Context: an optimization exercise on an open-source flow, tuned for small area. The choices shown serve that exercise and are no tape-out recipe. Function was checked by simulation only, so behaviour that the tests miss may differ from the original. Not every run is shown, and edits may drop behaviour that the tests do not exercise. Power and IR drop assume default switching activity.

==> flow/design.v <==
module fft_core (
   input               clk,
   input               rst_n,
   input        [3:0]  cfg_point,
   input               cfg_ifft,
   input        [5:0]  cfg_scaling,
   input               in_valid,
   input        [31:0] in_data,
   output logic        out_valid,
   output logic [31:0] out_data
);
   wire ok  = ~((cfg_point >= 4'd4) && (cfg_point <= 4'd9));
   wire a8  = (cfg_point == 4'd3);
   wire a4  = (cfg_point == 4'd3) || (cfg_point == 4'd2);
   wire        iv8 = in_valid & ok;
   wire [31:0] x8  = cfg_ifft ? {in_data[15:0], in_data[31:16]} : in_data;
   logic [2:0]  cnt8;
   logic [32:0] dl8 [0:3];
   logic [3:0]  tag8;
   logic [1:0]  j8;           
   logic        mB, nB3;      
   logic [15:0] uh;           
   wire         mA  = a8 & tag8[2] & j8[0];
   wire         nA3 = j8[1];
   wire         bf8 = iv8 & a8 & cnt8[2];
   wire [15:0]  a8r = dl8[3][31:16], a8i = dl8[3][15:0];
   wire [15:0]  b8r = x8[31:16],     b8i = x8[15:0];
   wire         cin8 = ~(cnt8[1:0] == 2'd2);
   wire hs_1;
   wire hc_2;
   ha u_hs_1 (.a(a8r[0]), .b(b8r[0]), .s(hs_1), .co(hc_2));
   wire fs_3;
   wire fc_4;
   fa u_fs_3 (.a(a8r[1]), .b(b8r[1]), .c(hc_2), .s(fs_3), .co(fc_4));
   wire fs_5;
   wire fc_6;
   fa u_fs_5 (.a(a8r[2]), .b(b8r[2]), .c(fc_4), .s(fs_5), .co(fc_6));
   wire fs_7;
   wire fc_8;
   fa u_fs_7 (.a(a8r[3]), .b(b8r[3]), .c(fc_6), .s(fs_7), .co(fc_8));
   wire fs_9;
   wire fc_10;
   fa u_fs_9 (.a(a8r[4]), .b(b8r[4]), .c(fc_8), .s(fs_9), .co(fc_10));
   wire fs_11;
   wire fc_12;
   fa u_fs_11 (.a(a8r[5]), .b(b8r[5]), .c(fc_10), .s(fs_11), .co(fc_12));
   wire fs_13;
   wire fc_14;
   fa u_fs_13 (.a(a8r[6]), .b(b8r[6]), .c(fc_12), .s(fs_13), .co(fc_14));
   wire fs_15;
   wire fc_16;
   fa u_fs_15 (.a(a8r[7]), .b(b8r[7]), .c(fc_14), .s(fs_15), .co(fc_16));
   wire fs_17;
   wire fc_18;
   fa u_fs_17 (.a(a8r[8]), .b(b8r[8]), .c(fc_16), .s(fs_17), .co(fc_18));
   wire fs_19;
   wire fc_20;
   fa u_fs_19 (.a(a8r[9]), .b(b8r[9]), .c(fc_18), .s(fs_19), .co(fc_20));
   wire fs_21;
   wire fc_22;
   fa u_fs_21 (.a(a8r[10]), .b(b8r[10]), .c(fc_20), .s(fs_21), .co(fc_22));
   wire fs_23;
   wire fc_24;
   fa u_fs_23 (.a(a8r[11]), .b(b8r[11]), .c(fc_22), .s(fs_23), .co(fc_24));
   wire fs_25;
   wire fc_26;
   fa u_fs_25 (.a(a8r[12]), .b(b8r[12]), .c(fc_24), .s(fs_25), .co(fc_26));
   wire fs_27;
   wire fc_28;
   fa u_fs_27 (.a(a8r[13]), .b(b8r[13]), .c(fc_26), .s(fs_27), .co(fc_28));
   wire fs_29;
   wire fc_30;
   fa u_fs_29 (.a(a8r[14]), .b(b8r[14]), .c(fc_28), .s(fs_29), .co(fc_30));
   wire fs_31;
   wire fc_32;
   fa u_fs_31 (.a(a8r[15]), .b(b8r[15]), .c(fc_30), .s(fs_31), .co(fc_32));
   wire [15:0] sr8;
   wire sr8_ov = fc_32 ^ fc_30;
   assign sr8 = sr8_ov ? {a8r[15], {15{~a8r[15]}}} : {fs_31, fs_29, fs_27, fs_25, fs_23, fs_21, fs_19, fs_17, fs_15, fs_13, fs_11, fs_9, fs_7, fs_5, fs_3, hs_1};
   wire hs_33;
   wire hc_34;
   ha u_hs_33 (.a(a8i[0]), .b(b8i[0]), .s(hs_33), .co(hc_34));
   wire fs_35;
   wire fc_36;
   fa u_fs_35 (.a(a8i[1]), .b(b8i[1]), .c(hc_34), .s(fs_35), .co(fc_36));
   wire fs_37;
   wire fc_38;
   fa u_fs_37 (.a(a8i[2]), .b(b8i[2]), .c(fc_36), .s(fs_37), .co(fc_38));
   wire fs_39;
   wire fc_40;
   fa u_fs_39 (.a(a8i[3]), .b(b8i[3]), .c(fc_38), .s(fs_39), .co(fc_40));
   wire fs_41;
   wire fc_42;
   fa u_fs_41 (.a(a8i[4]), .b(b8i[4]), .c(fc_40), .s(fs_41), .co(fc_42));
   wire fs_43;
   wire fc_44;
   fa u_fs_43 (.a(a8i[5]), .b(b8i[5]), .c(fc_42), .s(fs_43), .co(fc_44));
   wire fs_45;
   wire fc_46;
   fa u_fs_45 (.a(a8i[6]), .b(b8i[6]), .c(fc_44), .s(fs_45), .co(fc_46));
   wire fs_47;
   wire fc_48;
   fa u_fs_47 (.a(a8i[7]), .b(b8i[7]), .c(fc_46), .s(fs_47), .co(fc_48));
   wire fs_49;
   wire fc_50;
   fa u_fs_49 (.a(a8i[8]), .b(b8i[8]), .c(fc_48), .s(fs_49), .co(fc_50));
   wire fs_51;
   wire fc_52;
   fa u_fs_51 (.a(a8i[9]), .b(b8i[9]), .c(fc_50), .s(fs_51), .co(fc_52));
   wire fs_53;
   wire fc_54;
   fa u_fs_53 (.a(a8i[10]), .b(b8i[10]), .c(fc_52), .s(fs_53), .co(fc_54));
   wire fs_55;
   wire fc_56;
   fa u_fs_55 (.a(a8i[11]), .b(b8i[11]), .c(fc_54), .s(fs_55), .co(fc_56));
   wire fs_57;
   wire fc_58;
   fa u_fs_57 (.a(a8i[12]), .b(b8i[12]), .c(fc_56), .s(fs_57), .co(fc_58));
   wire fs_59;
   wire fc_60;
   fa u_fs_59 (.a(a8i[13]), .b(b8i[13]), .c(fc_58), .s(fs_59), .co(fc_60));
   wire fs_61;
   wire fc_62;
   fa u_fs_61 (.a(a8i[14]), .b(b8i[14]), .c(fc_60), .s(fs_61), .co(fc_62));
   wire fs_63;
   wire fc_64;
   fa u_fs_63 (.a(a8i[15]), .b(b8i[15]), .c(fc_62), .s(fs_63), .co(fc_64));
   wire [15:0] si8;
   wire si8_ov = fc_64 ^ fc_62;
   assign si8 = si8_ov ? {a8i[15], {15{~a8i[15]}}} : {fs_63, fs_61, fs_59, fs_57, fs_55, fs_53, fs_51, fs_49, fs_47, fs_45, fs_43, fs_41, fs_39, fs_37, fs_35, hs_33};
   wire fs_65;
   wire fc_66;
   fa u_fs_65 (.a(a8r[0]), .b(~b8r[0]), .c(cin8), .s(fs_65), .co(fc_66));
   wire fs_67;
   wire fc_68;
   fa u_fs_67 (.a(a8r[1]), .b(~b8r[1]), .c(fc_66), .s(fs_67), .co(fc_68));
   wire fs_69;
   wire fc_70;
   fa u_fs_69 (.a(a8r[2]), .b(~b8r[2]), .c(fc_68), .s(fs_69), .co(fc_70));
   wire fs_71;
   wire fc_72;
   fa u_fs_71 (.a(a8r[3]), .b(~b8r[3]), .c(fc_70), .s(fs_71), .co(fc_72));
   wire fs_73;
   wire fc_74;
   fa u_fs_73 (.a(a8r[4]), .b(~b8r[4]), .c(fc_72), .s(fs_73), .co(fc_74));
   wire fs_75;
   wire fc_76;
   fa u_fs_75 (.a(a8r[5]), .b(~b8r[5]), .c(fc_74), .s(fs_75), .co(fc_76));
   wire fs_77;
   wire fc_78;
   fa u_fs_77 (.a(a8r[6]), .b(~b8r[6]), .c(fc_76), .s(fs_77), .co(fc_78));
   wire fs_79;
   wire fc_80;
   fa u_fs_79 (.a(a8r[7]), .b(~b8r[7]), .c(fc_78), .s(fs_79), .co(fc_80));
   wire fs_81;
   wire fc_82;
   fa u_fs_81 (.a(a8r[8]), .b(~b8r[8]), .c(fc_80), .s(fs_81), .co(fc_82));
   wire fs_83;
   wire fc_84;
   fa u_fs_83 (.a(a8r[9]), .b(~b8r[9]), .c(fc_82), .s(fs_83), .co(fc_84));
   wire fs_85;
   wire fc_86;
   fa u_fs_85 (.a(a8r[10]), .b(~b8r[10]), .c(fc_84), .s(fs_85), .co(fc_86));
   wire fs_87;
   wire fc_88;
   fa u_fs_87 (.a(a8r[11]), .b(~b8r[11]), .c(fc_86), .s(fs_87), .co(fc_88));
   wire fs_89;
   wire fc_90;
   fa u_fs_89 (.a(a8r[12]), .b(~b8r[12]), .c(fc_88), .s(fs_89), .co(fc_90));
   wire fs_91;
   wire fc_92;
   fa u_fs_91 (.a(a8r[13]), .b(~b8r[13]), .c(fc_90), .s(fs_91), .co(fc_92));
   wire fs_93;
   wire fc_94;
   fa u_fs_93 (.a(a8r[14]), .b(~b8r[14]), .c(fc_92), .s(fs_93), .co(fc_94));
   wire fs_95;
   wire fc_96;
   fa u_fs_95 (.a(a8r[15]), .b(~b8r[15]), .c(fc_94), .s(fs_95), .co(fc_96));
   wire [15:0] dr8;
   wire dr8_ov = fc_96 ^ fc_94;
   assign dr8 = dr8_ov ? {a8r[15], {15{~a8r[15]}}} : {fs_95, fs_93, fs_91, fs_89, fs_87, fs_85, fs_83, fs_81, fs_79, fs_77, fs_75, fs_73, fs_71, fs_69, fs_67, fs_65};
   wire fs_97;
   wire fc_98;
   assign fs_97 = ~(a8i[0] ^ ~b8i[0]);
   assign fc_98 = a8i[0] | ~b8i[0];
   wire fs_99;
   wire fc_100;
   fa u_fs_99 (.a(a8i[1]), .b(~b8i[1]), .c(fc_98), .s(fs_99), .co(fc_100));
   wire fs_101;
   wire fc_102;
   fa u_fs_101 (.a(a8i[2]), .b(~b8i[2]), .c(fc_100), .s(fs_101), .co(fc_102));
   wire fs_103;
   wire fc_104;
   fa u_fs_103 (.a(a8i[3]), .b(~b8i[3]), .c(fc_102), .s(fs_103), .co(fc_104));
   wire fs_105;
   wire fc_106;
   fa u_fs_105 (.a(a8i[4]), .b(~b8i[4]), .c(fc_104), .s(fs_105), .co(fc_106));
   wire fs_107;
   wire fc_108;
   fa u_fs_107 (.a(a8i[5]), .b(~b8i[5]), .c(fc_106), .s(fs_107), .co(fc_108));
   wire fs_109;
   wire fc_110;
   fa u_fs_109 (.a(a8i[6]), .b(~b8i[6]), .c(fc_108), .s(fs_109), .co(fc_110));
   wire fs_111;
   wire fc_112;
   fa u_fs_111 (.a(a8i[7]), .b(~b8i[7]), .c(fc_110), .s(fs_111), .co(fc_112));
   wire fs_113;
   wire fc_114;
   fa u_fs_113 (.a(a8i[8]), .b(~b8i[8]), .c(fc_112), .s(fs_113), .co(fc_114));
   wire fs_115;
   wire fc_116;
   fa u_fs_115 (.a(a8i[9]), .b(~b8i[9]), .c(fc_114), .s(fs_115), .co(fc_116));
   wire fs_117;
   wire fc_118;
   fa u_fs_117 (.a(a8i[10]), .b(~b8i[10]), .c(fc_116), .s(fs_117), .co(fc_118));
   wire fs_119;
   wire fc_120;
   fa u_fs_119 (.a(a8i[11]), .b(~b8i[11]), .c(fc_118), .s(fs_119), .co(fc_120));
   wire fs_121;
   wire fc_122;
   fa u_fs_121 (.a(a8i[12]), .b(~b8i[12]), .c(fc_120), .s(fs_121), .co(fc_122));
   wire fs_123;
   wire fc_124;
   fa u_fs_123 (.a(a8i[13]), .b(~b8i[13]), .c(fc_122), .s(fs_123), .co(fc_124));
   wire fs_125;
   wire fc_126;
   fa u_fs_125 (.a(a8i[14]), .b(~b8i[14]), .c(fc_124), .s(fs_125), .co(fc_126));
   wire fs_127;
   wire fc_128;
   fa u_fs_127 (.a(a8i[15]), .b(~b8i[15]), .c(fc_126), .s(fs_127), .co(fc_128));
   wire [15:0] di8;
   wire di8_ov = fc_128 ^ fc_126;
   assign di8 = di8_ov ? {a8i[15], {15{~a8i[15]}}} : {fs_127, fs_125, fs_123, fs_121, fs_119, fs_117, fs_115, fs_113, fs_111, fs_109, fs_107, fs_105, fs_103, fs_101, fs_99, fs_97};
   wire hs_129;
   wire hc_130;
   ha u_hs_129 (.a(dr8[0]), .b(di8[0]), .s(hs_129), .co(hc_130));
   wire fs_131;
   wire fc_132;
   fa u_fs_131 (.a(dr8[1]), .b(di8[1]), .c(hc_130), .s(fs_131), .co(fc_132));
   wire fs_133;
   wire fc_134;
   fa u_fs_133 (.a(dr8[2]), .b(di8[2]), .c(fc_132), .s(fs_133), .co(fc_134));
   wire fs_135;
   wire fc_136;
   fa u_fs_135 (.a(dr8[3]), .b(di8[3]), .c(fc_134), .s(fs_135), .co(fc_136));
   wire fs_137;
   wire fc_138;
   fa u_fs_137 (.a(dr8[4]), .b(di8[4]), .c(fc_136), .s(fs_137), .co(fc_138));
   wire fs_139;
   wire fc_140;
   fa u_fs_139 (.a(dr8[5]), .b(di8[5]), .c(fc_138), .s(fs_139), .co(fc_140));
   wire fs_141;
   wire fc_142;
   fa u_fs_141 (.a(dr8[6]), .b(di8[6]), .c(fc_140), .s(fs_141), .co(fc_142));
   wire fs_143;
   wire fc_144;
   fa u_fs_143 (.a(dr8[7]), .b(di8[7]), .c(fc_142), .s(fs_143), .co(fc_144));
   wire fs_145;
   wire fc_146;
   fa u_fs_145 (.a(dr8[8]), .b(di8[8]), .c(fc_144), .s(fs_145), .co(fc_146));
   wire fs_147;
   wire fc_148;
   fa u_fs_147 (.a(dr8[9]), .b(di8[9]), .c(fc_146), .s(fs_147), .co(fc_148));
   wire fs_149;
   wire fc_150;
   fa u_fs_149 (.a(dr8[10]), .b(di8[10]), .c(fc_148), .s(fs_149), .co(fc_150));
   wire fs_151;
   wire fc_152;
   fa u_fs_151 (.a(dr8[11]), .b(di8[11]), .c(fc_150), .s(fs_151), .co(fc_152));
   wire fs_153;
   wire fc_154;
   fa u_fs_153 (.a(dr8[12]), .b(di8[12]), .c(fc_152), .s(fs_153), .co(fc_154));
   wire fs_155;
   wire fc_156;
   fa u_fs_155 (.a(dr8[13]), .b(di8[13]), .c(fc_154), .s(fs_155), .co(fc_156));
   wire fs_157;
   wire fc_158;
   fa u_fs_157 (.a(dr8[14]), .b(di8[14]), .c(fc_156), .s(fs_157), .co(fc_158));
   wire fs_159;
   wire fc_160;
   fa u_fs_159 (.a(dr8[15]), .b(di8[15]), .c(fc_158), .s(fs_159), .co(fc_160));
   wire fs_161;
   wire fc_162;
   fa u_fs_161 (.a(dr8[15]), .b(di8[15]), .c(fc_160), .s(fs_161), .co(fc_162));
   wire [16:0] s8 = {fs_161, fs_159, fs_157, fs_155, fs_153, fs_151, fs_149, fs_147, fs_145, fs_143, fs_141, fs_139, fs_137, fs_135, fs_133, fs_131, hs_129};
   wire fs_163;
   wire fc_164;
   assign fs_163 = ~(di8[0] ^ ~dr8[0]);
   assign fc_164 = di8[0] | ~dr8[0];
   wire fs_165;
   wire fc_166;
   fa u_fs_165 (.a(di8[1]), .b(~dr8[1]), .c(fc_164), .s(fs_165), .co(fc_166));
   wire fs_167;
   wire fc_168;
   fa u_fs_167 (.a(di8[2]), .b(~dr8[2]), .c(fc_166), .s(fs_167), .co(fc_168));
   wire fs_169;
   wire fc_170;
   fa u_fs_169 (.a(di8[3]), .b(~dr8[3]), .c(fc_168), .s(fs_169), .co(fc_170));
   wire fs_171;
   wire fc_172;
   fa u_fs_171 (.a(di8[4]), .b(~dr8[4]), .c(fc_170), .s(fs_171), .co(fc_172));
   wire fs_173;
   wire fc_174;
   fa u_fs_173 (.a(di8[5]), .b(~dr8[5]), .c(fc_172), .s(fs_173), .co(fc_174));
   wire fs_175;
   wire fc_176;
   fa u_fs_175 (.a(di8[6]), .b(~dr8[6]), .c(fc_174), .s(fs_175), .co(fc_176));
   wire fs_177;
   wire fc_178;
   fa u_fs_177 (.a(di8[7]), .b(~dr8[7]), .c(fc_176), .s(fs_177), .co(fc_178));
   wire fs_179;
   wire fc_180;
   fa u_fs_179 (.a(di8[8]), .b(~dr8[8]), .c(fc_178), .s(fs_179), .co(fc_180));
   wire fs_181;
   wire fc_182;
   fa u_fs_181 (.a(di8[9]), .b(~dr8[9]), .c(fc_180), .s(fs_181), .co(fc_182));
   wire fs_183;
   wire fc_184;
   fa u_fs_183 (.a(di8[10]), .b(~dr8[10]), .c(fc_182), .s(fs_183), .co(fc_184));
   wire fs_185;
   wire fc_186;
   fa u_fs_185 (.a(di8[11]), .b(~dr8[11]), .c(fc_184), .s(fs_185), .co(fc_186));
   wire fs_187;
   wire fc_188;
   fa u_fs_187 (.a(di8[12]), .b(~dr8[12]), .c(fc_186), .s(fs_187), .co(fc_188));
   wire fs_189;
   wire fc_190;
   fa u_fs_189 (.a(di8[13]), .b(~dr8[13]), .c(fc_188), .s(fs_189), .co(fc_190));
   wire fs_191;
   wire fc_192;
   fa u_fs_191 (.a(di8[14]), .b(~dr8[14]), .c(fc_190), .s(fs_191), .co(fc_192));
   wire fs_193;
   wire fc_194;
   fa u_fs_193 (.a(di8[15]), .b(~dr8[15]), .c(fc_192), .s(fs_193), .co(fc_194));
   wire fs_195;
   wire fc_196;
   fa u_fs_195 (.a(di8[15]), .b(~dr8[15]), .c(fc_194), .s(fs_195), .co(fc_196));
   wire [16:0] t8 = {fs_195, fs_193, fs_191, fs_189, fs_187, fs_185, fs_183, fs_181, fs_179, fs_177, fs_175, fs_173, fs_171, fs_169, fs_167, fs_165, fs_163};
   wire [15:0] nd8 = (dr8 == 16'h7fff) ? 16'h8001 : ~dr8;
   wire [16:0] s2 = dl8[2][32:16], t2 = {dl8[2][15:0], dl8[2][16]};
   wire [16:0] s3 = dl8[3][32:16], t3 = {dl8[3][15:0], dl8[3][16]};
   wire [16:0] ux = mB ? t3 : s2;
   wire [16:0] uw = mB ? (nB3 ? t3 : ~s3) : (nA3 ? s2 : t2);
   wire ue = mB & ~nB3;
   wire uz = ~mB & nA3 & (s2[12:0] == 13'd0);
   wire hs_197;
   wire hc_198;
   ha u_hs_197 (.a(ux[1]), .b(ux[0]), .s(hs_197), .co(hc_198));
   wire fs_199;
   wire fc_200;
   fa u_fs_199 (.a(ux[2]), .b(ux[1]), .c(hc_198), .s(fs_199), .co(fc_200));
   wire fs_201;
   wire fc_202;
   fa u_fs_201 (.a(ux[3]), .b(ux[2]), .c(fc_200), .s(fs_201), .co(fc_202));
   wire fs_203;
   wire fc_204;
   fa u_fs_203 (.a(ux[4]), .b(ux[3]), .c(fc_202), .s(fs_203), .co(fc_204));
   wire fs_205;
   wire fc_206;
   fa u_fs_205 (.a(ux[5]), .b(ux[4]), .c(fc_204), .s(fs_205), .co(fc_206));
   wire fs_207;
   wire fc_208;
   fa u_fs_207 (.a(ux[6]), .b(ux[5]), .c(fc_206), .s(fs_207), .co(fc_208));
   wire fs_209;
   wire fc_210;
   fa u_fs_209 (.a(ux[7]), .b(ux[6]), .c(fc_208), .s(fs_209), .co(fc_210));
   wire fs_211;
   wire fc_212;
   fa u_fs_211 (.a(ux[8]), .b(ux[7]), .c(fc_210), .s(fs_211), .co(fc_212));
   wire fs_213;
   wire fc_214;
   fa u_fs_213 (.a(ux[9]), .b(ux[8]), .c(fc_212), .s(fs_213), .co(fc_214));
   wire fs_215;
   wire fc_216;
   fa u_fs_215 (.a(ux[10]), .b(ux[9]), .c(fc_214), .s(fs_215), .co(fc_216));
   wire fs_217;
   wire fc_218;
   fa u_fs_217 (.a(ux[11]), .b(ux[10]), .c(fc_216), .s(fs_217), .co(fc_218));
   wire fs_219;
   wire fc_220;
   fa u_fs_219 (.a(ux[12]), .b(ux[11]), .c(fc_218), .s(fs_219), .co(fc_220));
   wire fs_221;
   wire fc_222;
   fa u_fs_221 (.a(ux[13]), .b(ux[12]), .c(fc_220), .s(fs_221), .co(fc_222));
   wire fs_223;
   wire fc_224;
   fa u_fs_223 (.a(ux[14]), .b(ux[13]), .c(fc_222), .s(fs_223), .co(fc_224));
   wire fs_225;
   wire fc_226;
   fa u_fs_225 (.a(ux[15]), .b(ux[14]), .c(fc_224), .s(fs_225), .co(fc_226));
   wire fs_227;
   wire fc_228;
   fa u_fs_227 (.a(ux[16]), .b(ux[15]), .c(fc_226), .s(fs_227), .co(fc_228));
   wire fs_229;
   wire fc_230;
   fa u_fs_229 (.a(ux[16]), .b(ux[16]), .c(fc_228), .s(fs_229), .co(fc_230));
   wire fs_231;
   wire fc_232;
   fa u_fs_231 (.a(ux[16]), .b(ux[16]), .c(fc_230), .s(fs_231), .co(fc_232));
   wire [18:0] uy = {fs_231, fs_229, fs_227, fs_225, fs_223, fs_221, fs_219, fs_217, fs_215, fs_213, fs_211, fs_209, fs_207, fs_205, fs_203, fs_201, fs_199, hs_197, ux[0]};
   logic [22:0] ucorr;
   always_comb begin
      case ({ux[16], uw[16], uz})
         3'd0: ucorr = 23'd8126465;
         3'd1: ucorr = 23'd8126401;
         3'd2: ucorr = 23'd8126337;
         3'd3: ucorr = 23'd8126273;
         3'd4: ucorr = 23'd4177409;
         3'd5: ucorr = 23'd4177345;
         3'd6: ucorr = 23'd4177281;
         3'd7: ucorr = 23'd4177217;
         default: ucorr = 23'd0;
      endcase
   end
   wire hs_233;
   wire hc_234;
   ha u_hs_233 (.a(~uy[0]), .b(uy[9]), .s(hs_233), .co(hc_234));
   wire hs_235;
   wire hc_236;
   ha u_hs_235 (.a(~uy[1]), .b(uy[10]), .s(hs_235), .co(hc_236));
   wire hs_237;
   wire hc_238;
   ha u_hs_237 (.a(~uy[2]), .b(uy[11]), .s(hs_237), .co(hc_238));
   wire hs_239;
   wire hc_240;
   ha u_hs_239 (.a(~uy[3]), .b(uy[12]), .s(hs_239), .co(hc_240));
   wire fs_241;
   wire fc_242;
   fa u_fs_241 (.a(uy[0]), .b(~uy[4]), .c(uy[13]), .s(fs_241), .co(fc_242));
   wire fs_243;
   wire fc_244;
   fa u_fs_243 (.a(uy[1]), .b(~uy[5]), .c(uy[14]), .s(fs_243), .co(fc_244));
   wire fs_245;
   wire fc_246;
   fa u_fs_245 (.a(uy[2]), .b(~uy[6]), .c(uy[15]), .s(fs_245), .co(fc_246));
   wire hs_247;
   wire hc_248;
   ha u_hs_247 (.a(ux[8]), .b(uw[15]), .s(hs_247), .co(hc_248));
   wire fs_249;
   wire fc_250;
   fa u_fs_249 (.a(uy[3]), .b(~uy[7]), .c(uy[16]), .s(fs_249), .co(fc_250));
   wire hs_251;
   wire hc_252;
   ha u_hs_251 (.a(ux[9]), .b(ucorr[7]), .s(hs_251), .co(hc_252));
   wire fs_253;
   wire fc_254;
   fa u_fs_253 (.a(uy[4]), .b(~uy[8]), .c(uy[17]), .s(fs_253), .co(fc_254));
   wire hs_255;
   wire hc_256;
   ha u_hs_255 (.a(ux[10]), .b(ucorr[8]), .s(hs_255), .co(hc_256));
   wire fs_257;
   wire fc_258;
   fa u_fs_257 (.a(uy[5]), .b(~uy[9]), .c(ux[11]), .s(fs_257), .co(fc_258));
   wire hs_259;
   wire hc_260;
   ha u_hs_259 (.a(uy[6]), .b(~uy[10]), .s(hs_259), .co(hc_260));
   wire hs_261;
   wire hc_262;
   ha u_hs_261 (.a(uy[7]), .b(~uy[11]), .s(hs_261), .co(hc_262));
   wire hs_263;
   wire hc_264;
   ha u_hs_263 (.a(uy[8]), .b(~uy[12]), .s(hs_263), .co(hc_264));
   wire hs_265;
   wire hc_266;
   ha u_hs_265 (.a(uy[9]), .b(~uy[13]), .s(hs_265), .co(hc_266));
   wire hs_267;
   wire hc_268;
   ha u_hs_267 (.a(hs_233), .b(ux[2]), .s(hs_267), .co(hc_268));
   wire fs_269;
   wire fc_270;
   fa u_fs_269 (.a(hc_234), .b(hs_235), .c(ux[3]), .s(fs_269), .co(fc_270));
   wire fs_271;
   wire fc_272;
   fa u_fs_271 (.a(hc_236), .b(hs_237), .c(ux[4]), .s(fs_271), .co(fc_272));
   wire fs_273;
   wire fc_274;
   fa u_fs_273 (.a(hc_238), .b(hs_239), .c(ux[5]), .s(fs_273), .co(fc_274));
   wire fs_275;
   wire fc_276;
   fa u_fs_275 (.a(hc_240), .b(fs_241), .c(ux[6]), .s(fs_275), .co(fc_276));
   wire fs_277;
   wire fc_278;
   fa u_fs_277 (.a(fc_242), .b(fs_243), .c(ux[7]), .s(fs_277), .co(fc_278));
   wire fs_279;
   wire fc_280;
   fa u_fs_279 (.a(fc_244), .b(fs_245), .c(hs_247), .s(fs_279), .co(fc_280));
   wire fs_281;
   wire fc_282;
   fa u_fs_281 (.a(fc_246), .b(hc_248), .c(fs_249), .s(fs_281), .co(fc_282));
   wire fs_283;
   wire fc_284;
   fa u_fs_283 (.a(fc_250), .b(hc_252), .c(fs_253), .s(fs_283), .co(fc_284));
   wire fs_285;
   wire fc_286;
   fa u_fs_285 (.a(fc_254), .b(hc_256), .c(fs_257), .s(fs_285), .co(fc_286));
   wire fs_287;
   wire fc_288;
   fa u_fs_287 (.a(fc_258), .b(hs_259), .c(ux[12]), .s(fs_287), .co(fc_288));
   wire fs_289;
   wire fc_290;
   fa u_fs_289 (.a(hc_260), .b(hs_261), .c(ux[13]), .s(fs_289), .co(fc_290));
   wire fs_291;
   wire fc_292;
   fa u_fs_291 (.a(hc_262), .b(hs_263), .c(ux[14]), .s(fs_291), .co(fc_292));
   wire fs_293;
   wire fc_294;
   fa u_fs_293 (.a(hc_264), .b(hs_265), .c(ux[15]), .s(fs_293), .co(fc_294));
   wire fs_295;
   wire fc_296;
   fa u_fs_295 (.a(hc_266), .b(uy[10]), .c(~uy[14]), .s(fs_295), .co(fc_296));
   wire hs_297;
   wire hc_298;
   ha u_hs_297 (.a(uy[11]), .b(~uy[15]), .s(hs_297), .co(hc_298));
   wire hs_299;
   wire hc_300;
   ha u_hs_299 (.a(uy[12]), .b(~uy[16]), .s(hs_299), .co(hc_300));
   wire hs_301;
   wire hc_302;
   ha u_hs_301 (.a(uy[13]), .b(~uy[17]), .s(hs_301), .co(hc_302));
   wire hs_303;
   wire hc_304;
   ha u_hs_303 (.a(uy[0]), .b(uw[0]), .s(hs_303), .co(hc_304));
   wire hs_305;
   wire hc_306;
   ha u_hs_305 (.a(uy[1]), .b(uw[1]), .s(hs_305), .co(hc_306));
   wire hs_307;
   wire hc_308;
   ha u_hs_307 (.a(uy[2]), .b(uw[2]), .s(hs_307), .co(hc_308));
   wire hs_309;
   wire hc_310;
   ha u_hs_309 (.a(uy[3]), .b(uw[3]), .s(hs_309), .co(hc_310));
   wire hs_311;
   wire hc_312;
   ha u_hs_311 (.a(uy[4]), .b(uw[4]), .s(hs_311), .co(hc_312));
   wire hs_313;
   wire hc_314;
   ha u_hs_313 (.a(uy[5]), .b(uw[5]), .s(hs_313), .co(hc_314));
   wire hs_315;
   wire hc_316;
   ha u_hs_315 (.a(uy[6]), .b(uw[6]), .s(hs_315), .co(hc_316));
   wire fs_317;
   wire fc_318;
   fa u_fs_317 (.a(uy[7]), .b(ux[0]), .c(uw[7]), .s(fs_317), .co(fc_318));
   wire fs_319;
   wire fc_320;
   fa u_fs_319 (.a(uy[8]), .b(ux[1]), .c(uw[8]), .s(fs_319), .co(fc_320));
   wire fs_321;
   wire fc_322;
   assign fs_321 = ~(hs_267 ^ uw[9]);
   assign fc_322 = hs_267 | uw[9];
   wire fs_323;
   wire fc_324;
   fa u_fs_323 (.a(hc_268), .b(fs_269), .c(uw[10]), .s(fs_323), .co(fc_324));
   wire fs_325;
   wire fc_326;
   fa u_fs_325 (.a(fc_270), .b(fs_271), .c(uw[11]), .s(fs_325), .co(fc_326));
   wire fs_327;
   wire fc_328;
   fa u_fs_327 (.a(fc_272), .b(fs_273), .c(uw[12]), .s(fs_327), .co(fc_328));
   wire fs_329;
   wire fc_330;
   fa u_fs_329 (.a(fc_274), .b(fs_275), .c(uw[13]), .s(fs_329), .co(fc_330));
   wire fs_331;
   wire fc_332;
   fa u_fs_331 (.a(fc_276), .b(fs_277), .c(uw[14]), .s(fs_331), .co(fc_332));
   wire fs_333;
   wire fc_334;
   fa u_fs_333 (.a(fc_278), .b(fs_279), .c(ucorr[6]), .s(fs_333), .co(fc_334));
   wire fs_335;
   wire fc_336;
   fa u_fs_335 (.a(fc_280), .b(fs_281), .c(hs_251), .s(fs_335), .co(fc_336));
   wire fs_337;
   wire fc_338;
   fa u_fs_337 (.a(fc_282), .b(fs_283), .c(hs_255), .s(fs_337), .co(fc_338));
   wire fs_339;
   wire fc_340;
   fa u_fs_339 (.a(fc_284), .b(fs_285), .c(ucorr[9]), .s(fs_339), .co(fc_340));
   wire fs_341;
   wire fc_342;
   fa u_fs_341 (.a(fc_286), .b(fs_287), .c(ucorr[10]), .s(fs_341), .co(fc_342));
   wire fs_343;
   wire fc_344;
   fa u_fs_343 (.a(fc_288), .b(fs_289), .c(ucorr[11]), .s(fs_343), .co(fc_344));
   wire fs_345;
   wire fc_346;
   fa u_fs_345 (.a(fc_290), .b(fs_291), .c(ucorr[12]), .s(fs_345), .co(fc_346));
   wire fs_347;
   wire fc_348;
   fa u_fs_347 (.a(fc_292), .b(fs_293), .c(ucorr[13]), .s(fs_347), .co(fc_348));
   wire fs_349;
   wire fc_350;
   fa u_fs_349 (.a(fc_294), .b(fs_295), .c(ucorr[14]), .s(fs_349), .co(fc_350));
   wire fs_351;
   wire fc_352;
   fa u_fs_351 (.a(fc_296), .b(hs_297), .c(ucorr[15]), .s(fs_351), .co(fc_352));
   wire fs_353;
   wire fc_354;
   fa u_fs_353 (.a(hc_298), .b(hs_299), .c(ucorr[16]), .s(fs_353), .co(fc_354));
   wire fs_355;
   wire fc_356;
   fa u_fs_355 (.a(hc_300), .b(hs_301), .c(ucorr[17]), .s(fs_355), .co(fc_356));
   wire fs_357;
   wire fc_358;
   fa u_fs_357 (.a(hc_302), .b(uy[14]), .c(ucorr[18]), .s(fs_357), .co(fc_358));
   wire lc_359;
   assign lc_359 = hs_303 & ue;
   wire lc_360;
   assign lc_360 = (hc_304 & hs_305) | (lc_359 & (hc_304 | hs_305));
   wire lc_361;
   assign lc_361 = (hc_306 & hs_307) | (lc_360 & (hc_306 | hs_307));
   wire lc_362;
   assign lc_362 = (hc_308 & hs_309) | (lc_361 & (hc_308 | hs_309));
   wire lc_363;
   assign lc_363 = (hc_310 & hs_311) | (lc_362 & (hc_310 | hs_311));
   wire lc_364;
   assign lc_364 = (hc_312 & hs_313) | (lc_363 & (hc_312 | hs_313));
   wire lc_365;
   assign lc_365 = (hc_314 & hs_315) | (lc_364 & (hc_314 | hs_315));
   wire lc_366;
   assign lc_366 = (hc_316 & fs_317) | (lc_365 & (hc_316 | fs_317));
   wire lc_367;
   assign lc_367 = (fc_318 & fs_319) | (lc_366 & (fc_318 | fs_319));
   wire lc_368;
   assign lc_368 = (fc_320 & fs_321) | (lc_367 & (fc_320 | fs_321));
   wire lc_369;
   assign lc_369 = (fc_322 & fs_323) | (lc_368 & (fc_322 | fs_323));
   wire lc_370;
   assign lc_370 = (fc_324 & fs_325) | (lc_369 & (fc_324 | fs_325));
   wire lc_371;
   assign lc_371 = (fc_326 & fs_327) | (lc_370 & (fc_326 | fs_327));
   wire lc_372;
   assign lc_372 = (fc_328 & fs_329) | (lc_371 & (fc_328 | fs_329));
   wire lc_373;
   assign lc_373 = (fc_330 & fs_331) | (lc_372 & (fc_330 | fs_331));
   wire fs_374;
   wire fc_375;
   fa u_fs_374 (.a(fc_332), .b(fs_333), .c(lc_373), .s(fs_374), .co(fc_375));
   wire fs_376;
   wire fc_377;
   fa u_fs_376 (.a(fc_334), .b(fs_335), .c(fc_375), .s(fs_376), .co(fc_377));
   wire fs_378;
   wire fc_379;
   fa u_fs_378 (.a(fc_336), .b(fs_337), .c(fc_377), .s(fs_378), .co(fc_379));
   wire fs_380;
   wire fc_381;
   fa u_fs_380 (.a(fc_338), .b(fs_339), .c(fc_379), .s(fs_380), .co(fc_381));
   wire fs_382;
   wire fc_383;
   fa u_fs_382 (.a(fc_340), .b(fs_341), .c(fc_381), .s(fs_382), .co(fc_383));
   wire fs_384;
   wire fc_385;
   fa u_fs_384 (.a(fc_342), .b(fs_343), .c(fc_383), .s(fs_384), .co(fc_385));
   wire fs_386;
   wire fc_387;
   fa u_fs_386 (.a(fc_344), .b(fs_345), .c(fc_385), .s(fs_386), .co(fc_387));
   wire fs_388;
   wire fc_389;
   fa u_fs_388 (.a(fc_346), .b(fs_347), .c(fc_387), .s(fs_388), .co(fc_389));
   wire fs_390;
   wire fc_391;
   fa u_fs_390 (.a(fc_348), .b(fs_349), .c(fc_389), .s(fs_390), .co(fc_391));
   wire fs_392;
   wire fc_393;
   fa u_fs_392 (.a(fc_350), .b(fs_351), .c(fc_391), .s(fs_392), .co(fc_393));
   wire fs_394;
   wire fc_395;
   fa u_fs_394 (.a(fc_352), .b(fs_353), .c(fc_393), .s(fs_394), .co(fc_395));
   wire fs_396;
   wire fc_397;
   fa u_fs_396 (.a(fc_354), .b(fs_355), .c(fc_395), .s(fs_396), .co(fc_397));
   wire fs_398;
   wire fc_399;
   fa u_fs_398 (.a(fc_356), .b(fs_357), .c(fc_397), .s(fs_398), .co(fc_399));
   wire fs_400;
   wire fc_401;
   fa u_fs_400 (.a(fc_358), .b(~uy[15]), .c(fc_399), .s(fs_400), .co(fc_401));
   wire fs_402;
   wire fc_403;
   fa u_fs_402 (.a(uy[15]), .b(~uy[16]), .c(fc_401), .s(fs_402), .co(fc_403));
   wire fs_404;
   wire fc_405;
   fa u_fs_404 (.a(uy[16]), .b(~uy[17]), .c(fc_403), .s(fs_404), .co(fc_405));
   wire fs_406;
   wire fc_407;
   fa u_fs_406 (.a(uy[17]), .b(ucorr[22]), .c(fc_405), .s(fs_406), .co(fc_407));
   wire [16:0] uq_q = {fs_406, fs_404, fs_402, fs_400, fs_398, fs_396, fs_394, fs_392, fs_390, fs_388, fs_386, fs_384, fs_382, fs_380, fs_378, fs_376, fs_374};
   wire [15:0] uq = (uq_q[16] ^ uq_q[15]) ? {uq_q[16], {15{~uq_q[16]}}} : uq_q[15:0];
   logic [32:0] dl8_in;
   always_comb begin
      if (bf8) begin
         case (cnt8[1:0])
            2'd0: dl8_in = {1'b0, dr8, di8};
            2'd2: dl8_in = {1'b0, di8, nd8};
            default: dl8_in = {s8, t8[16:1]};
         endcase
      end else begin
         dl8_in = {1'b0, x8};
      end
   end
   always_ff @(posedge clk) begin
      dl8[0] <= dl8_in;
      dl8[1] <= dl8[0];
      dl8[2] <= dl8[1];
      dl8[3] <= dl8[2];
   end
   always_ff @(posedge clk) begin
      if (!rst_n) begin
         cnt8 <= 3'd0;
         tag8 <= 4'd0;
         j8   <= 2'd0;
         mB   <= 1'b0;
      end else begin
         if (iv8) cnt8 <= cnt8 + 3'd1;
         tag8 <= {tag8[2:0], a8 ? bf8 : iv8};
         if (a8 & tag8[2]) j8 <= j8 + 2'd1;
         mB <= mA;
      end
   end
   always_ff @(posedge clk) begin
      nB3 <= nA3;
      uh  <= uq;
   end
   logic [31:0] o8;
   always_comb begin
      if (bf8)                 o8 = {sr8, si8};
      else if (mB)             o8 = nB3 ? {uq, ~uh} : {uh, uq};
      else                     o8 = dl8[3][31:0];
   end
   wire        v8  = bf8 | tag8[3];
   wire [1:0]  sh8 = a8 ? cfg_scaling[1:0] : 2'd0;
   wire signed [15:0] o8r = o8[31:16], o8i = o8[15:0];
   wire signed [15:0] q8r = o8r >>> sh8, q8i = o8i >>> sh8;
   logic        cv;
   logic [31:0] cd;
   always_ff @(posedge clk) begin
      if (!rst_n) cv <= 1'b0;
      else        cv <= v8;
      cd <= {q8r, q8i};
   end
   logic [1:0]  cnt4;
   logic [31:0] dl4 [0:1];
   logic [1:0]  tag4;
   wire         bf4 = cv & a4 & cnt4[1];
   wire [15:0]  a4r = dl4[1][31:16], a4i = dl4[1][15:0];
   wire [15:0]  b4r = cd[31:16],     b4i = cd[15:0];
   wire         cin4 = ~cnt4[0];
   wire hs_408;
   wire hc_409;
   ha u_hs_408 (.a(a4r[0]), .b(b4r[0]), .s(hs_408), .co(hc_409));
   wire fs_410;
   wire fc_411;
   fa u_fs_410 (.a(a4r[1]), .b(b4r[1]), .c(hc_409), .s(fs_410), .co(fc_411));
   wire fs_412;
   wire fc_413;
   fa u_fs_412 (.a(a4r[2]), .b(b4r[2]), .c(fc_411), .s(fs_412), .co(fc_413));
   wire fs_414;
   wire fc_415;
   fa u_fs_414 (.a(a4r[3]), .b(b4r[3]), .c(fc_413), .s(fs_414), .co(fc_415));
   wire fs_416;
   wire fc_417;
   fa u_fs_416 (.a(a4r[4]), .b(b4r[4]), .c(fc_415), .s(fs_416), .co(fc_417));
   wire fs_418;
   wire fc_419;
   fa u_fs_418 (.a(a4r[5]), .b(b4r[5]), .c(fc_417), .s(fs_418), .co(fc_419));
   wire fs_420;
   wire fc_421;
   fa u_fs_420 (.a(a4r[6]), .b(b4r[6]), .c(fc_419), .s(fs_420), .co(fc_421));
   wire fs_422;
   wire fc_423;
   fa u_fs_422 (.a(a4r[7]), .b(b4r[7]), .c(fc_421), .s(fs_422), .co(fc_423));
   wire fs_424;
   wire fc_425;
   fa u_fs_424 (.a(a4r[8]), .b(b4r[8]), .c(fc_423), .s(fs_424), .co(fc_425));
   wire fs_426;
   wire fc_427;
   fa u_fs_426 (.a(a4r[9]), .b(b4r[9]), .c(fc_425), .s(fs_426), .co(fc_427));
   wire fs_428;
   wire fc_429;
   fa u_fs_428 (.a(a4r[10]), .b(b4r[10]), .c(fc_427), .s(fs_428), .co(fc_429));
   wire fs_430;
   wire fc_431;
   fa u_fs_430 (.a(a4r[11]), .b(b4r[11]), .c(fc_429), .s(fs_430), .co(fc_431));
   wire fs_432;
   wire fc_433;
   fa u_fs_432 (.a(a4r[12]), .b(b4r[12]), .c(fc_431), .s(fs_432), .co(fc_433));
   wire fs_434;
   wire fc_435;
   fa u_fs_434 (.a(a4r[13]), .b(b4r[13]), .c(fc_433), .s(fs_434), .co(fc_435));
   wire fs_436;
   wire fc_437;
   fa u_fs_436 (.a(a4r[14]), .b(b4r[14]), .c(fc_435), .s(fs_436), .co(fc_437));
   wire fs_438;
   wire fc_439;
   fa u_fs_438 (.a(a4r[15]), .b(b4r[15]), .c(fc_437), .s(fs_438), .co(fc_439));
   wire [15:0] sr4;
   wire sr4_ov = fc_439 ^ fc_437;
   assign sr4 = sr4_ov ? {a4r[15], {15{~a4r[15]}}} : {fs_438, fs_436, fs_434, fs_432, fs_430, fs_428, fs_426, fs_424, fs_422, fs_420, fs_418, fs_416, fs_414, fs_412, fs_410, hs_408};
   wire hs_440;
   wire hc_441;
   ha u_hs_440 (.a(a4i[0]), .b(b4i[0]), .s(hs_440), .co(hc_441));
   wire fs_442;
   wire fc_443;
   fa u_fs_442 (.a(a4i[1]), .b(b4i[1]), .c(hc_441), .s(fs_442), .co(fc_443));
   wire fs_444;
   wire fc_445;
   fa u_fs_444 (.a(a4i[2]), .b(b4i[2]), .c(fc_443), .s(fs_444), .co(fc_445));
   wire fs_446;
   wire fc_447;
   fa u_fs_446 (.a(a4i[3]), .b(b4i[3]), .c(fc_445), .s(fs_446), .co(fc_447));
   wire fs_448;
   wire fc_449;
   fa u_fs_448 (.a(a4i[4]), .b(b4i[4]), .c(fc_447), .s(fs_448), .co(fc_449));
   wire fs_450;
   wire fc_451;
   fa u_fs_450 (.a(a4i[5]), .b(b4i[5]), .c(fc_449), .s(fs_450), .co(fc_451));
   wire fs_452;
   wire fc_453;
   fa u_fs_452 (.a(a4i[6]), .b(b4i[6]), .c(fc_451), .s(fs_452), .co(fc_453));
   wire fs_454;
   wire fc_455;
   fa u_fs_454 (.a(a4i[7]), .b(b4i[7]), .c(fc_453), .s(fs_454), .co(fc_455));
   wire fs_456;
   wire fc_457;
   fa u_fs_456 (.a(a4i[8]), .b(b4i[8]), .c(fc_455), .s(fs_456), .co(fc_457));
   wire fs_458;
   wire fc_459;
   fa u_fs_458 (.a(a4i[9]), .b(b4i[9]), .c(fc_457), .s(fs_458), .co(fc_459));
   wire fs_460;
   wire fc_461;
   fa u_fs_460 (.a(a4i[10]), .b(b4i[10]), .c(fc_459), .s(fs_460), .co(fc_461));
   wire fs_462;
   wire fc_463;
   fa u_fs_462 (.a(a4i[11]), .b(b4i[11]), .c(fc_461), .s(fs_462), .co(fc_463));
   wire fs_464;
   wire fc_465;
   fa u_fs_464 (.a(a4i[12]), .b(b4i[12]), .c(fc_463), .s(fs_464), .co(fc_465));
   wire fs_466;
   wire fc_467;
   fa u_fs_466 (.a(a4i[13]), .b(b4i[13]), .c(fc_465), .s(fs_466), .co(fc_467));
   wire fs_468;
   wire fc_469;
   fa u_fs_468 (.a(a4i[14]), .b(b4i[14]), .c(fc_467), .s(fs_468), .co(fc_469));
   wire fs_470;
   wire fc_471;
   fa u_fs_470 (.a(a4i[15]), .b(b4i[15]), .c(fc_469), .s(fs_470), .co(fc_471));
   wire [15:0] si4;
   wire si4_ov = fc_471 ^ fc_469;
   assign si4 = si4_ov ? {a4i[15], {15{~a4i[15]}}} : {fs_470, fs_468, fs_466, fs_464, fs_462, fs_460, fs_458, fs_456, fs_454, fs_452, fs_450, fs_448, fs_446, fs_444, fs_442, hs_440};
   wire fs_472;
   wire fc_473;
   fa u_fs_472 (.a(a4r[0]), .b(~b4r[0]), .c(cin4), .s(fs_472), .co(fc_473));
   wire fs_474;
   wire fc_475;
   fa u_fs_474 (.a(a4r[1]), .b(~b4r[1]), .c(fc_473), .s(fs_474), .co(fc_475));
   wire fs_476;
   wire fc_477;
   fa u_fs_476 (.a(a4r[2]), .b(~b4r[2]), .c(fc_475), .s(fs_476), .co(fc_477));
   wire fs_478;
   wire fc_479;
   fa u_fs_478 (.a(a4r[3]), .b(~b4r[3]), .c(fc_477), .s(fs_478), .co(fc_479));
   wire fs_480;
   wire fc_481;
   fa u_fs_480 (.a(a4r[4]), .b(~b4r[4]), .c(fc_479), .s(fs_480), .co(fc_481));
   wire fs_482;
   wire fc_483;
   fa u_fs_482 (.a(a4r[5]), .b(~b4r[5]), .c(fc_481), .s(fs_482), .co(fc_483));
   wire fs_484;
   wire fc_485;
   fa u_fs_484 (.a(a4r[6]), .b(~b4r[6]), .c(fc_483), .s(fs_484), .co(fc_485));
   wire fs_486;
   wire fc_487;
   fa u_fs_486 (.a(a4r[7]), .b(~b4r[7]), .c(fc_485), .s(fs_486), .co(fc_487));
   wire fs_488;
   wire fc_489;
   fa u_fs_488 (.a(a4r[8]), .b(~b4r[8]), .c(fc_487), .s(fs_488), .co(fc_489));
   wire fs_490;
   wire fc_491;
   fa u_fs_490 (.a(a4r[9]), .b(~b4r[9]), .c(fc_489), .s(fs_490), .co(fc_491));
   wire fs_492;
   wire fc_493;
   fa u_fs_492 (.a(a4r[10]), .b(~b4r[10]), .c(fc_491), .s(fs_492), .co(fc_493));
   wire fs_494;
   wire fc_495;
   fa u_fs_494 (.a(a4r[11]), .b(~b4r[11]), .c(fc_493), .s(fs_494), .co(fc_495));
   wire fs_496;
   wire fc_497;
   fa u_fs_496 (.a(a4r[12]), .b(~b4r[12]), .c(fc_495), .s(fs_496), .co(fc_497));
   wire fs_498;
   wire fc_499;
   fa u_fs_498 (.a(a4r[13]), .b(~b4r[13]), .c(fc_497), .s(fs_498), .co(fc_499));
   wire fs_500;
   wire fc_501;
   fa u_fs_500 (.a(a4r[14]), .b(~b4r[14]), .c(fc_499), .s(fs_500), .co(fc_501));
   wire fs_502;
   wire fc_503;
   fa u_fs_502 (.a(a4r[15]), .b(~b4r[15]), .c(fc_501), .s(fs_502), .co(fc_503));
   wire [15:0] dr4;
   wire dr4_ov = fc_503 ^ fc_501;
   assign dr4 = dr4_ov ? {a4r[15], {15{~a4r[15]}}} : {fs_502, fs_500, fs_498, fs_496, fs_494, fs_492, fs_490, fs_488, fs_486, fs_484, fs_482, fs_480, fs_478, fs_476, fs_474, fs_472};
   wire fs_504;
   wire fc_505;
   assign fs_504 = ~(a4i[0] ^ ~b4i[0]);
   assign fc_505 = a4i[0] | ~b4i[0];
   wire fs_506;
   wire fc_507;
   fa u_fs_506 (.a(a4i[1]), .b(~b4i[1]), .c(fc_505), .s(fs_506), .co(fc_507));
   wire fs_508;
   wire fc_509;
   fa u_fs_508 (.a(a4i[2]), .b(~b4i[2]), .c(fc_507), .s(fs_508), .co(fc_509));
   wire fs_510;
   wire fc_511;
   fa u_fs_510 (.a(a4i[3]), .b(~b4i[3]), .c(fc_509), .s(fs_510), .co(fc_511));
   wire fs_512;
   wire fc_513;
   fa u_fs_512 (.a(a4i[4]), .b(~b4i[4]), .c(fc_511), .s(fs_512), .co(fc_513));
   wire fs_514;
   wire fc_515;
   fa u_fs_514 (.a(a4i[5]), .b(~b4i[5]), .c(fc_513), .s(fs_514), .co(fc_515));
   wire fs_516;
   wire fc_517;
   fa u_fs_516 (.a(a4i[6]), .b(~b4i[6]), .c(fc_515), .s(fs_516), .co(fc_517));
   wire fs_518;
   wire fc_519;
   fa u_fs_518 (.a(a4i[7]), .b(~b4i[7]), .c(fc_517), .s(fs_518), .co(fc_519));
   wire fs_520;
   wire fc_521;
   fa u_fs_520 (.a(a4i[8]), .b(~b4i[8]), .c(fc_519), .s(fs_520), .co(fc_521));
   wire fs_522;
   wire fc_523;
   fa u_fs_522 (.a(a4i[9]), .b(~b4i[9]), .c(fc_521), .s(fs_522), .co(fc_523));
   wire fs_524;
   wire fc_525;
   fa u_fs_524 (.a(a4i[10]), .b(~b4i[10]), .c(fc_523), .s(fs_524), .co(fc_525));
   wire fs_526;
   wire fc_527;
   fa u_fs_526 (.a(a4i[11]), .b(~b4i[11]), .c(fc_525), .s(fs_526), .co(fc_527));
   wire fs_528;
   wire fc_529;
   fa u_fs_528 (.a(a4i[12]), .b(~b4i[12]), .c(fc_527), .s(fs_528), .co(fc_529));
   wire fs_530;
   wire fc_531;
   fa u_fs_530 (.a(a4i[13]), .b(~b4i[13]), .c(fc_529), .s(fs_530), .co(fc_531));
   wire fs_532;
   wire fc_533;
   fa u_fs_532 (.a(a4i[14]), .b(~b4i[14]), .c(fc_531), .s(fs_532), .co(fc_533));
   wire fs_534;
   wire fc_535;
   fa u_fs_534 (.a(a4i[15]), .b(~b4i[15]), .c(fc_533), .s(fs_534), .co(fc_535));
   wire [15:0] di4;
   wire di4_ov = fc_535 ^ fc_533;
   assign di4 = di4_ov ? {a4i[15], {15{~a4i[15]}}} : {fs_534, fs_532, fs_530, fs_528, fs_526, fs_524, fs_522, fs_520, fs_518, fs_516, fs_514, fs_512, fs_510, fs_508, fs_506, fs_504};
   wire [15:0] nd4 = (dr4 == 16'h7fff) ? 16'h8001 : ~dr4;
   wire [31:0] dl4_in = bf4 ? (cnt4[0] ? {di4, nd4} : {dr4, di4}) : cd;
   always_ff @(posedge clk) begin
      dl4[0] <= dl4_in;
      dl4[1] <= dl4[0];
   end
   always_ff @(posedge clk) begin
      if (!rst_n) begin
         cnt4 <= 2'd0;
         tag4 <= 2'd0;
      end else begin
         if (cv) cnt4 <= cnt4 + 2'd1;
         tag4 <= {tag4[0], a4 ? bf4 : cv};
      end
   end
   wire [31:0] o4  = bf4 ? {sr4, si4} : dl4[1];
   wire        v4  = bf4 | tag4[1];
   wire [1:0]  sh4 = a4 ? cfg_scaling[3:2] : 2'd0;
   wire signed [15:0] o4r = o4[31:16], o4i = o4[15:0];
   wire signed [15:0] q4r = o4r >>> sh4, q4i = o4i >>> sh4;
   wire [31:0] d4 = {q4r, q4i};
   logic        cnt2;
   logic [31:0] dl2;
   logic        tag2;
   wire         bf2 = v4 & cnt2;
   wire [15:0]  a2r = dl2[31:16], a2i = dl2[15:0];
   wire [15:0]  b2r = d4[31:16],  b2i = d4[15:0];
   wire hs_536;
   wire hc_537;
   ha u_hs_536 (.a(a2r[0]), .b(b2r[0]), .s(hs_536), .co(hc_537));
   wire fs_538;
   wire fc_539;
   fa u_fs_538 (.a(a2r[1]), .b(b2r[1]), .c(hc_537), .s(fs_538), .co(fc_539));
   wire fs_540;
   wire fc_541;
   fa u_fs_540 (.a(a2r[2]), .b(b2r[2]), .c(fc_539), .s(fs_540), .co(fc_541));
   wire fs_542;
   wire fc_543;
   fa u_fs_542 (.a(a2r[3]), .b(b2r[3]), .c(fc_541), .s(fs_542), .co(fc_543));
   wire fs_544;
   wire fc_545;
   fa u_fs_544 (.a(a2r[4]), .b(b2r[4]), .c(fc_543), .s(fs_544), .co(fc_545));
   wire fs_546;
   wire fc_547;
   fa u_fs_546 (.a(a2r[5]), .b(b2r[5]), .c(fc_545), .s(fs_546), .co(fc_547));
   wire fs_548;
   wire fc_549;
   fa u_fs_548 (.a(a2r[6]), .b(b2r[6]), .c(fc_547), .s(fs_548), .co(fc_549));
   wire fs_550;
   wire fc_551;
   fa u_fs_550 (.a(a2r[7]), .b(b2r[7]), .c(fc_549), .s(fs_550), .co(fc_551));
   wire fs_552;
   wire fc_553;
   fa u_fs_552 (.a(a2r[8]), .b(b2r[8]), .c(fc_551), .s(fs_552), .co(fc_553));
   wire fs_554;
   wire fc_555;
   fa u_fs_554 (.a(a2r[9]), .b(b2r[9]), .c(fc_553), .s(fs_554), .co(fc_555));
   wire fs_556;
   wire fc_557;
   fa u_fs_556 (.a(a2r[10]), .b(b2r[10]), .c(fc_555), .s(fs_556), .co(fc_557));
   wire fs_558;
   wire fc_559;
   fa u_fs_558 (.a(a2r[11]), .b(b2r[11]), .c(fc_557), .s(fs_558), .co(fc_559));
   wire fs_560;
   wire fc_561;
   fa u_fs_560 (.a(a2r[12]), .b(b2r[12]), .c(fc_559), .s(fs_560), .co(fc_561));
   wire fs_562;
   wire fc_563;
   fa u_fs_562 (.a(a2r[13]), .b(b2r[13]), .c(fc_561), .s(fs_562), .co(fc_563));
   wire fs_564;
   wire fc_565;
   fa u_fs_564 (.a(a2r[14]), .b(b2r[14]), .c(fc_563), .s(fs_564), .co(fc_565));
   wire fs_566;
   wire fc_567;
   fa u_fs_566 (.a(a2r[15]), .b(b2r[15]), .c(fc_565), .s(fs_566), .co(fc_567));
   wire [15:0] sr2;
   wire sr2_ov = fc_567 ^ fc_565;
   assign sr2 = sr2_ov ? {a2r[15], {15{~a2r[15]}}} : {fs_566, fs_564, fs_562, fs_560, fs_558, fs_556, fs_554, fs_552, fs_550, fs_548, fs_546, fs_544, fs_542, fs_540, fs_538, hs_536};
   wire hs_568;
   wire hc_569;
   ha u_hs_568 (.a(a2i[0]), .b(b2i[0]), .s(hs_568), .co(hc_569));
   wire fs_570;
   wire fc_571;
   fa u_fs_570 (.a(a2i[1]), .b(b2i[1]), .c(hc_569), .s(fs_570), .co(fc_571));
   wire fs_572;
   wire fc_573;
   fa u_fs_572 (.a(a2i[2]), .b(b2i[2]), .c(fc_571), .s(fs_572), .co(fc_573));
   wire fs_574;
   wire fc_575;
   fa u_fs_574 (.a(a2i[3]), .b(b2i[3]), .c(fc_573), .s(fs_574), .co(fc_575));
   wire fs_576;
   wire fc_577;
   fa u_fs_576 (.a(a2i[4]), .b(b2i[4]), .c(fc_575), .s(fs_576), .co(fc_577));
   wire fs_578;
   wire fc_579;
   fa u_fs_578 (.a(a2i[5]), .b(b2i[5]), .c(fc_577), .s(fs_578), .co(fc_579));
   wire fs_580;
   wire fc_581;
   fa u_fs_580 (.a(a2i[6]), .b(b2i[6]), .c(fc_579), .s(fs_580), .co(fc_581));
   wire fs_582;
   wire fc_583;
   fa u_fs_582 (.a(a2i[7]), .b(b2i[7]), .c(fc_581), .s(fs_582), .co(fc_583));
   wire fs_584;
   wire fc_585;
   fa u_fs_584 (.a(a2i[8]), .b(b2i[8]), .c(fc_583), .s(fs_584), .co(fc_585));
   wire fs_586;
   wire fc_587;
   fa u_fs_586 (.a(a2i[9]), .b(b2i[9]), .c(fc_585), .s(fs_586), .co(fc_587));
   wire fs_588;
   wire fc_589;
   fa u_fs_588 (.a(a2i[10]), .b(b2i[10]), .c(fc_587), .s(fs_588), .co(fc_589));
   wire fs_590;
   wire fc_591;
   fa u_fs_590 (.a(a2i[11]), .b(b2i[11]), .c(fc_589), .s(fs_590), .co(fc_591));
   wire fs_592;
   wire fc_593;
   fa u_fs_592 (.a(a2i[12]), .b(b2i[12]), .c(fc_591), .s(fs_592), .co(fc_593));
   wire fs_594;
   wire fc_595;
   fa u_fs_594 (.a(a2i[13]), .b(b2i[13]), .c(fc_593), .s(fs_594), .co(fc_595));
   wire fs_596;
   wire fc_597;
   fa u_fs_596 (.a(a2i[14]), .b(b2i[14]), .c(fc_595), .s(fs_596), .co(fc_597));
   wire fs_598;
   wire fc_599;
   fa u_fs_598 (.a(a2i[15]), .b(b2i[15]), .c(fc_597), .s(fs_598), .co(fc_599));
   wire [15:0] si2;
   wire si2_ov = fc_599 ^ fc_597;
   assign si2 = si2_ov ? {a2i[15], {15{~a2i[15]}}} : {fs_598, fs_596, fs_594, fs_592, fs_590, fs_588, fs_586, fs_584, fs_582, fs_580, fs_578, fs_576, fs_574, fs_572, fs_570, hs_568};
   wire fs_600;
   wire fc_601;
   assign fs_600 = ~(a2r[0] ^ ~b2r[0]);
   assign fc_601 = a2r[0] | ~b2r[0];
   wire fs_602;
   wire fc_603;
   fa u_fs_602 (.a(a2r[1]), .b(~b2r[1]), .c(fc_601), .s(fs_602), .co(fc_603));
   wire fs_604;
   wire fc_605;
   fa u_fs_604 (.a(a2r[2]), .b(~b2r[2]), .c(fc_603), .s(fs_604), .co(fc_605));
   wire fs_606;
   wire fc_607;
   fa u_fs_606 (.a(a2r[3]), .b(~b2r[3]), .c(fc_605), .s(fs_606), .co(fc_607));
   wire fs_608;
   wire fc_609;
   fa u_fs_608 (.a(a2r[4]), .b(~b2r[4]), .c(fc_607), .s(fs_608), .co(fc_609));
   wire fs_610;
   wire fc_611;
   fa u_fs_610 (.a(a2r[5]), .b(~b2r[5]), .c(fc_609), .s(fs_610), .co(fc_611));
   wire fs_612;
   wire fc_613;
   fa u_fs_612 (.a(a2r[6]), .b(~b2r[6]), .c(fc_611), .s(fs_612), .co(fc_613));
   wire fs_614;
   wire fc_615;
   fa u_fs_614 (.a(a2r[7]), .b(~b2r[7]), .c(fc_613), .s(fs_614), .co(fc_615));
   wire fs_616;
   wire fc_617;
   fa u_fs_616 (.a(a2r[8]), .b(~b2r[8]), .c(fc_615), .s(fs_616), .co(fc_617));
   wire fs_618;
   wire fc_619;
   fa u_fs_618 (.a(a2r[9]), .b(~b2r[9]), .c(fc_617), .s(fs_618), .co(fc_619));
   wire fs_620;
   wire fc_621;
   fa u_fs_620 (.a(a2r[10]), .b(~b2r[10]), .c(fc_619), .s(fs_620), .co(fc_621));
   wire fs_622;
   wire fc_623;
   fa u_fs_622 (.a(a2r[11]), .b(~b2r[11]), .c(fc_621), .s(fs_622), .co(fc_623));
   wire fs_624;
   wire fc_625;
   fa u_fs_624 (.a(a2r[12]), .b(~b2r[12]), .c(fc_623), .s(fs_624), .co(fc_625));
   wire fs_626;
   wire fc_627;
   fa u_fs_626 (.a(a2r[13]), .b(~b2r[13]), .c(fc_625), .s(fs_626), .co(fc_627));
   wire fs_628;
   wire fc_629;
   fa u_fs_628 (.a(a2r[14]), .b(~b2r[14]), .c(fc_627), .s(fs_628), .co(fc_629));
   wire fs_630;
   wire fc_631;
   fa u_fs_630 (.a(a2r[15]), .b(~b2r[15]), .c(fc_629), .s(fs_630), .co(fc_631));
   wire [15:0] dr2;
   wire dr2_ov = fc_631 ^ fc_629;
   assign dr2 = dr2_ov ? {a2r[15], {15{~a2r[15]}}} : {fs_630, fs_628, fs_626, fs_624, fs_622, fs_620, fs_618, fs_616, fs_614, fs_612, fs_610, fs_608, fs_606, fs_604, fs_602, fs_600};
   wire fs_632;
   wire fc_633;
   assign fs_632 = ~(a2i[0] ^ ~b2i[0]);
   assign fc_633 = a2i[0] | ~b2i[0];
   wire fs_634;
   wire fc_635;
   fa u_fs_634 (.a(a2i[1]), .b(~b2i[1]), .c(fc_633), .s(fs_634), .co(fc_635));
   wire fs_636;
   wire fc_637;
   fa u_fs_636 (.a(a2i[2]), .b(~b2i[2]), .c(fc_635), .s(fs_636), .co(fc_637));
   wire fs_638;
   wire fc_639;
   fa u_fs_638 (.a(a2i[3]), .b(~b2i[3]), .c(fc_637), .s(fs_638), .co(fc_639));
   wire fs_640;
   wire fc_641;
   fa u_fs_640 (.a(a2i[4]), .b(~b2i[4]), .c(fc_639), .s(fs_640), .co(fc_641));
   wire fs_642;
   wire fc_643;
   fa u_fs_642 (.a(a2i[5]), .b(~b2i[5]), .c(fc_641), .s(fs_642), .co(fc_643));
   wire fs_644;
   wire fc_645;
   fa u_fs_644 (.a(a2i[6]), .b(~b2i[6]), .c(fc_643), .s(fs_644), .co(fc_645));
   wire fs_646;
   wire fc_647;
   fa u_fs_646 (.a(a2i[7]), .b(~b2i[7]), .c(fc_645), .s(fs_646), .co(fc_647));
   wire fs_648;
   wire fc_649;
   fa u_fs_648 (.a(a2i[8]), .b(~b2i[8]), .c(fc_647), .s(fs_648), .co(fc_649));
   wire fs_650;
   wire fc_651;
   fa u_fs_650 (.a(a2i[9]), .b(~b2i[9]), .c(fc_649), .s(fs_650), .co(fc_651));
   wire fs_652;
   wire fc_653;
   fa u_fs_652 (.a(a2i[10]), .b(~b2i[10]), .c(fc_651), .s(fs_652), .co(fc_653));
   wire fs_654;
   wire fc_655;
   fa u_fs_654 (.a(a2i[11]), .b(~b2i[11]), .c(fc_653), .s(fs_654), .co(fc_655));
   wire fs_656;
   wire fc_657;
   fa u_fs_656 (.a(a2i[12]), .b(~b2i[12]), .c(fc_655), .s(fs_656), .co(fc_657));
   wire fs_658;
   wire fc_659;
   fa u_fs_658 (.a(a2i[13]), .b(~b2i[13]), .c(fc_657), .s(fs_658), .co(fc_659));
   wire fs_660;
   wire fc_661;
   fa u_fs_660 (.a(a2i[14]), .b(~b2i[14]), .c(fc_659), .s(fs_660), .co(fc_661));
   wire fs_662;
   wire fc_663;
   fa u_fs_662 (.a(a2i[15]), .b(~b2i[15]), .c(fc_661), .s(fs_662), .co(fc_663));
   wire [15:0] di2;
   wire di2_ov = fc_663 ^ fc_661;
   assign di2 = di2_ov ? {a2i[15], {15{~a2i[15]}}} : {fs_662, fs_660, fs_658, fs_656, fs_654, fs_652, fs_650, fs_648, fs_646, fs_644, fs_642, fs_640, fs_638, fs_636, fs_634, fs_632};
   always_ff @(posedge clk) begin
      dl2 <= bf2 ? {dr2, di2} : d4;
   end
   always_ff @(posedge clk) begin
      if (!rst_n) begin
         cnt2 <= 1'b0;
         tag2 <= 1'b0;
      end else begin
         if (v4) cnt2 <= ~cnt2;
         tag2 <= bf2;
      end
   end
   wire [31:0] o2 = bf2 ? {sr2, si2} : dl2;
   wire signed [15:0] o2r = o2[31:16], o2i = o2[15:0];
   wire signed [15:0] q2r = o2r >>> cfg_scaling[5:4], q2i = o2i >>> cfg_scaling[5:4];
   assign out_valid = bf2 | tag2;
   assign out_data  = {q2r, q2i};
endmodule
module fa (input a, input b, input c, output s, output co);
   assign s  = a ^ b ^ c;
   assign co = (a & b) | (c & (a ^ b));
endmodule
module ha (input a, input b, output s, output co);
   assign s  = a ^ b;
   assign co = a & b;
endmodule
==> flow/flow/run.sh <==
#!/bin/bash
# Layout flow: the standard flow (standard.sh: ORFS from the standard
# synthesis script to finish) with these settings changed:
#  - ABC maps the logic between registers with an area-oriented script
#    (flow/abc_speed.script, used in place of ORFS's script of that name;
#    registers are mapped before ABC runs, so they are unchanged);
#  - the port buffers that global placement inserts are buf_2 cells;
#  - clock tree synthesis inserts no dummy loads.
# make's full output goes to flow_make.log in the work folder; ORFS keeps
# each step's log under orfs/logs/.
set -euo pipefail
rm -rf scripts_abc
cp -r "$FLOW_HOME/scripts" scripts_abc
cp flow/abc_speed.script scripts_abc/abc_speed.script
bash standard.sh \
  "SCRIPTS_DIR=$PWD/scripts_abc" \
  "BUFFER_PORTS_ARGS=-buffer_cell sky130_fd_sc_hd__buf_2" \
  "CTS_ARGS=-sink_clustering_enable -repair_clock_nets -dont_use_dummy_load -buf_list {sky130_fd_sc_hd__clkbuf_4 sky130_fd_sc_hd__clkbuf_8} -sink_clustering_size 20 -sink_clustering_max_diameter 60" \
  finish > flow_make.log 2>&1
==> flow/flow/abc_speed.script <==
&get -n
&st
&dch
&nf -a -R 1000 -E 100 -F 8 -A 6
&put
topo
stime -c
==> flow/standard.sh <==
#!/bin/bash
# synth_recipe.tcl (not shown) runs the flow's synth.tcl, then flattens the netlist and writes it again
# the make line also repeats each setting of config.mk as NAME=value (left out here)
make -C /OpenROAD-flow-scripts/flow DESIGN_CONFIG=/design/flow/config.mk WORK_HOME=/design/flow/orfs CLKGATE_MAP_FILE= SYNTH_SCRIPT=/design/flow/synth_recipe.tcl "${@:-finish}"
==> flow/config.mk <==
export PLATFORM = sky130hd
export DESIGN_NAME = fft_core
export DESIGN_NICKNAME = fft_core
export VERILOG_FILES = /design/flow/design.v
export SDC_FILE = /design/flow/constraint.sdc
export NUM_CORES = 4
export LEC_CHECK = 0
export CAP_MARGIN = 0
export CORE_MARGIN = 2
export CORE_UTILIZATION = 75
export CTS_BUF_LIST = sky130_fd_sc_hd__clkbuf_4 sky130_fd_sc_hd__clkbuf_8
export CTS_CLUSTER_DIAMETER = 60
export CTS_CLUSTER_SIZE = 20
export GPL_TIMING_DRIVEN = 0
export PLACE_DENSITY = 0.85
export SLEW_MARGIN = 0
export SYNTH_HIERARCHICAL = 1
export SYNTH_MEMORY_MAX_BITS = 65536
==> flow/constraint.sdc <==
create_clock -name core_clock -period 20.0 [get_ports {clk}]
set_input_delay 4.0000 -clock core_clock [delete_from_list [all_inputs] [get_ports {clk}]]
set_output_delay 4.0000 -clock core_clock [all_outputs]
set_load 0.01 [all_outputs]
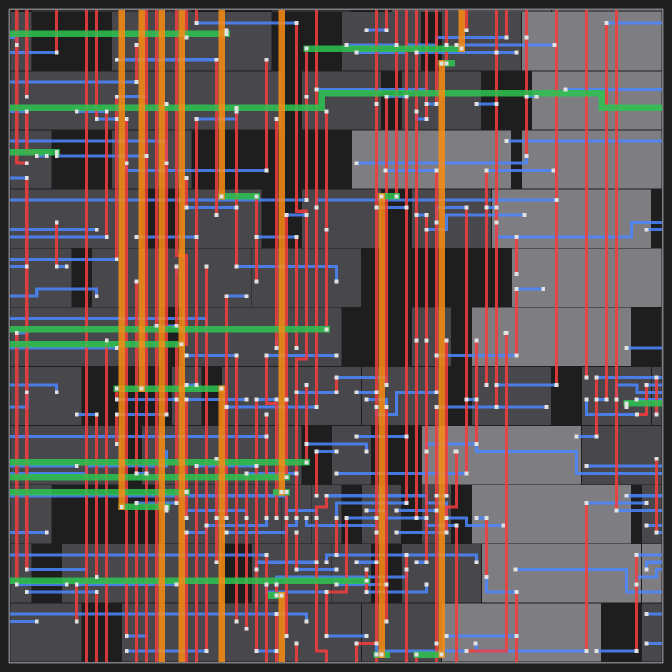
Figure 1: run 1, a small window of the routed layout.
Window x 68 to 98, y 68 to 98 um. Cells in gray, sequential cells in the stronger gray; small squares are vias.
color	layer
blue	metal 1
orange	metal 4
red	metal 2
green	metal 3
most frequent	mux2i_1 (13), fa_1 (12), dfxtp_1 (11)
sequential cells in the window	11
netlist names of flops here include	cd (8), dl4 (3)
cells with their middle in the window	55

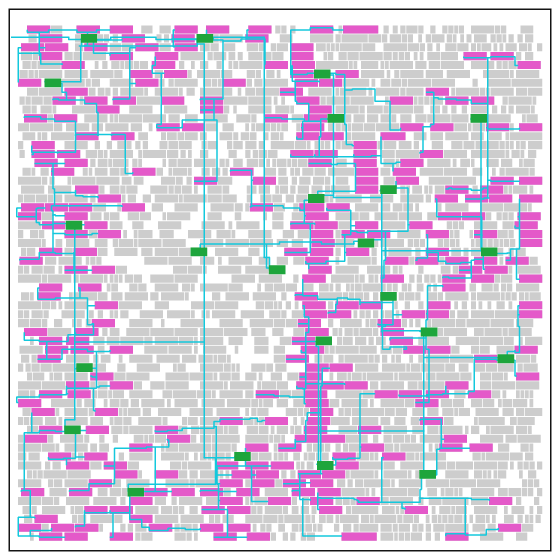
Figure 2: run 1, clock distribution.
[magenta] flip-flops | count: 294
[cyan] clock wires | length: 3370 um
[green] clock drivers | count: 23
flops lie	all over the die
routed clock nets	24
Clock Power Share: 12.7%
clock-net power: 294 uW
post-route clock skew: 48.4 ps

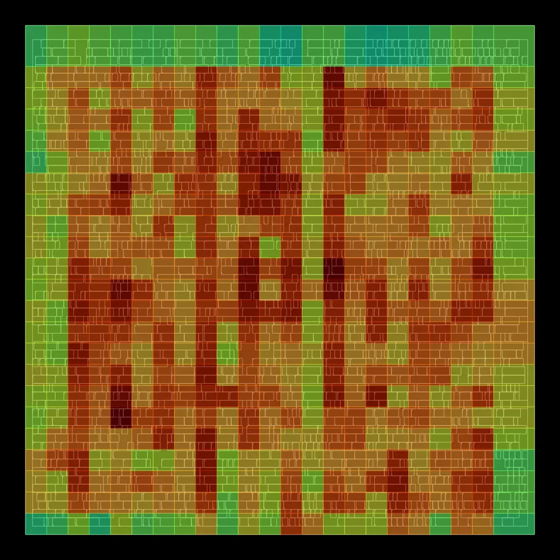
Figure 3: run 1, congestion heat map.
met2 demand-to-capacity share in global routing: 64.5%
most crowded layer after global routing: met2

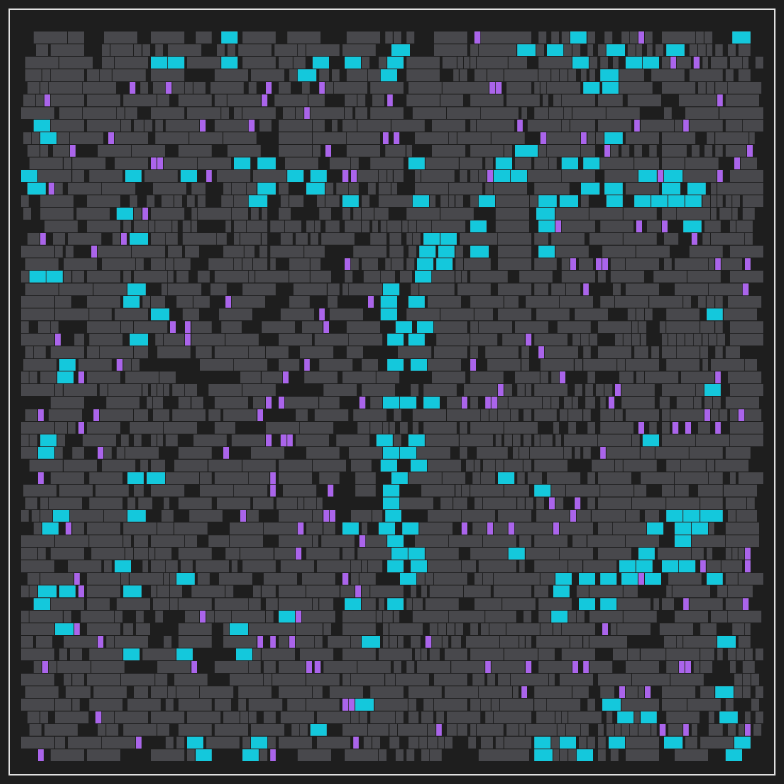
Figure 4: run 1, logic cells by family.
color	family	cells	where
purple	inv cells	158	all over the die
cyan	mux cells	184	all over the die
commonest non-fill, non-tap cell in the layout: dfxtp_1
fin cells: 2211
proportion of cell area occupied by multi-input gates: 62.7%

==> run summary, run 1 <==
Critical path endpoint category: an output pin. For met1 alone, demand over resource in global routing was 46.6%. The critical hold path startpoint was dl4[0][8]. Sequential cells make up 27.7% of the cell area.

Cell with the most instances after synthesis: dfxtp_1. By area, the combinational part of the netlist is dominated by adder cells. The sequential cell area fraction in the yosys report is 30.4%, and the transition time at the pin with the least slew margin is 1350 ps.

The area growth from synthesis to layout is 9.65%. The tools report the post-CTS setup buffer count as 5. The total nets after synthesis is 2128, and the largest fanout on the critical path is 15. TritonCTS built the clock tree. For the total I/O pin count, the log shows 79. The critical path capture point was out_data[2]. The logs give 9.80% for the worst-case headroom to the max-slew limit and 1301 for the number of combinational gates with multiple inputs.

The clock net in this run drives a total of 294 sinks. For the setup TNS, the log shows 0 ps. By area, the class that comes first in the final layout consists of multi-input combinational cells. The design received a total of 330 well taps at floorplan. The path with the worst hold slack has its endpoint at dl4[1][8].

The die is 165 um tall. After Yosys synthesis, XOR and XNOR cells account for 0.540% of the synthesized area. For the worst setup path, the data arrival time is 15610 ps. The root buffer cell chosen for the clock tree is clkbuf_8. Summed over all cells, the static leakage comes to 0.00858 uW. The run gives 16000 ps as the required time at the endpoint of the critical path. The floorplan step defined a die boundary enclosing 27200 sq um. Summing the areas of all fa, ha and maj instances in the mapped netlist gives 32.6% of the synthesized area. The worst setup path is of the reg2out kind.

Including well taps, the total number of placed cells is 2172. The worst path uses 98.0% of the clock period. Highest routed metal layer: met4.

In the global route stage, met3 resource usage came out at 6.39%. The number of ordinary inverters in the final layout was 158. For the worst-skew pair, the clock arrives at the later sink with an insertion delay of 600 ps. The compound-gate portion of the synthesized area works out to 18.8%. Cell type with the highest occurrence count on the critical path: fa_1.

The met3 wire length was 4100 um. The first global-routing pass estimated 78800 um of wire. The tool flagged a number of max-cap violations equal to 0. Counting every instance in the synthesized netlist gives 1753. The top cell type by area accounts for 30.0% of the synthesized area.

The logs give 0 for the max-slew violation count and 44 for the post-synthesis cell type count. The register cell area after layout came out at 5910 sq um. The logs give 15200 for the total via count after detailed routing and 58 for the row count. In the routed layout, each cell is associated on average with a via count of 6.87. The total number of sequential cells is 294, and the met2 wire length is 25800 um. Counting instances, the worst hold path has a depth of 0. In the final layout, the multi-input gates occupy 13400 sq um.

In the synthesized netlist the dominant register cell turns out to be dfxtp_1. For this block, wires on met1 add up to 18500 um. The first-pass iteration count of the detailed router was 8; the die width was 165 um.

After clock tree synthesis, the repair step resized 25 gates. Timing would allow up to 51.0 MHz. VDD sags by at most 0.000101 V. A synthesized cell averages 11.1 sq um. The aggregate global routing overflow was 0. The plain and repair buffers instantiated in the layout total 105. The clock period could shrink to 19610 ps. For the total routing usage reported by global routing, the log shows 37.3%.

The Yosys step of the flow raised 9 warnings. The worst register-to-register path has a depth of 43. Tracing the worst setup path back leads to its startpoint at cd[0]. After Yosys synthesis, and, or, nand and nor cells account for 4.93% of the synthesized area. The run gives 0 as the initial antenna violation count.

The count of buffering cells on the critical path with inverters included works out to 2. The wire-length estimate of the detail-placed layout is 37300 um. After filler insertion, the fill cell instance count of the layout stands at 1446. The top cell types in the final layout, fill and taps aside, are dfxtp_1, fa_1, a21oi_1.

The worst register-to-register path ends at cd[18]. Ranked by total cell area, the synthesized netlist is headed by dfxtp_1, fa_1, mux2i_1, a21oi_1, clkinv_1. For this run, design rule violations remaining after detail routing come to 0. The tools report the number of antenna cells inserted as 0. The worst setup path is launched from a flip-flop. Entering global routing, the biggest net connects 56 pins. Instance count on the critical path: 46. In the final layout, clock buffers and inverters account for 1.48% of the cell area. Counting along the longest clock path gives a buffer depth of 3. Port buffering added 78 buffers.

The portion of netlist area occupied by mux cells works out to 9.74%. The number of nets at the end of the flow was 2258. Broken down by cell family, the worst path's largest delay share belongs to adder cells. The dominant cell type by area after synthesis is dfxtp_1. The count of nets left with antenna violations once routing finished came out at 0. Worst-path cell with the longest stage delay: fa_1. Buffers inserted during clock tree synthesis total 23. Setup violations remaining at the end of the flow were counted as 0. The routed design has 50800 um of wire. The largest single stage delay on the critical path is 420 ps. The number of global-route vias before repair is 15200, and the first-iteration detailed-routing DRC count is 1602. The core region area was 25300 sq um; the proportion of layout cells with a drive suffix above 1 was 10.7%. Number of H-tree levels: 1. Once the floorplan was initialized, standard cells occupied 76.8% of the core.

For the cell area after synthesis, the log shows 19500 sq um. Internal reg-to-reg setup slack: 1310 ps. The number of endpoints with negative hold slack in the final report came out at 0. The number of flops mapped to enable cells by yosys works out to 2. The total of flip-flops plus latches after synthesis was 294; the proportion of final cell area spent on non-clock buffers was 3.41%.

Dividing total power by cell area gives a power density of 108 nW/um^2. In the synthesized netlist, the cells that appear most often are dfxtp_1, fa_1, a21oi_1, clkinv_1, mux2i_1. The average wire per standard cell is 23.0 um. Register clock-pin slew on the reported worst setup and hold paths: 110 ps. The flow ran to the end and the layout has no timing, DRC or antenna violations. Kind of path behind the tightest hold check: reg2reg. The layout has 23 clock buffers. Routability-driven placement finished with a final weighted congestion of 0.983.

For this design, the CTS-stage hold fixing added 0 buffers. The tools report the worst flop-to-flop path startpoint as mB. In the synthesized netlist the async set-or-reset flop fraction comes to 0%.
==> run 1: metrics by stage <==
stage | hold WS, ps | worst slack, ps | area [sq um] | utilization (%) | total power (uW)
after floorplan | 310 | 605 | 19500 | - | 1590
after CTS | 302 | 0.938 | 21000 | 83.0 | 2250
after global placement | 310 | -1400 | 20300 | 80.0 | 1870
final | 299 | 392 | 21300 | 84.2 | 2310
after detailed placement | 312 | -888 | 20500 | 81.0 | 1950
after global routing | 309 | -79.4 | 21300 | 84.2 | 2470
==> run 1: power by group <==
group / internal, uW / switching [uW] / total [uW] / leakage, uW
Clock: 103 / 191 / 294 / 0.000165
Combinational: 540 / 748 / 1290 / 0.00594
Sequential: 661 / 61.4 / 722 / 0.00248
==> run 1: state kept, by name (all words and copies together), names as in the netlist <==
register / flops
dl4: 64
cd: 32
nB3: 1
cnt4: 2
dl2: 32
tag2: 1
tag4: 2
cv: 1
cnt2: 1
cnt8: 3
dl8: 132
mB: 1
uh: 16
j8: 2
tag8: 4
==> run 1: per-module statistics from Yosys, one instance, submodules excluded <==
| module | area, sq um | flip-flops and latches | times used |
|---|---|---|---|
| ha | 12.5 | 0 | 30 |
| fa | 20.0 | 0 | 287 |
| fft_core | 13300 | 294 | 1 |
==> run 2, diff against run 1 <==
--- a/flow/config.mk
+++ b/flow/config.mk
@@ -12,5 +12,4 @@
 export CTS_CLUSTER_DIAMETER = 60
 export CTS_CLUSTER_SIZE = 20
-export GPL_TIMING_DRIVEN = 0
 export PLACE_DENSITY = 0.85
 export SLEW_MARGIN = 0
==> run summary, run 2 <==
The total of flip-flops plus latches after synthesis works out to 294 (unchanged). Counting instances in the post-synthesis netlist gives the leading cell types as dfxtp_1, fa_1, a21oi_1, clkinv_1, mux2i_1. The top cell types in the final layout, fill and taps aside, are dfxtp_1, fa_1, a21oi_1. In this run the most critical hold path is launched from dl8[0][9]. Average wire per standard cell: 23.1 um (+0.37%). For this run, the leading register cell type out of synthesis is dfxtp_1. The number of nets at the end of the flow was 2280 (+0.97%).

The final-report setup violation count was 0 (unchanged). The top register by number of flip-flops was dl8. The number of instances in the synthesized netlist was 1753 (unchanged); the worst hold slack was 306 ps (+6.27 ps). For the first-iteration detailed-routing DRC count, the log shows 1467 (-8.4%). The max-capacitance violation count is 0 (unchanged).

The setup path with the least slack is of type reg2out. The run gives 992 uW (-0.90%) as the switching power. The tools report the total I/O pin count as 79 (unchanged). The global-route met1 utilization is 48.7% (+2.1 points), and the first-pass iteration count of the detailed router is 8 (unchanged).

Largest net degree at the start of global routing: 58 (+3.6%). met2 is the most crowded layer. The sequential cell area fraction in the yosys report is 30.4% (unchanged), and the core region area is 25300 sq um (unchanged).

The run gives 0 (unchanged) as the remaining design rule violation count. In this run the critical register-to-register path is captured at cd[17]. The run gives 4 (-84%) as the number of gates resized after cts. The logs give 20600 sq um (+0.20%) for the placed instance area and 15400 (+1.3%) for the number of global-route vias before repair. The largest share of the power goes to combinational cells. The biggest cell delay along the critical path came out at 410 ps (about the same). The number of flops mapped to enable cells by yosys was 2 (unchanged); the transition time at the pin with the least slew margin was 1130 ps (-220 ps). The cell depth of the worst hold path is 0 (unchanged). The number of antenna cells inserted was 0 (unchanged); the number of cells traversed by the worst register-to-register path was 43 (unchanged).

The combinational logic power was 1280 uW (about the same). Static leakage: 0.00859 uW (about the same). The required time at the endpoint of the critical path was 16000 ps (about the same). The tools report the sink of the worst hold path as dl8[1][9].

For the arrival time at the worst endpoint, the log shows 15610 ps (about the same). The parity-gate share of the synthesized area counting xor and xnor cells was 0.540% (unchanged). For the achievable frequency, the log shows 51.0 MHz (about the same). For the final wirelength, the log shows 51500 um (+1.4%). The run finished with no timing, DRC or antenna violations.

The total routing usage reported by global routing is 38.6% (+1.3 points). The most critical setup path has its endpoint at out_data[18]. After synthesis, the largest family of logic cells by area is adder cells. The tools report the total via count after detailed routing as 15200 (-0.20%).

Share of the synthesized area in the top cell type: 30.0% (unchanged). The number of buffers inserted for hold repair after clock tree synthesis came out at 0 (unchanged). TritonCTS built the clock tree. STA classifies the critical path startpoint as a flip-flop. The die area was 27200 sq um (unchanged); the count of filler cells inserted in the layout was 1458 (+0.83%). For the cell area after synthesis, the log shows 19500 sq um (unchanged).

The most numerous cell type found on the critical path is fa_1. The run gives 1310 uW (about the same) as the internal power. The async set-or-reset flop fraction in the synthesized netlist came out at 0% (unchanged).

The area of all placed cells without fillers is 21200 sq um (-0.82%). dfxtp_1 is the most common cell in the netlist. The final worst-path cycle share was 98.1% (about the same); the number of H-tree levels was 1 (unchanged). The maximum root-to-sink buffer count is 3 (unchanged). For the HPWL after detailed placement, the log shows 39000 um (+4.6%).

The starting density of the core was 76.8% (unchanged). The path class of the tightest hold or removal check is reg2reg. Power density normalized to cell area: 109 nW/um^2 (+0.48%).

Die extent in y: 165 um (unchanged). Dominant cell type by area after synthesis: dfxtp_1. For the row count, the log shows 58 (unchanged). The run gives 25900 um (+0.24%) as the met2 wire length. The run gives 0 (unchanged) as the max-slew violation count.

The routed via count divided by cell count was 6.79 (-1.2%); the final RePlAce weighted congestion was 0.978 (-0.51%). The post-route met1 wirelength is 19200 um (+3.6%), and the initial antenna violation count is 0 (unchanged). The flip-flop and latch power was 722 uW (about the same); the synthesis-to-finish area growth was 8.75%.

The tools report the post-CTS setup buffer count as 0 (-5). Internal reg-to-reg setup slack: 1820 ps (+510 ps). The logs give 0 (unchanged) for the antenna violation net count after detailed routing and 0.0000949 V (-5.9%) for the worst voltage drop across the vdd grid.

The portion of netlist area occupied by mux cells came out at 9.74% (unchanged). On the critical path, the stage with the largest delay is an instance of fa_1. The logs give 0 ps (unchanged) for the setup TNS and 66.2% (+1.6 points) for the met2 track demand over resource.

The critical path endpoint category was an output pin. The worst register-to-register path begins at mB. The tools report the number of endpoints with negative hold slack in the final report as 0 (unchanged).
run 2: changes by cell type in the layout (fill, tap and decap cells not counted), sizes merged:
cell,change
buf,+20
clkbuf,+1
clkdlybuf4s15,+1
clkinv,+1
inv,-1
run 2: worst max-delay path, delay by kind of cell, from the launching register on:
kind | cells | cell delay [ps]
and+or+nand+nor | 4 | 530
DFF | 1 | 350
AOI/OAI and AO/OA | 4 | 680
muxes | 2 | 480
xor gates and xnor gates | 2 | 350
buffers and inverters | 3 | 580
adders and majority gates | 32 | 12050
run 2: cell type report:
class                           count  area (sq um)  share of cell area [%]
Multi-Input combinational cell   1301         13200                    62.2
Tap cell                          330           413                    1.95
Sequential cell                   294          5910                    27.9
Timing Repair Buffer              126           759                    3.59
Inverter                          158           593                    2.80
Clock buffer                       24           330                    1.56
run 2: modules after synthesis, one instance, submodules excluded:
module | flip-flops and latches | area (sq um) | cells | times used
fft_core | 294 | 13300 | 1436 | 1
ha | 0 | 12.5 | 1 | 30
fa | 0 | 20.0 | 1 | 287
run 2: through the flow:
stage | setup WS [ps] | instances
final | 390 | 2233
after global routing | -13.6 | 2233
after CTS | 1.60 | 2221
after detailed placement | 502 | 2197
after global placement | 1070 | 2197
after floorplan | 605 | 1753
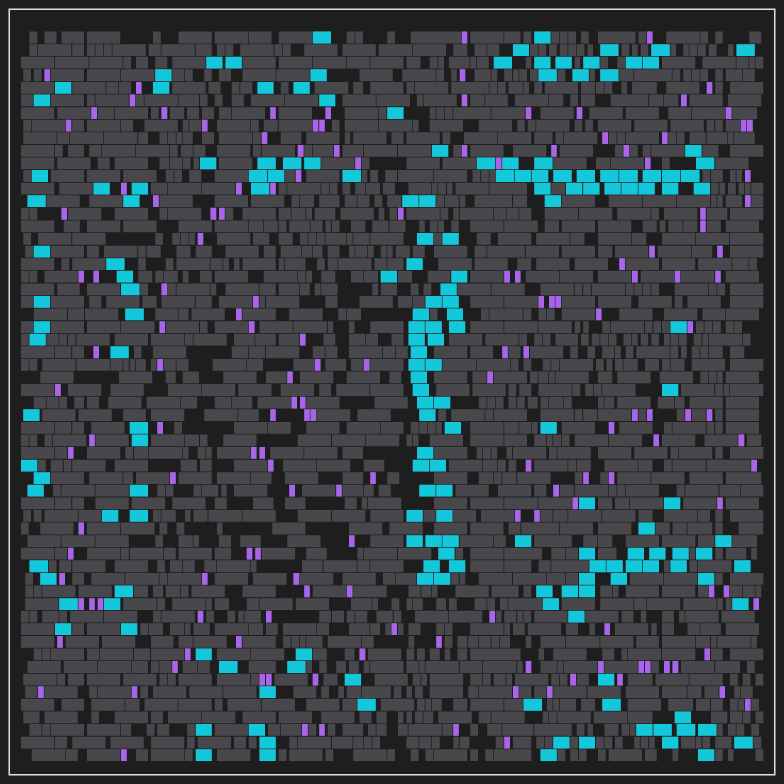
Figure 5: run 2, logic cells by family.
color	family	cells	where
purple	inv cells	158	all over the die
cyan	mux cells	184	all over the die
fin cells: 2233
proportion of cell area occupied by multi-input gates: 62.2%

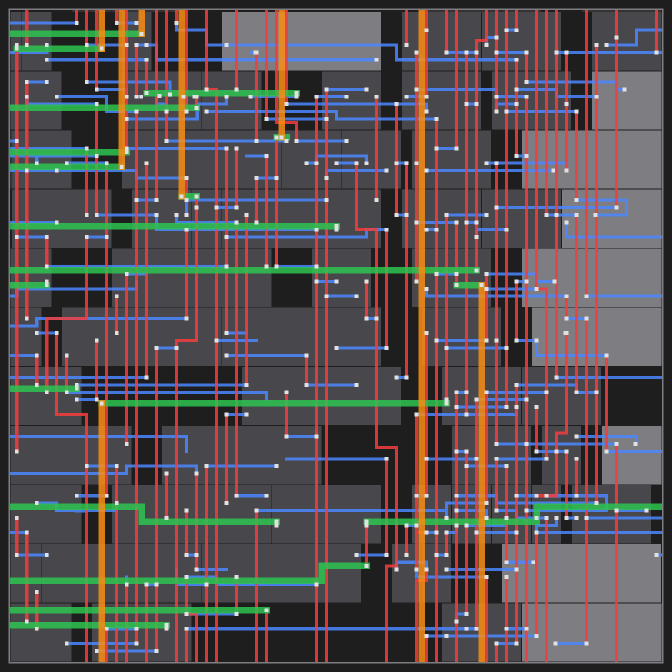
Figure 6: run 2, a small window of the routed layout.
Window x 68 to 98, y 68 to 98 um. Cells in gray, sequential cells in the stronger gray; small squares are vias.
color	layer
green	metal 3
red	metal 2
orange	metal 4
blue	metal 1
sequential cells in the window	7
most frequent	mux2i_1 (15), fa_1 (11), a21o_1 (8)
cells with their middle in the window	56
netlist names of flops here include	cd (6), uh (1)

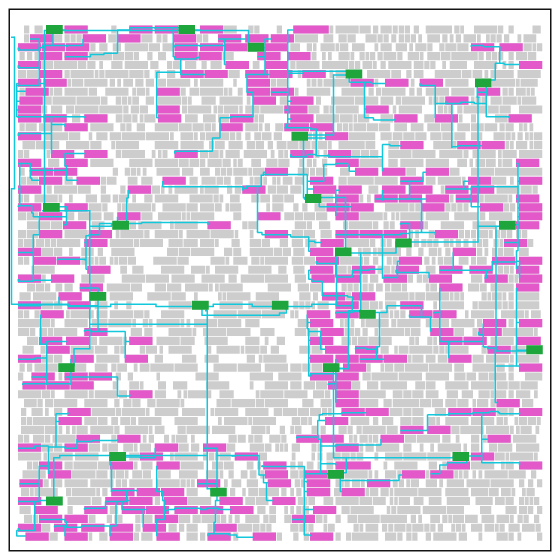
Figure 7: run 2, clock distribution.
[green] clock drivers | count: 24
[magenta] flip-flops | count: 294
[cyan] clock wires | length: 3230 um
routed clock nets	25
flops lie	all over the die
post-route clock skew: 63.3 ps
clock insertion delay at the later pin of the skew report: 600 ps
Clock Power Share: 12.9%
clock-net power: 296 uW

==> run 3, diff against run 2 <==
--- a/flow/flow/run.sh
+++ b/flow/flow/run.sh
@@ -15,5 +15,5 @@
 bash standard.sh \
   "SCRIPTS_DIR=$PWD/scripts_abc" \
-  "BUFFER_PORTS_ARGS=-buffer_cell sky130_fd_sc_hd__buf_2" \
+  "BUFFER_PORTS_ARGS=-buffer_cell sky130_fd_sc_hd__buf_1" \
   "CTS_ARGS=-sink_clustering_enable -repair_clock_nets -dont_use_dummy_load -buf_list {sky130_fd_sc_hd__clkbuf_4 sky130_fd_sc_hd__clkbuf_8} -sink_clustering_size 20 -sink_clustering_max_diameter 60" \
   finish > flow_make.log 2>&1
==> run summary, run 3 <==
For this run, the leading register cell type out of synthesis is dfxtp_1. TritonCTS built the clock tree. The tools report the row count as 58 (unchanged).

The first-pass iteration count of the detailed router is 8 (unchanged). The post-synthesis cell type count was 44. Routed via count divided by cell count: 6.82 (+0.48%).

The initial antenna violation count was 0 (unchanged); the number of instances in the synthesized netlist was 1753 (unchanged). The tools report the number of nets at the end of the flow as 2276 (-0.18%). The tools report the cell area after synthesis as 19500 sq um (unchanged).

For the final setup skew, the log shows 46.4 ps (-16.9 ps). The cell class with the largest area share is multi-input combinational cells. Per report_power, the combinational group accounts for 55.9% of the total.

The internal power is 1300 uW (-0.68%). The setup path with the least slack is of type reg2out. The logs give 30.4% (unchanged) for the sequential cell area fraction in the yosys report and 25300 sq um (unchanged) for the core region area. The area of combinational cells with multiple inputs is 13200 sq um (+0.66%). The flip-flop and latch power was 722 uW (about the same). The category of the worst setup path launch point was a flip-flop.

The largest net degree at the start of global routing was 56 (-3.4%). Antenna violation net count after detailed routing: 0 (unchanged). The area of all placed cells without fillers is 21100 sq um (-0.19%), and the number of global-route vias before repair is 15300 (-0.60%). The parity-gate share of the synthesized area counting xor and xnor cells is 0.540% (unchanged). The number of ordinary inverters in the final layout is 158 (unchanged). Setup TNS: 0 ps (unchanged).

The portion of netlist area occupied by mux cells was 9.74% (unchanged); the smallest setup slack after layout was 335 ps (-54.8 ps). By area, the combinational part of the netlist is dominated by adder cells. The synthesis-to-finish area growth came out at 8.55%. The dominant cell type by area after synthesis was dfxtp_1.

The flow ran to the end and the layout has no timing, DRC or antenna violations. The combinational logic power came out at 1280 uW (about the same). The final critical delay including setup and external delays was 19660 ps. For the max-capacitance violation count, the log shows 0 (unchanged). The static leakage was 0.00838 uW (-2.4%); the number of combinational gates with multiple inputs was 1301 (unchanged). The count of buffering cells on the critical path with inverters included was 4 (+1); the worst voltage drop across the vdd grid was 0.000111 V (+17%). The number of flops mapped to enable cells by yosys came out at 2 (unchanged). The final worst-path cycle share is 98.3% (+0.27 points).

The run gives 0 (unchanged) as the number of buffers inserted for hold repair after clock tree synthesis. The share of the synthesized area in the top cell type is 30.0% (unchanged), and the arrival time at the worst endpoint is 15660 ps (+50 ps). In the layout the commonest cells are dfxtp_1, fa_1, a21oi_1.

The async set-or-reset flop fraction in the synthesized netlist works out to 0% (unchanged). The tools report the number of H-tree levels as 1 (unchanged). The number of gates resized after cts is 2 (-2). The min-delay analysis places its worst path in the category reg2reg.

The count of buffers not belonging to the clock network in the layout came out at 124 (-1.6%). The total via count after detailed routing is 15200 (+0.30%). The final-report setup violation count is 0 (unchanged).

Final RePlAce weighted congestion: 0.981 (+0.29%). The total of flip-flops plus latches after synthesis came out at 294 (unchanged). The average wire per standard cell came out at 22.8 um (-1.3%).

The portion of the layout cell area used by clock cells was 1.43% (-0.13 points); the total I/O pin count was 79 (unchanged). The die area is 27200 sq um (unchanged), and the worst setup slack before clock tree synthesis is 552 ps (+50.0 ps). Ranked by flip-flop count, first place goes to dl8.

The tools report the final-layout clock buffer total as 22 (-8.3%). For the starting density of the core, the log shows 76.8% (unchanged). The tools report the power dissipated in the clock network as 283 uW (-4%).

The cell that appears most often on the critical path is fa_1. The clock latency on the worst-skew pair is 580 ps (-20 ps). The count of filler cells inserted in the layout came out at 1532 (+5.1%). Sorting the synthesized cells by area gives the leading types as dfxtp_1, fa_1, mux2i_1, a21oi_1, clkinv_1.

The critical path endpoint category was an output pin. The logs give 38500 um (-1.4%) for the HPWL after detailed placement and 0 (unchanged) for the max-slew violation count. The kind of cell adding the most delay to the critical path was adder cells. In the synthesized netlist, the cells that appear most often are dfxtp_1, fa_1, a21oi_1, clkinv_1, mux2i_1.

The tap cell instance count came out at 330 (unchanged). The tools report the number of instances in the placed design as 2197 (unchanged). The die extent in y is 165 um (unchanged), and the sequential fraction of total cell area is 28.0% (+0.047 points). The run gives 12.4% (-0.5 points) as the share of total power in the clock network. The biggest cell delay along the critical path came out at 430 ps (+20 ps). The first-iteration detailed-routing DRC count was 1623 (+11%); the register cell area after layout was 5910 sq um (about the same). Number of endpoints with negative hold slack in the final report: 0 (unchanged). The final wirelength was 50800 um (-1.5%); the worst hold slack was 303 ps (-2.48 ps). Placed instance area: 20500 sq um (-0.46%). The remaining design rule violation count was 0 (unchanged); the post-CTS setup buffer count was 0 (unchanged).

The worst-path cell with the longest stage delay is fa_1. The proportion of final cell area spent on non-clock buffers works out to 3.13% (-0.46 points). The top power group is combinational cells. The cell with the most instances after synthesis was dfxtp_1. For the number of antenna cells inserted, the log shows 0 (unchanged). Required time at the endpoint of the critical path: 16000 ps (about the same). For the total number of sequential cells, the log shows 294 (unchanged). For the maximum root-to-sink buffer count, the log shows 3 (unchanged). The transition time at the pin with the least slew margin works out to 1160 ps (+24.5 ps).
## run 3: changes by cell type in the layout (fill, tap and decap cells not counted), moves of 2 or more
cell / previous run / this run
a221oi_1: 40 / 33
clkbuf_2: 0 / 5
a2111oi_0: 2 / 0
xor2_1: 4 / 2
xor2_2: 1 / 3
buf_4: 43 / 41
buf_6: 2 / 4
clkbuf_8: 24 / 22
a221oi_2: 10 / 16
o21ai_1: 2 / 0
buf_2: 79 / 2
buf_1: 0 / 71
## run 3: path summary, 6_finish.rpt
path,from,endpoint,slack [ps],cells after the start
setup / recovery,dl4[1][0],out_data[2],340,47
hold / removal,dl8[1][10],dl8[2][10],300,0
setup reg to reg,mB,cd[26],1970,44
hold reg to reg,dl8[1][10],dl8[2][10],300,0
## run 3: layer usage
| metal | wire, um | global-route usage (%) | share of wire [%] |
|---|---|---|---|
| met1 | 19000 | 47.7 | 37 |
| met2 | 25900 | 66.1 | 51 |
| met3 | 3660 | 5.69 | 7.2 |
| met5 | 0 | 0 | 0 |
| met4 | 2260 | 14.7 | 4.5 |
## run 3: per-module statistics from Yosys, one instance, submodules excluded
module,copies in the design,flip-flops and latches,cells inside
fa,287,0,1
fft_core,1,294,1436
ha,30,0,1
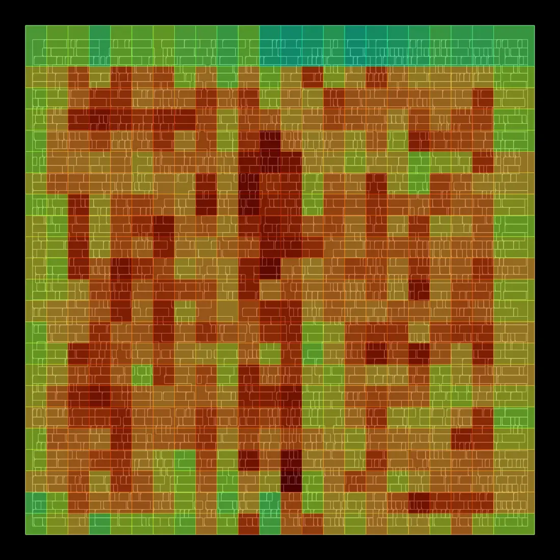
Figure 8: run 3, congestion heat map.
met3 track demand over resource: 5.69%
met1 Track Usage GR: 47.7%
Total GRT Usage: 37.8%

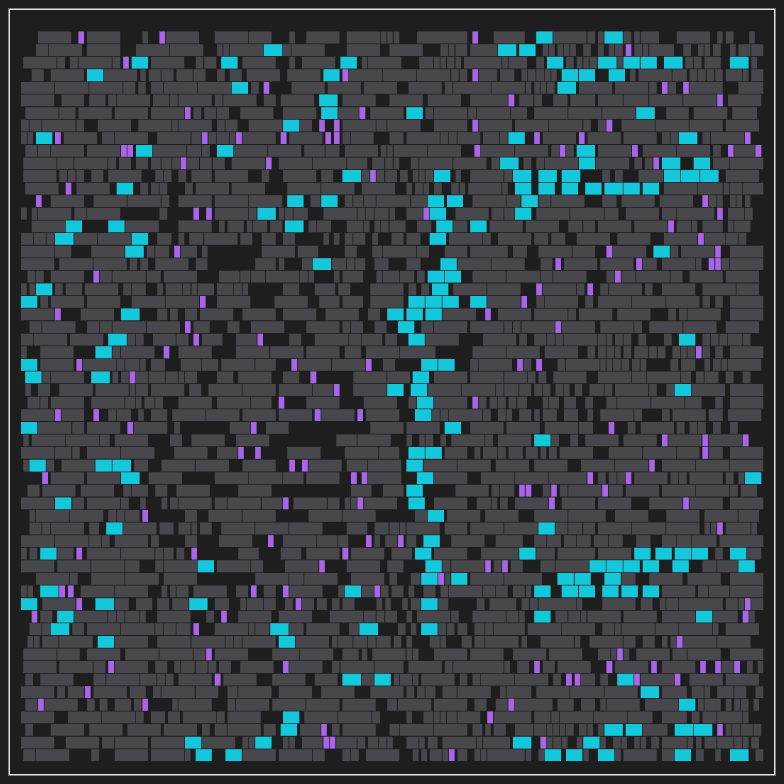
Figure 9: run 3, logic cells by family.
color	family	cells	where
purple	inv cells	158	all over the die
cyan	mux cells	184	all over the die
proportion of cell area occupied by multi-input gates: 62.7%
fin cells: 2229

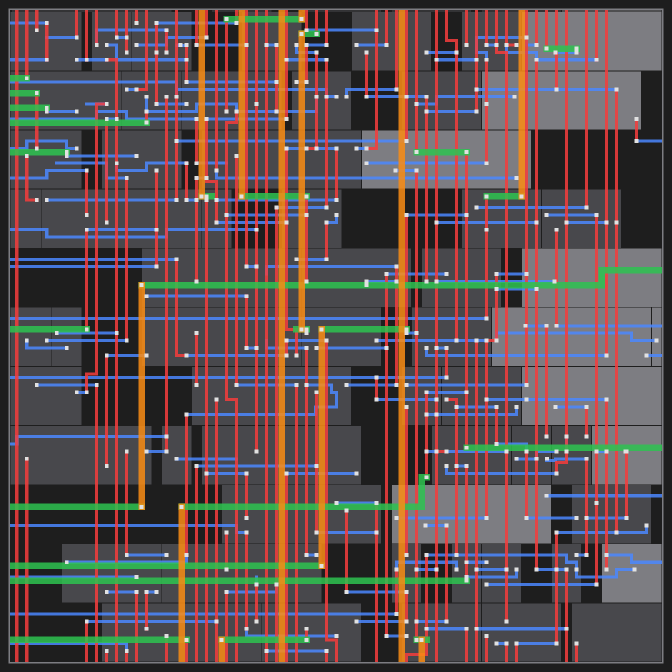
Figure 10: run 3, a small window of the routed layout.
Window x 68 to 98, y 68 to 98 um. Cells in gray, sequential cells in the stronger gray; small squares are vias.
color	layer
orange	metal 4
green	metal 3
blue	metal 1
red	metal 2
netlist names of flops here include	cd (6), mB (1)
cells with their middle in the window	53
sequential cells in the window	7
most frequent	mux2i_1 (12), fa_1 (11), dfxtp_1 (6)

==> run 4, diff against run 3 <==
--- a/flow/flow/run.sh
+++ b/flow/flow/run.sh
@@ -5,5 +5,5 @@
 #    (flow/abc_speed.script, used in place of ORFS's script of that name;
 #    registers are mapped before ABC runs, so they are unchanged);
-#  - the port buffers that global placement inserts are buf_2 cells;
+#  - the port buffers that global placement inserts are buf_1 cells;
 #  - clock tree synthesis inserts no dummy loads.
 # make's full output goes to flow_make.log in the work folder; ORFS keeps
==> flow/flow/abc_speed.script (replaced) <==
&get -n
&st
&dch
&nf -a -R 1000 -E 100 -F 8 -A 6
&st
&dch
&nf -a -R 1000 -E 100 -F 8 -A 6
&put
topo
stime -c
==> run summary, run 4 <==
The run finished with no timing, DRC or antenna violations. The endpoint identified for the worst register-to-register timing path is cd[0]. For the number of H-tree levels, the log shows 1 (unchanged). The cell depth of the worst hold path is 0 (unchanged). The final RePlAce weighted congestion was 1.00 (+2.4%); the portion of netlist area occupied by mux cells was 9.32% (-0.42 points). For the post-route met1 wirelength, the log shows 18600 um (-2.2%). The max-capacitance violation count is 0 (unchanged), and the total via count after detailed routing is 15200 (-0.086%). The run gives 294 as the TritonCTS sink count. The final non-filler cell total was 2240 (+0.49%). The dominant power group in this design is combinational cells.

The post-CTS setup buffer count came out at 0 (unchanged). The share of total power consumed by net switching was 43.2%; the number of cells traversed by the worst register-to-register path was 45 (+2.3%). For the number of global-route vias before repair, the log shows 15100 (-1.4%). Final-report setup violation count: 0 (unchanged). The tools report the part of the total power dissipated in sequential elements as 31.8%. TritonCTS built the clock tree. The logs give 0 (unchanged) for the max-slew violation count and 0 (unchanged) for the number of endpoints with negative hold slack in the final report. The internal power is 1290 uW (-0.43%), and the global-route track usage on met3 is 7.08% (+1.4 points).

Worst voltage drop across the vdd grid: 0.0000927 V (-17%). The cell with the most instances after synthesis is dfxtp_1. The average wire per standard cell is 22.8 um (about the same), and the number of instances in the synthesized netlist is 1761 (+0.46%). In this run the horizontal extent of the chip is 165 um. The largest registers in the layout are dl8 (132), dl4 (64). Leaving out fill and tap cells, the most frequent cells in the layout are dfxtp_1, fa_1, a21oi_1. The total routing usage reported by global routing is 37.9% (+0.091 points). The register clock-pin slew on the reported worst setup and hold paths works out to 120 ps. In this run the most used layer during global routing was met2. The critical path in this run is classified as reg2out. The most critical setup path has its endpoint at out_data[26].

The cell type with the highest occurrence count on the critical path is fa_1. By area the synthesized netlist is led by dfxtp_1, fa_1, mux2i_1, a21oi_1, clkinv_1. The number of buffers inserted for hold repair after clock tree synthesis was 0 (unchanged); the first-iteration detailed-routing DRC count was 1310 (-19%). The startpoint identified for the worst hold timing path is dl8[0][12].

The final worst-path cycle share works out to 98.5% (+0.18 points). Largest net degree at the start of global routing: 89 (+59%). The logs give 2286 (+0.44%) for the number of nets at the end of the flow and 13100 sq um (-0.99%) for the area of combinational cells with multiple inputs. The run gives 25500 um (-1.4%) as the met2 wire length. The clock tree root driver cell was clkbuf_8. The synthesis-to-finish area growth is 8.48% (about the same), and the arrival time at the worst endpoint is 15700 ps (+40 ps). The number of clock buffers added by TritonCTS is 22.

More flip-flops sit in one register than any other, and that register is dl8. The run gives 16000 ps (about the same) as the required time at the endpoint of the critical path. The cell area after synthesis was 19300 sq um (-0.55%); the first-pass iteration count of the detailed router was 10 (+2).

The worst register-to-register path begins at mB. Critical path endpoint category: an output pin. The die extent in y works out to 165 um (-0.27%). The dominant cell type by area after synthesis was dfxtp_1. The critical path starts at dl4[1][16]. The total I/O pin count was 79 (unchanged). In the final layout, the share of cells above drive strength 1 is 6.13%. The number of instances in the placed design was 2209 (+0.55%); the die area was 27100 sq um (-0.54%).

Summed over all nets, the switching power comes to 984 uW. For the number of gates resized after cts, the log shows 2 (unchanged). Parity-gate share of the synthesized area counting xor and xnor cells: 0.543% (+0.0030 points). The remaining design rule violation count is 0 (unchanged). The highest routed metal layer is met4.

The worst hold path terminates at dl8[1][12]. The maximum root-to-sink buffer count was 3 (unchanged). The tools report the yosys synthesis warning count as 9.

The post-synthesis cell type count is 38 (-14%), and the count of filler cells inserted in the layout is 1521 (-0.72%). Final wirelength: 51100 um (+0.57%). The largest fanout on the critical path was 16. The proportion of power drawn by combinational gates came out at 55.9% (about the same). Primary flip-flop cell chosen by synthesis mapping: dfxtp_1. The internal reg-to-reg setup slack was 1390 ps (-580 ps); the starting density of the core was 76.6% (-0.20 points). The core utilization of the finished layout was 83.1%; the total power consumption of the routed design was 2270 uW. The worst hold path belongs to the class reg2reg. Number of flops mapped to enable cells by yosys: 2 (unchanged). Summed over all layers, the global routing overflow is 0. The tools report the wire length of the first global-routing pass as 78900 um.

By area, the combinational part of the netlist is dominated by adder cells. Total nets after synthesis: 2136. The row count came out at 58 (unchanged). Leading cell type in the layout, fill and taps excluded: dfxtp_1. The synthesized netlist devotes 4.27% of its cell area to simple gates. In this run the mean area of a mapped cell was 11.0 sq um. The run gives 0.00835 uW (-0.40%) as the static leakage. The global-route met1 utilization is 46.3% (-1.4 points). The flip-flop and latch power is 722 uW (about the same). The run gives 65.7% (-0.48 points) as the met2 track demand over resource. Initial antenna violation count: 1 (+1). STA classifies the critical path startpoint as a flip-flop.

For the antenna violation net count after detailed routing, the log shows 0 (unchanged). The transition time at the pin with the least slew margin is 1120 ps (-34.2 ps). The share of the synthesized area in the top cell type is 30.2% (+0.17 points). The worst hold slack is 295 ps (-8.40 ps), and the met3 wire length is 4120 um (+12%). The final critical delay including setup and external delays was 19700 ps (+36.0 ps); the number of flip-flops under the largest register name was 132. The biggest cell delay along the critical path came out at 400 ps (-30 ps). The worst-path cell with the longest stage delay was fa_1.

The tools report the combinational logic power as 1270 uW (about the same). For this run, the top clock speed supported by timing is 50.8 MHz. The power density normalized to cell area was 108 nW/um^2. The commonest cells after synthesis are dfxtp_1, fa_1, a21oi_1, clkinv_1, mux2i_1. The async set-or-reset flop fraction in the synthesized netlist works out to 0% (unchanged). The total of flip-flops plus latches after synthesis works out to 294 (unchanged). The tools report the HPWL after detailed placement as 38600 um (+0.38%). In this run the tool buffered the top-level ports with 78 buffer cells. The compound-gate portion of the synthesized area came out at 19.9%. Headroom to the max-slew limit came out at 25.1%. The arithmetic-cell share of the synthesized area counting full adders, half adders and majority gates is 32.4%, and the routed via count divided by cell count is 6.78 (-0.58%). Core region area: 25300 sq um (-0.29%). The sequential cell area fraction in the yosys report came out at 30.5% (+0.17 points).
[run 4: cell count changes after synthesis, moves of 14 or more]
cell	previous run	this run
a21oi_1	212	245
o21ai_0	74	102
a22oi_1	63	41
nand2_1	97	75
o22ai_1	5	26
mux2_1	43	26
a22o_1	15	1
[run 4: per-stage QoR]
step	TNS, ps	worst slack [ps]	instance area [sq um]
after floorplan	0	643	19300
after global placement	0	1080	20400
after detailed placement	0	529	20400
after CTS	0	52.6	20700
after global routing	-638	-124	21000
final	0	299	21000
[run 4: worst max-delay path: cells and delay by family (launching register included)]
family                   cells  cell delay (ps)
adder cells (fa/ha/maj)     32            12200
AO/OA/AOI/OAI                5             1080
XOR/XNOR                     2              410
AND/OR/NAND/NOR              4              360
multiplexers                 1              360
flip-flops                   1              350
buffers and inverters        2              340
[run 4: area by class of cell]
type                            instances  area share, %
Sequential cell                       294           28.1
Inverter                              157           2.81
Multi-Input combinational cell       1310           62.5
Timing Repair Buffer                  126           3.18
Antenna cell                            1         0.0119
Tap cell                              330           1.97
Clock buffer                           22           1.44
[run 4: Yosys stat by module, one instance, submodules excluded]
module,cells inside,area [sq um],times used
fa,1,20.0,287
fft_core,1444,13200,1
ha,1,12.5,30
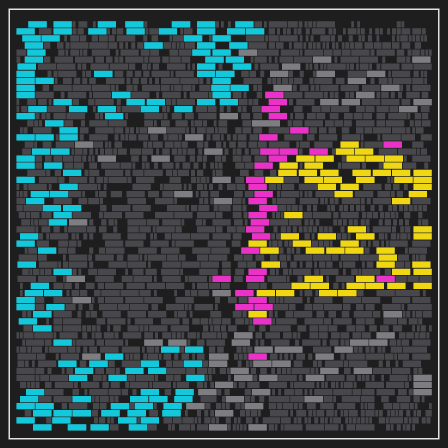
Figure 11: run 4, register map, names as in the netlist.
Other sequential cells in the stronger gray, the rest of the logic in the fainter gray.
color	name in the netlist	sequential cells
magenta	cd	32
yellow	dl4	64
cyan	dl8	132
FF/Latch Area: 5910 sq um
share of cell area taken by flip-flops and latches: 28.1%

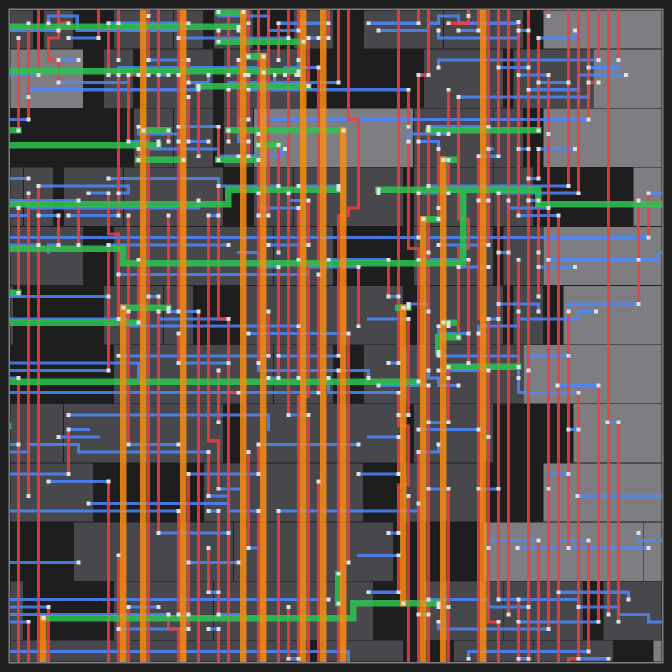
Figure 12: run 4, a small window of the routed layout.
Window x 67 to 97, y 67 to 97 um. Cells in gray, sequential cells in the stronger gray; small squares are vias.
color	layer
orange	metal 4
red	metal 2
green	metal 3
blue	metal 1
most frequent	mux2i_1 (15), fa_1 (10), dfxtp_1 (9)
cells with their middle in the window	60
netlist names of flops here include	cd (7)
sequential cells in the window	9

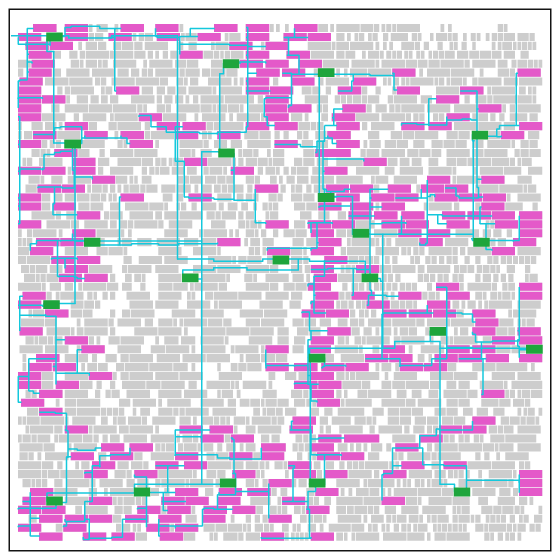
Figure 13: run 4, clock distribution.
[green] clock drivers | count: 22
[magenta] flip-flops | count: 294
[cyan] clock wires | length: 3070 um
flops lie	all over the die
Clock Power Share: 12.3%
post-route clock skew: 49.7 ps
clock-net power: 280 uW
clock insertion delay at the later pin of the skew report: 590 ps

-- what the ideal ports hide --
The results above use ideal ports. As a check the final layouts listed here were re-extracted and re-timed, cells and wires unchanged.
Step 1: set_driving_cell puts a clkbuf_16 on clk and a buf_2 on each other input, an assumption about the parent block.
Step 2 also shifts input and output timing later by t, the mid clock arrival at the registers, as if the neighbouring blocks saw the same clock.
Slacks: ideal ports / drivers / drivers and shift; pairs: ideal ports / drivers.
| run | shift t [ns] | slack for setup (ns) | clock arrival spread, ns | worst data-port slew with drivers (ns) | pins driven straight from the clock port |
|---|---|---|---|---|---|
| run 1 | 0.619 | 0.392 / 0.346 / 0.012 | 0.048 / 0.049 | 0.04 | 1 |
| run 2 | 0.619 | 0.390 / 0.343 / 0.962 | 0.063 / 0.063 | 0.04 | 1 |
| run 3 | 0.603 | 0.335 / 0.289 / 0.892 | 0.046 / 0.047 | 0.05 | 1 |
| run 4 | 0.611 | 0.299 / 0.250 / 0.861 | 0.050 / 0.050 | 0.03 | 1 |
After both steps setup and hold are still met in every run listed. The setup slack of run 1, which loses most, moves by -0.046 ns with the drivers and by -0.380 ns with both steps.
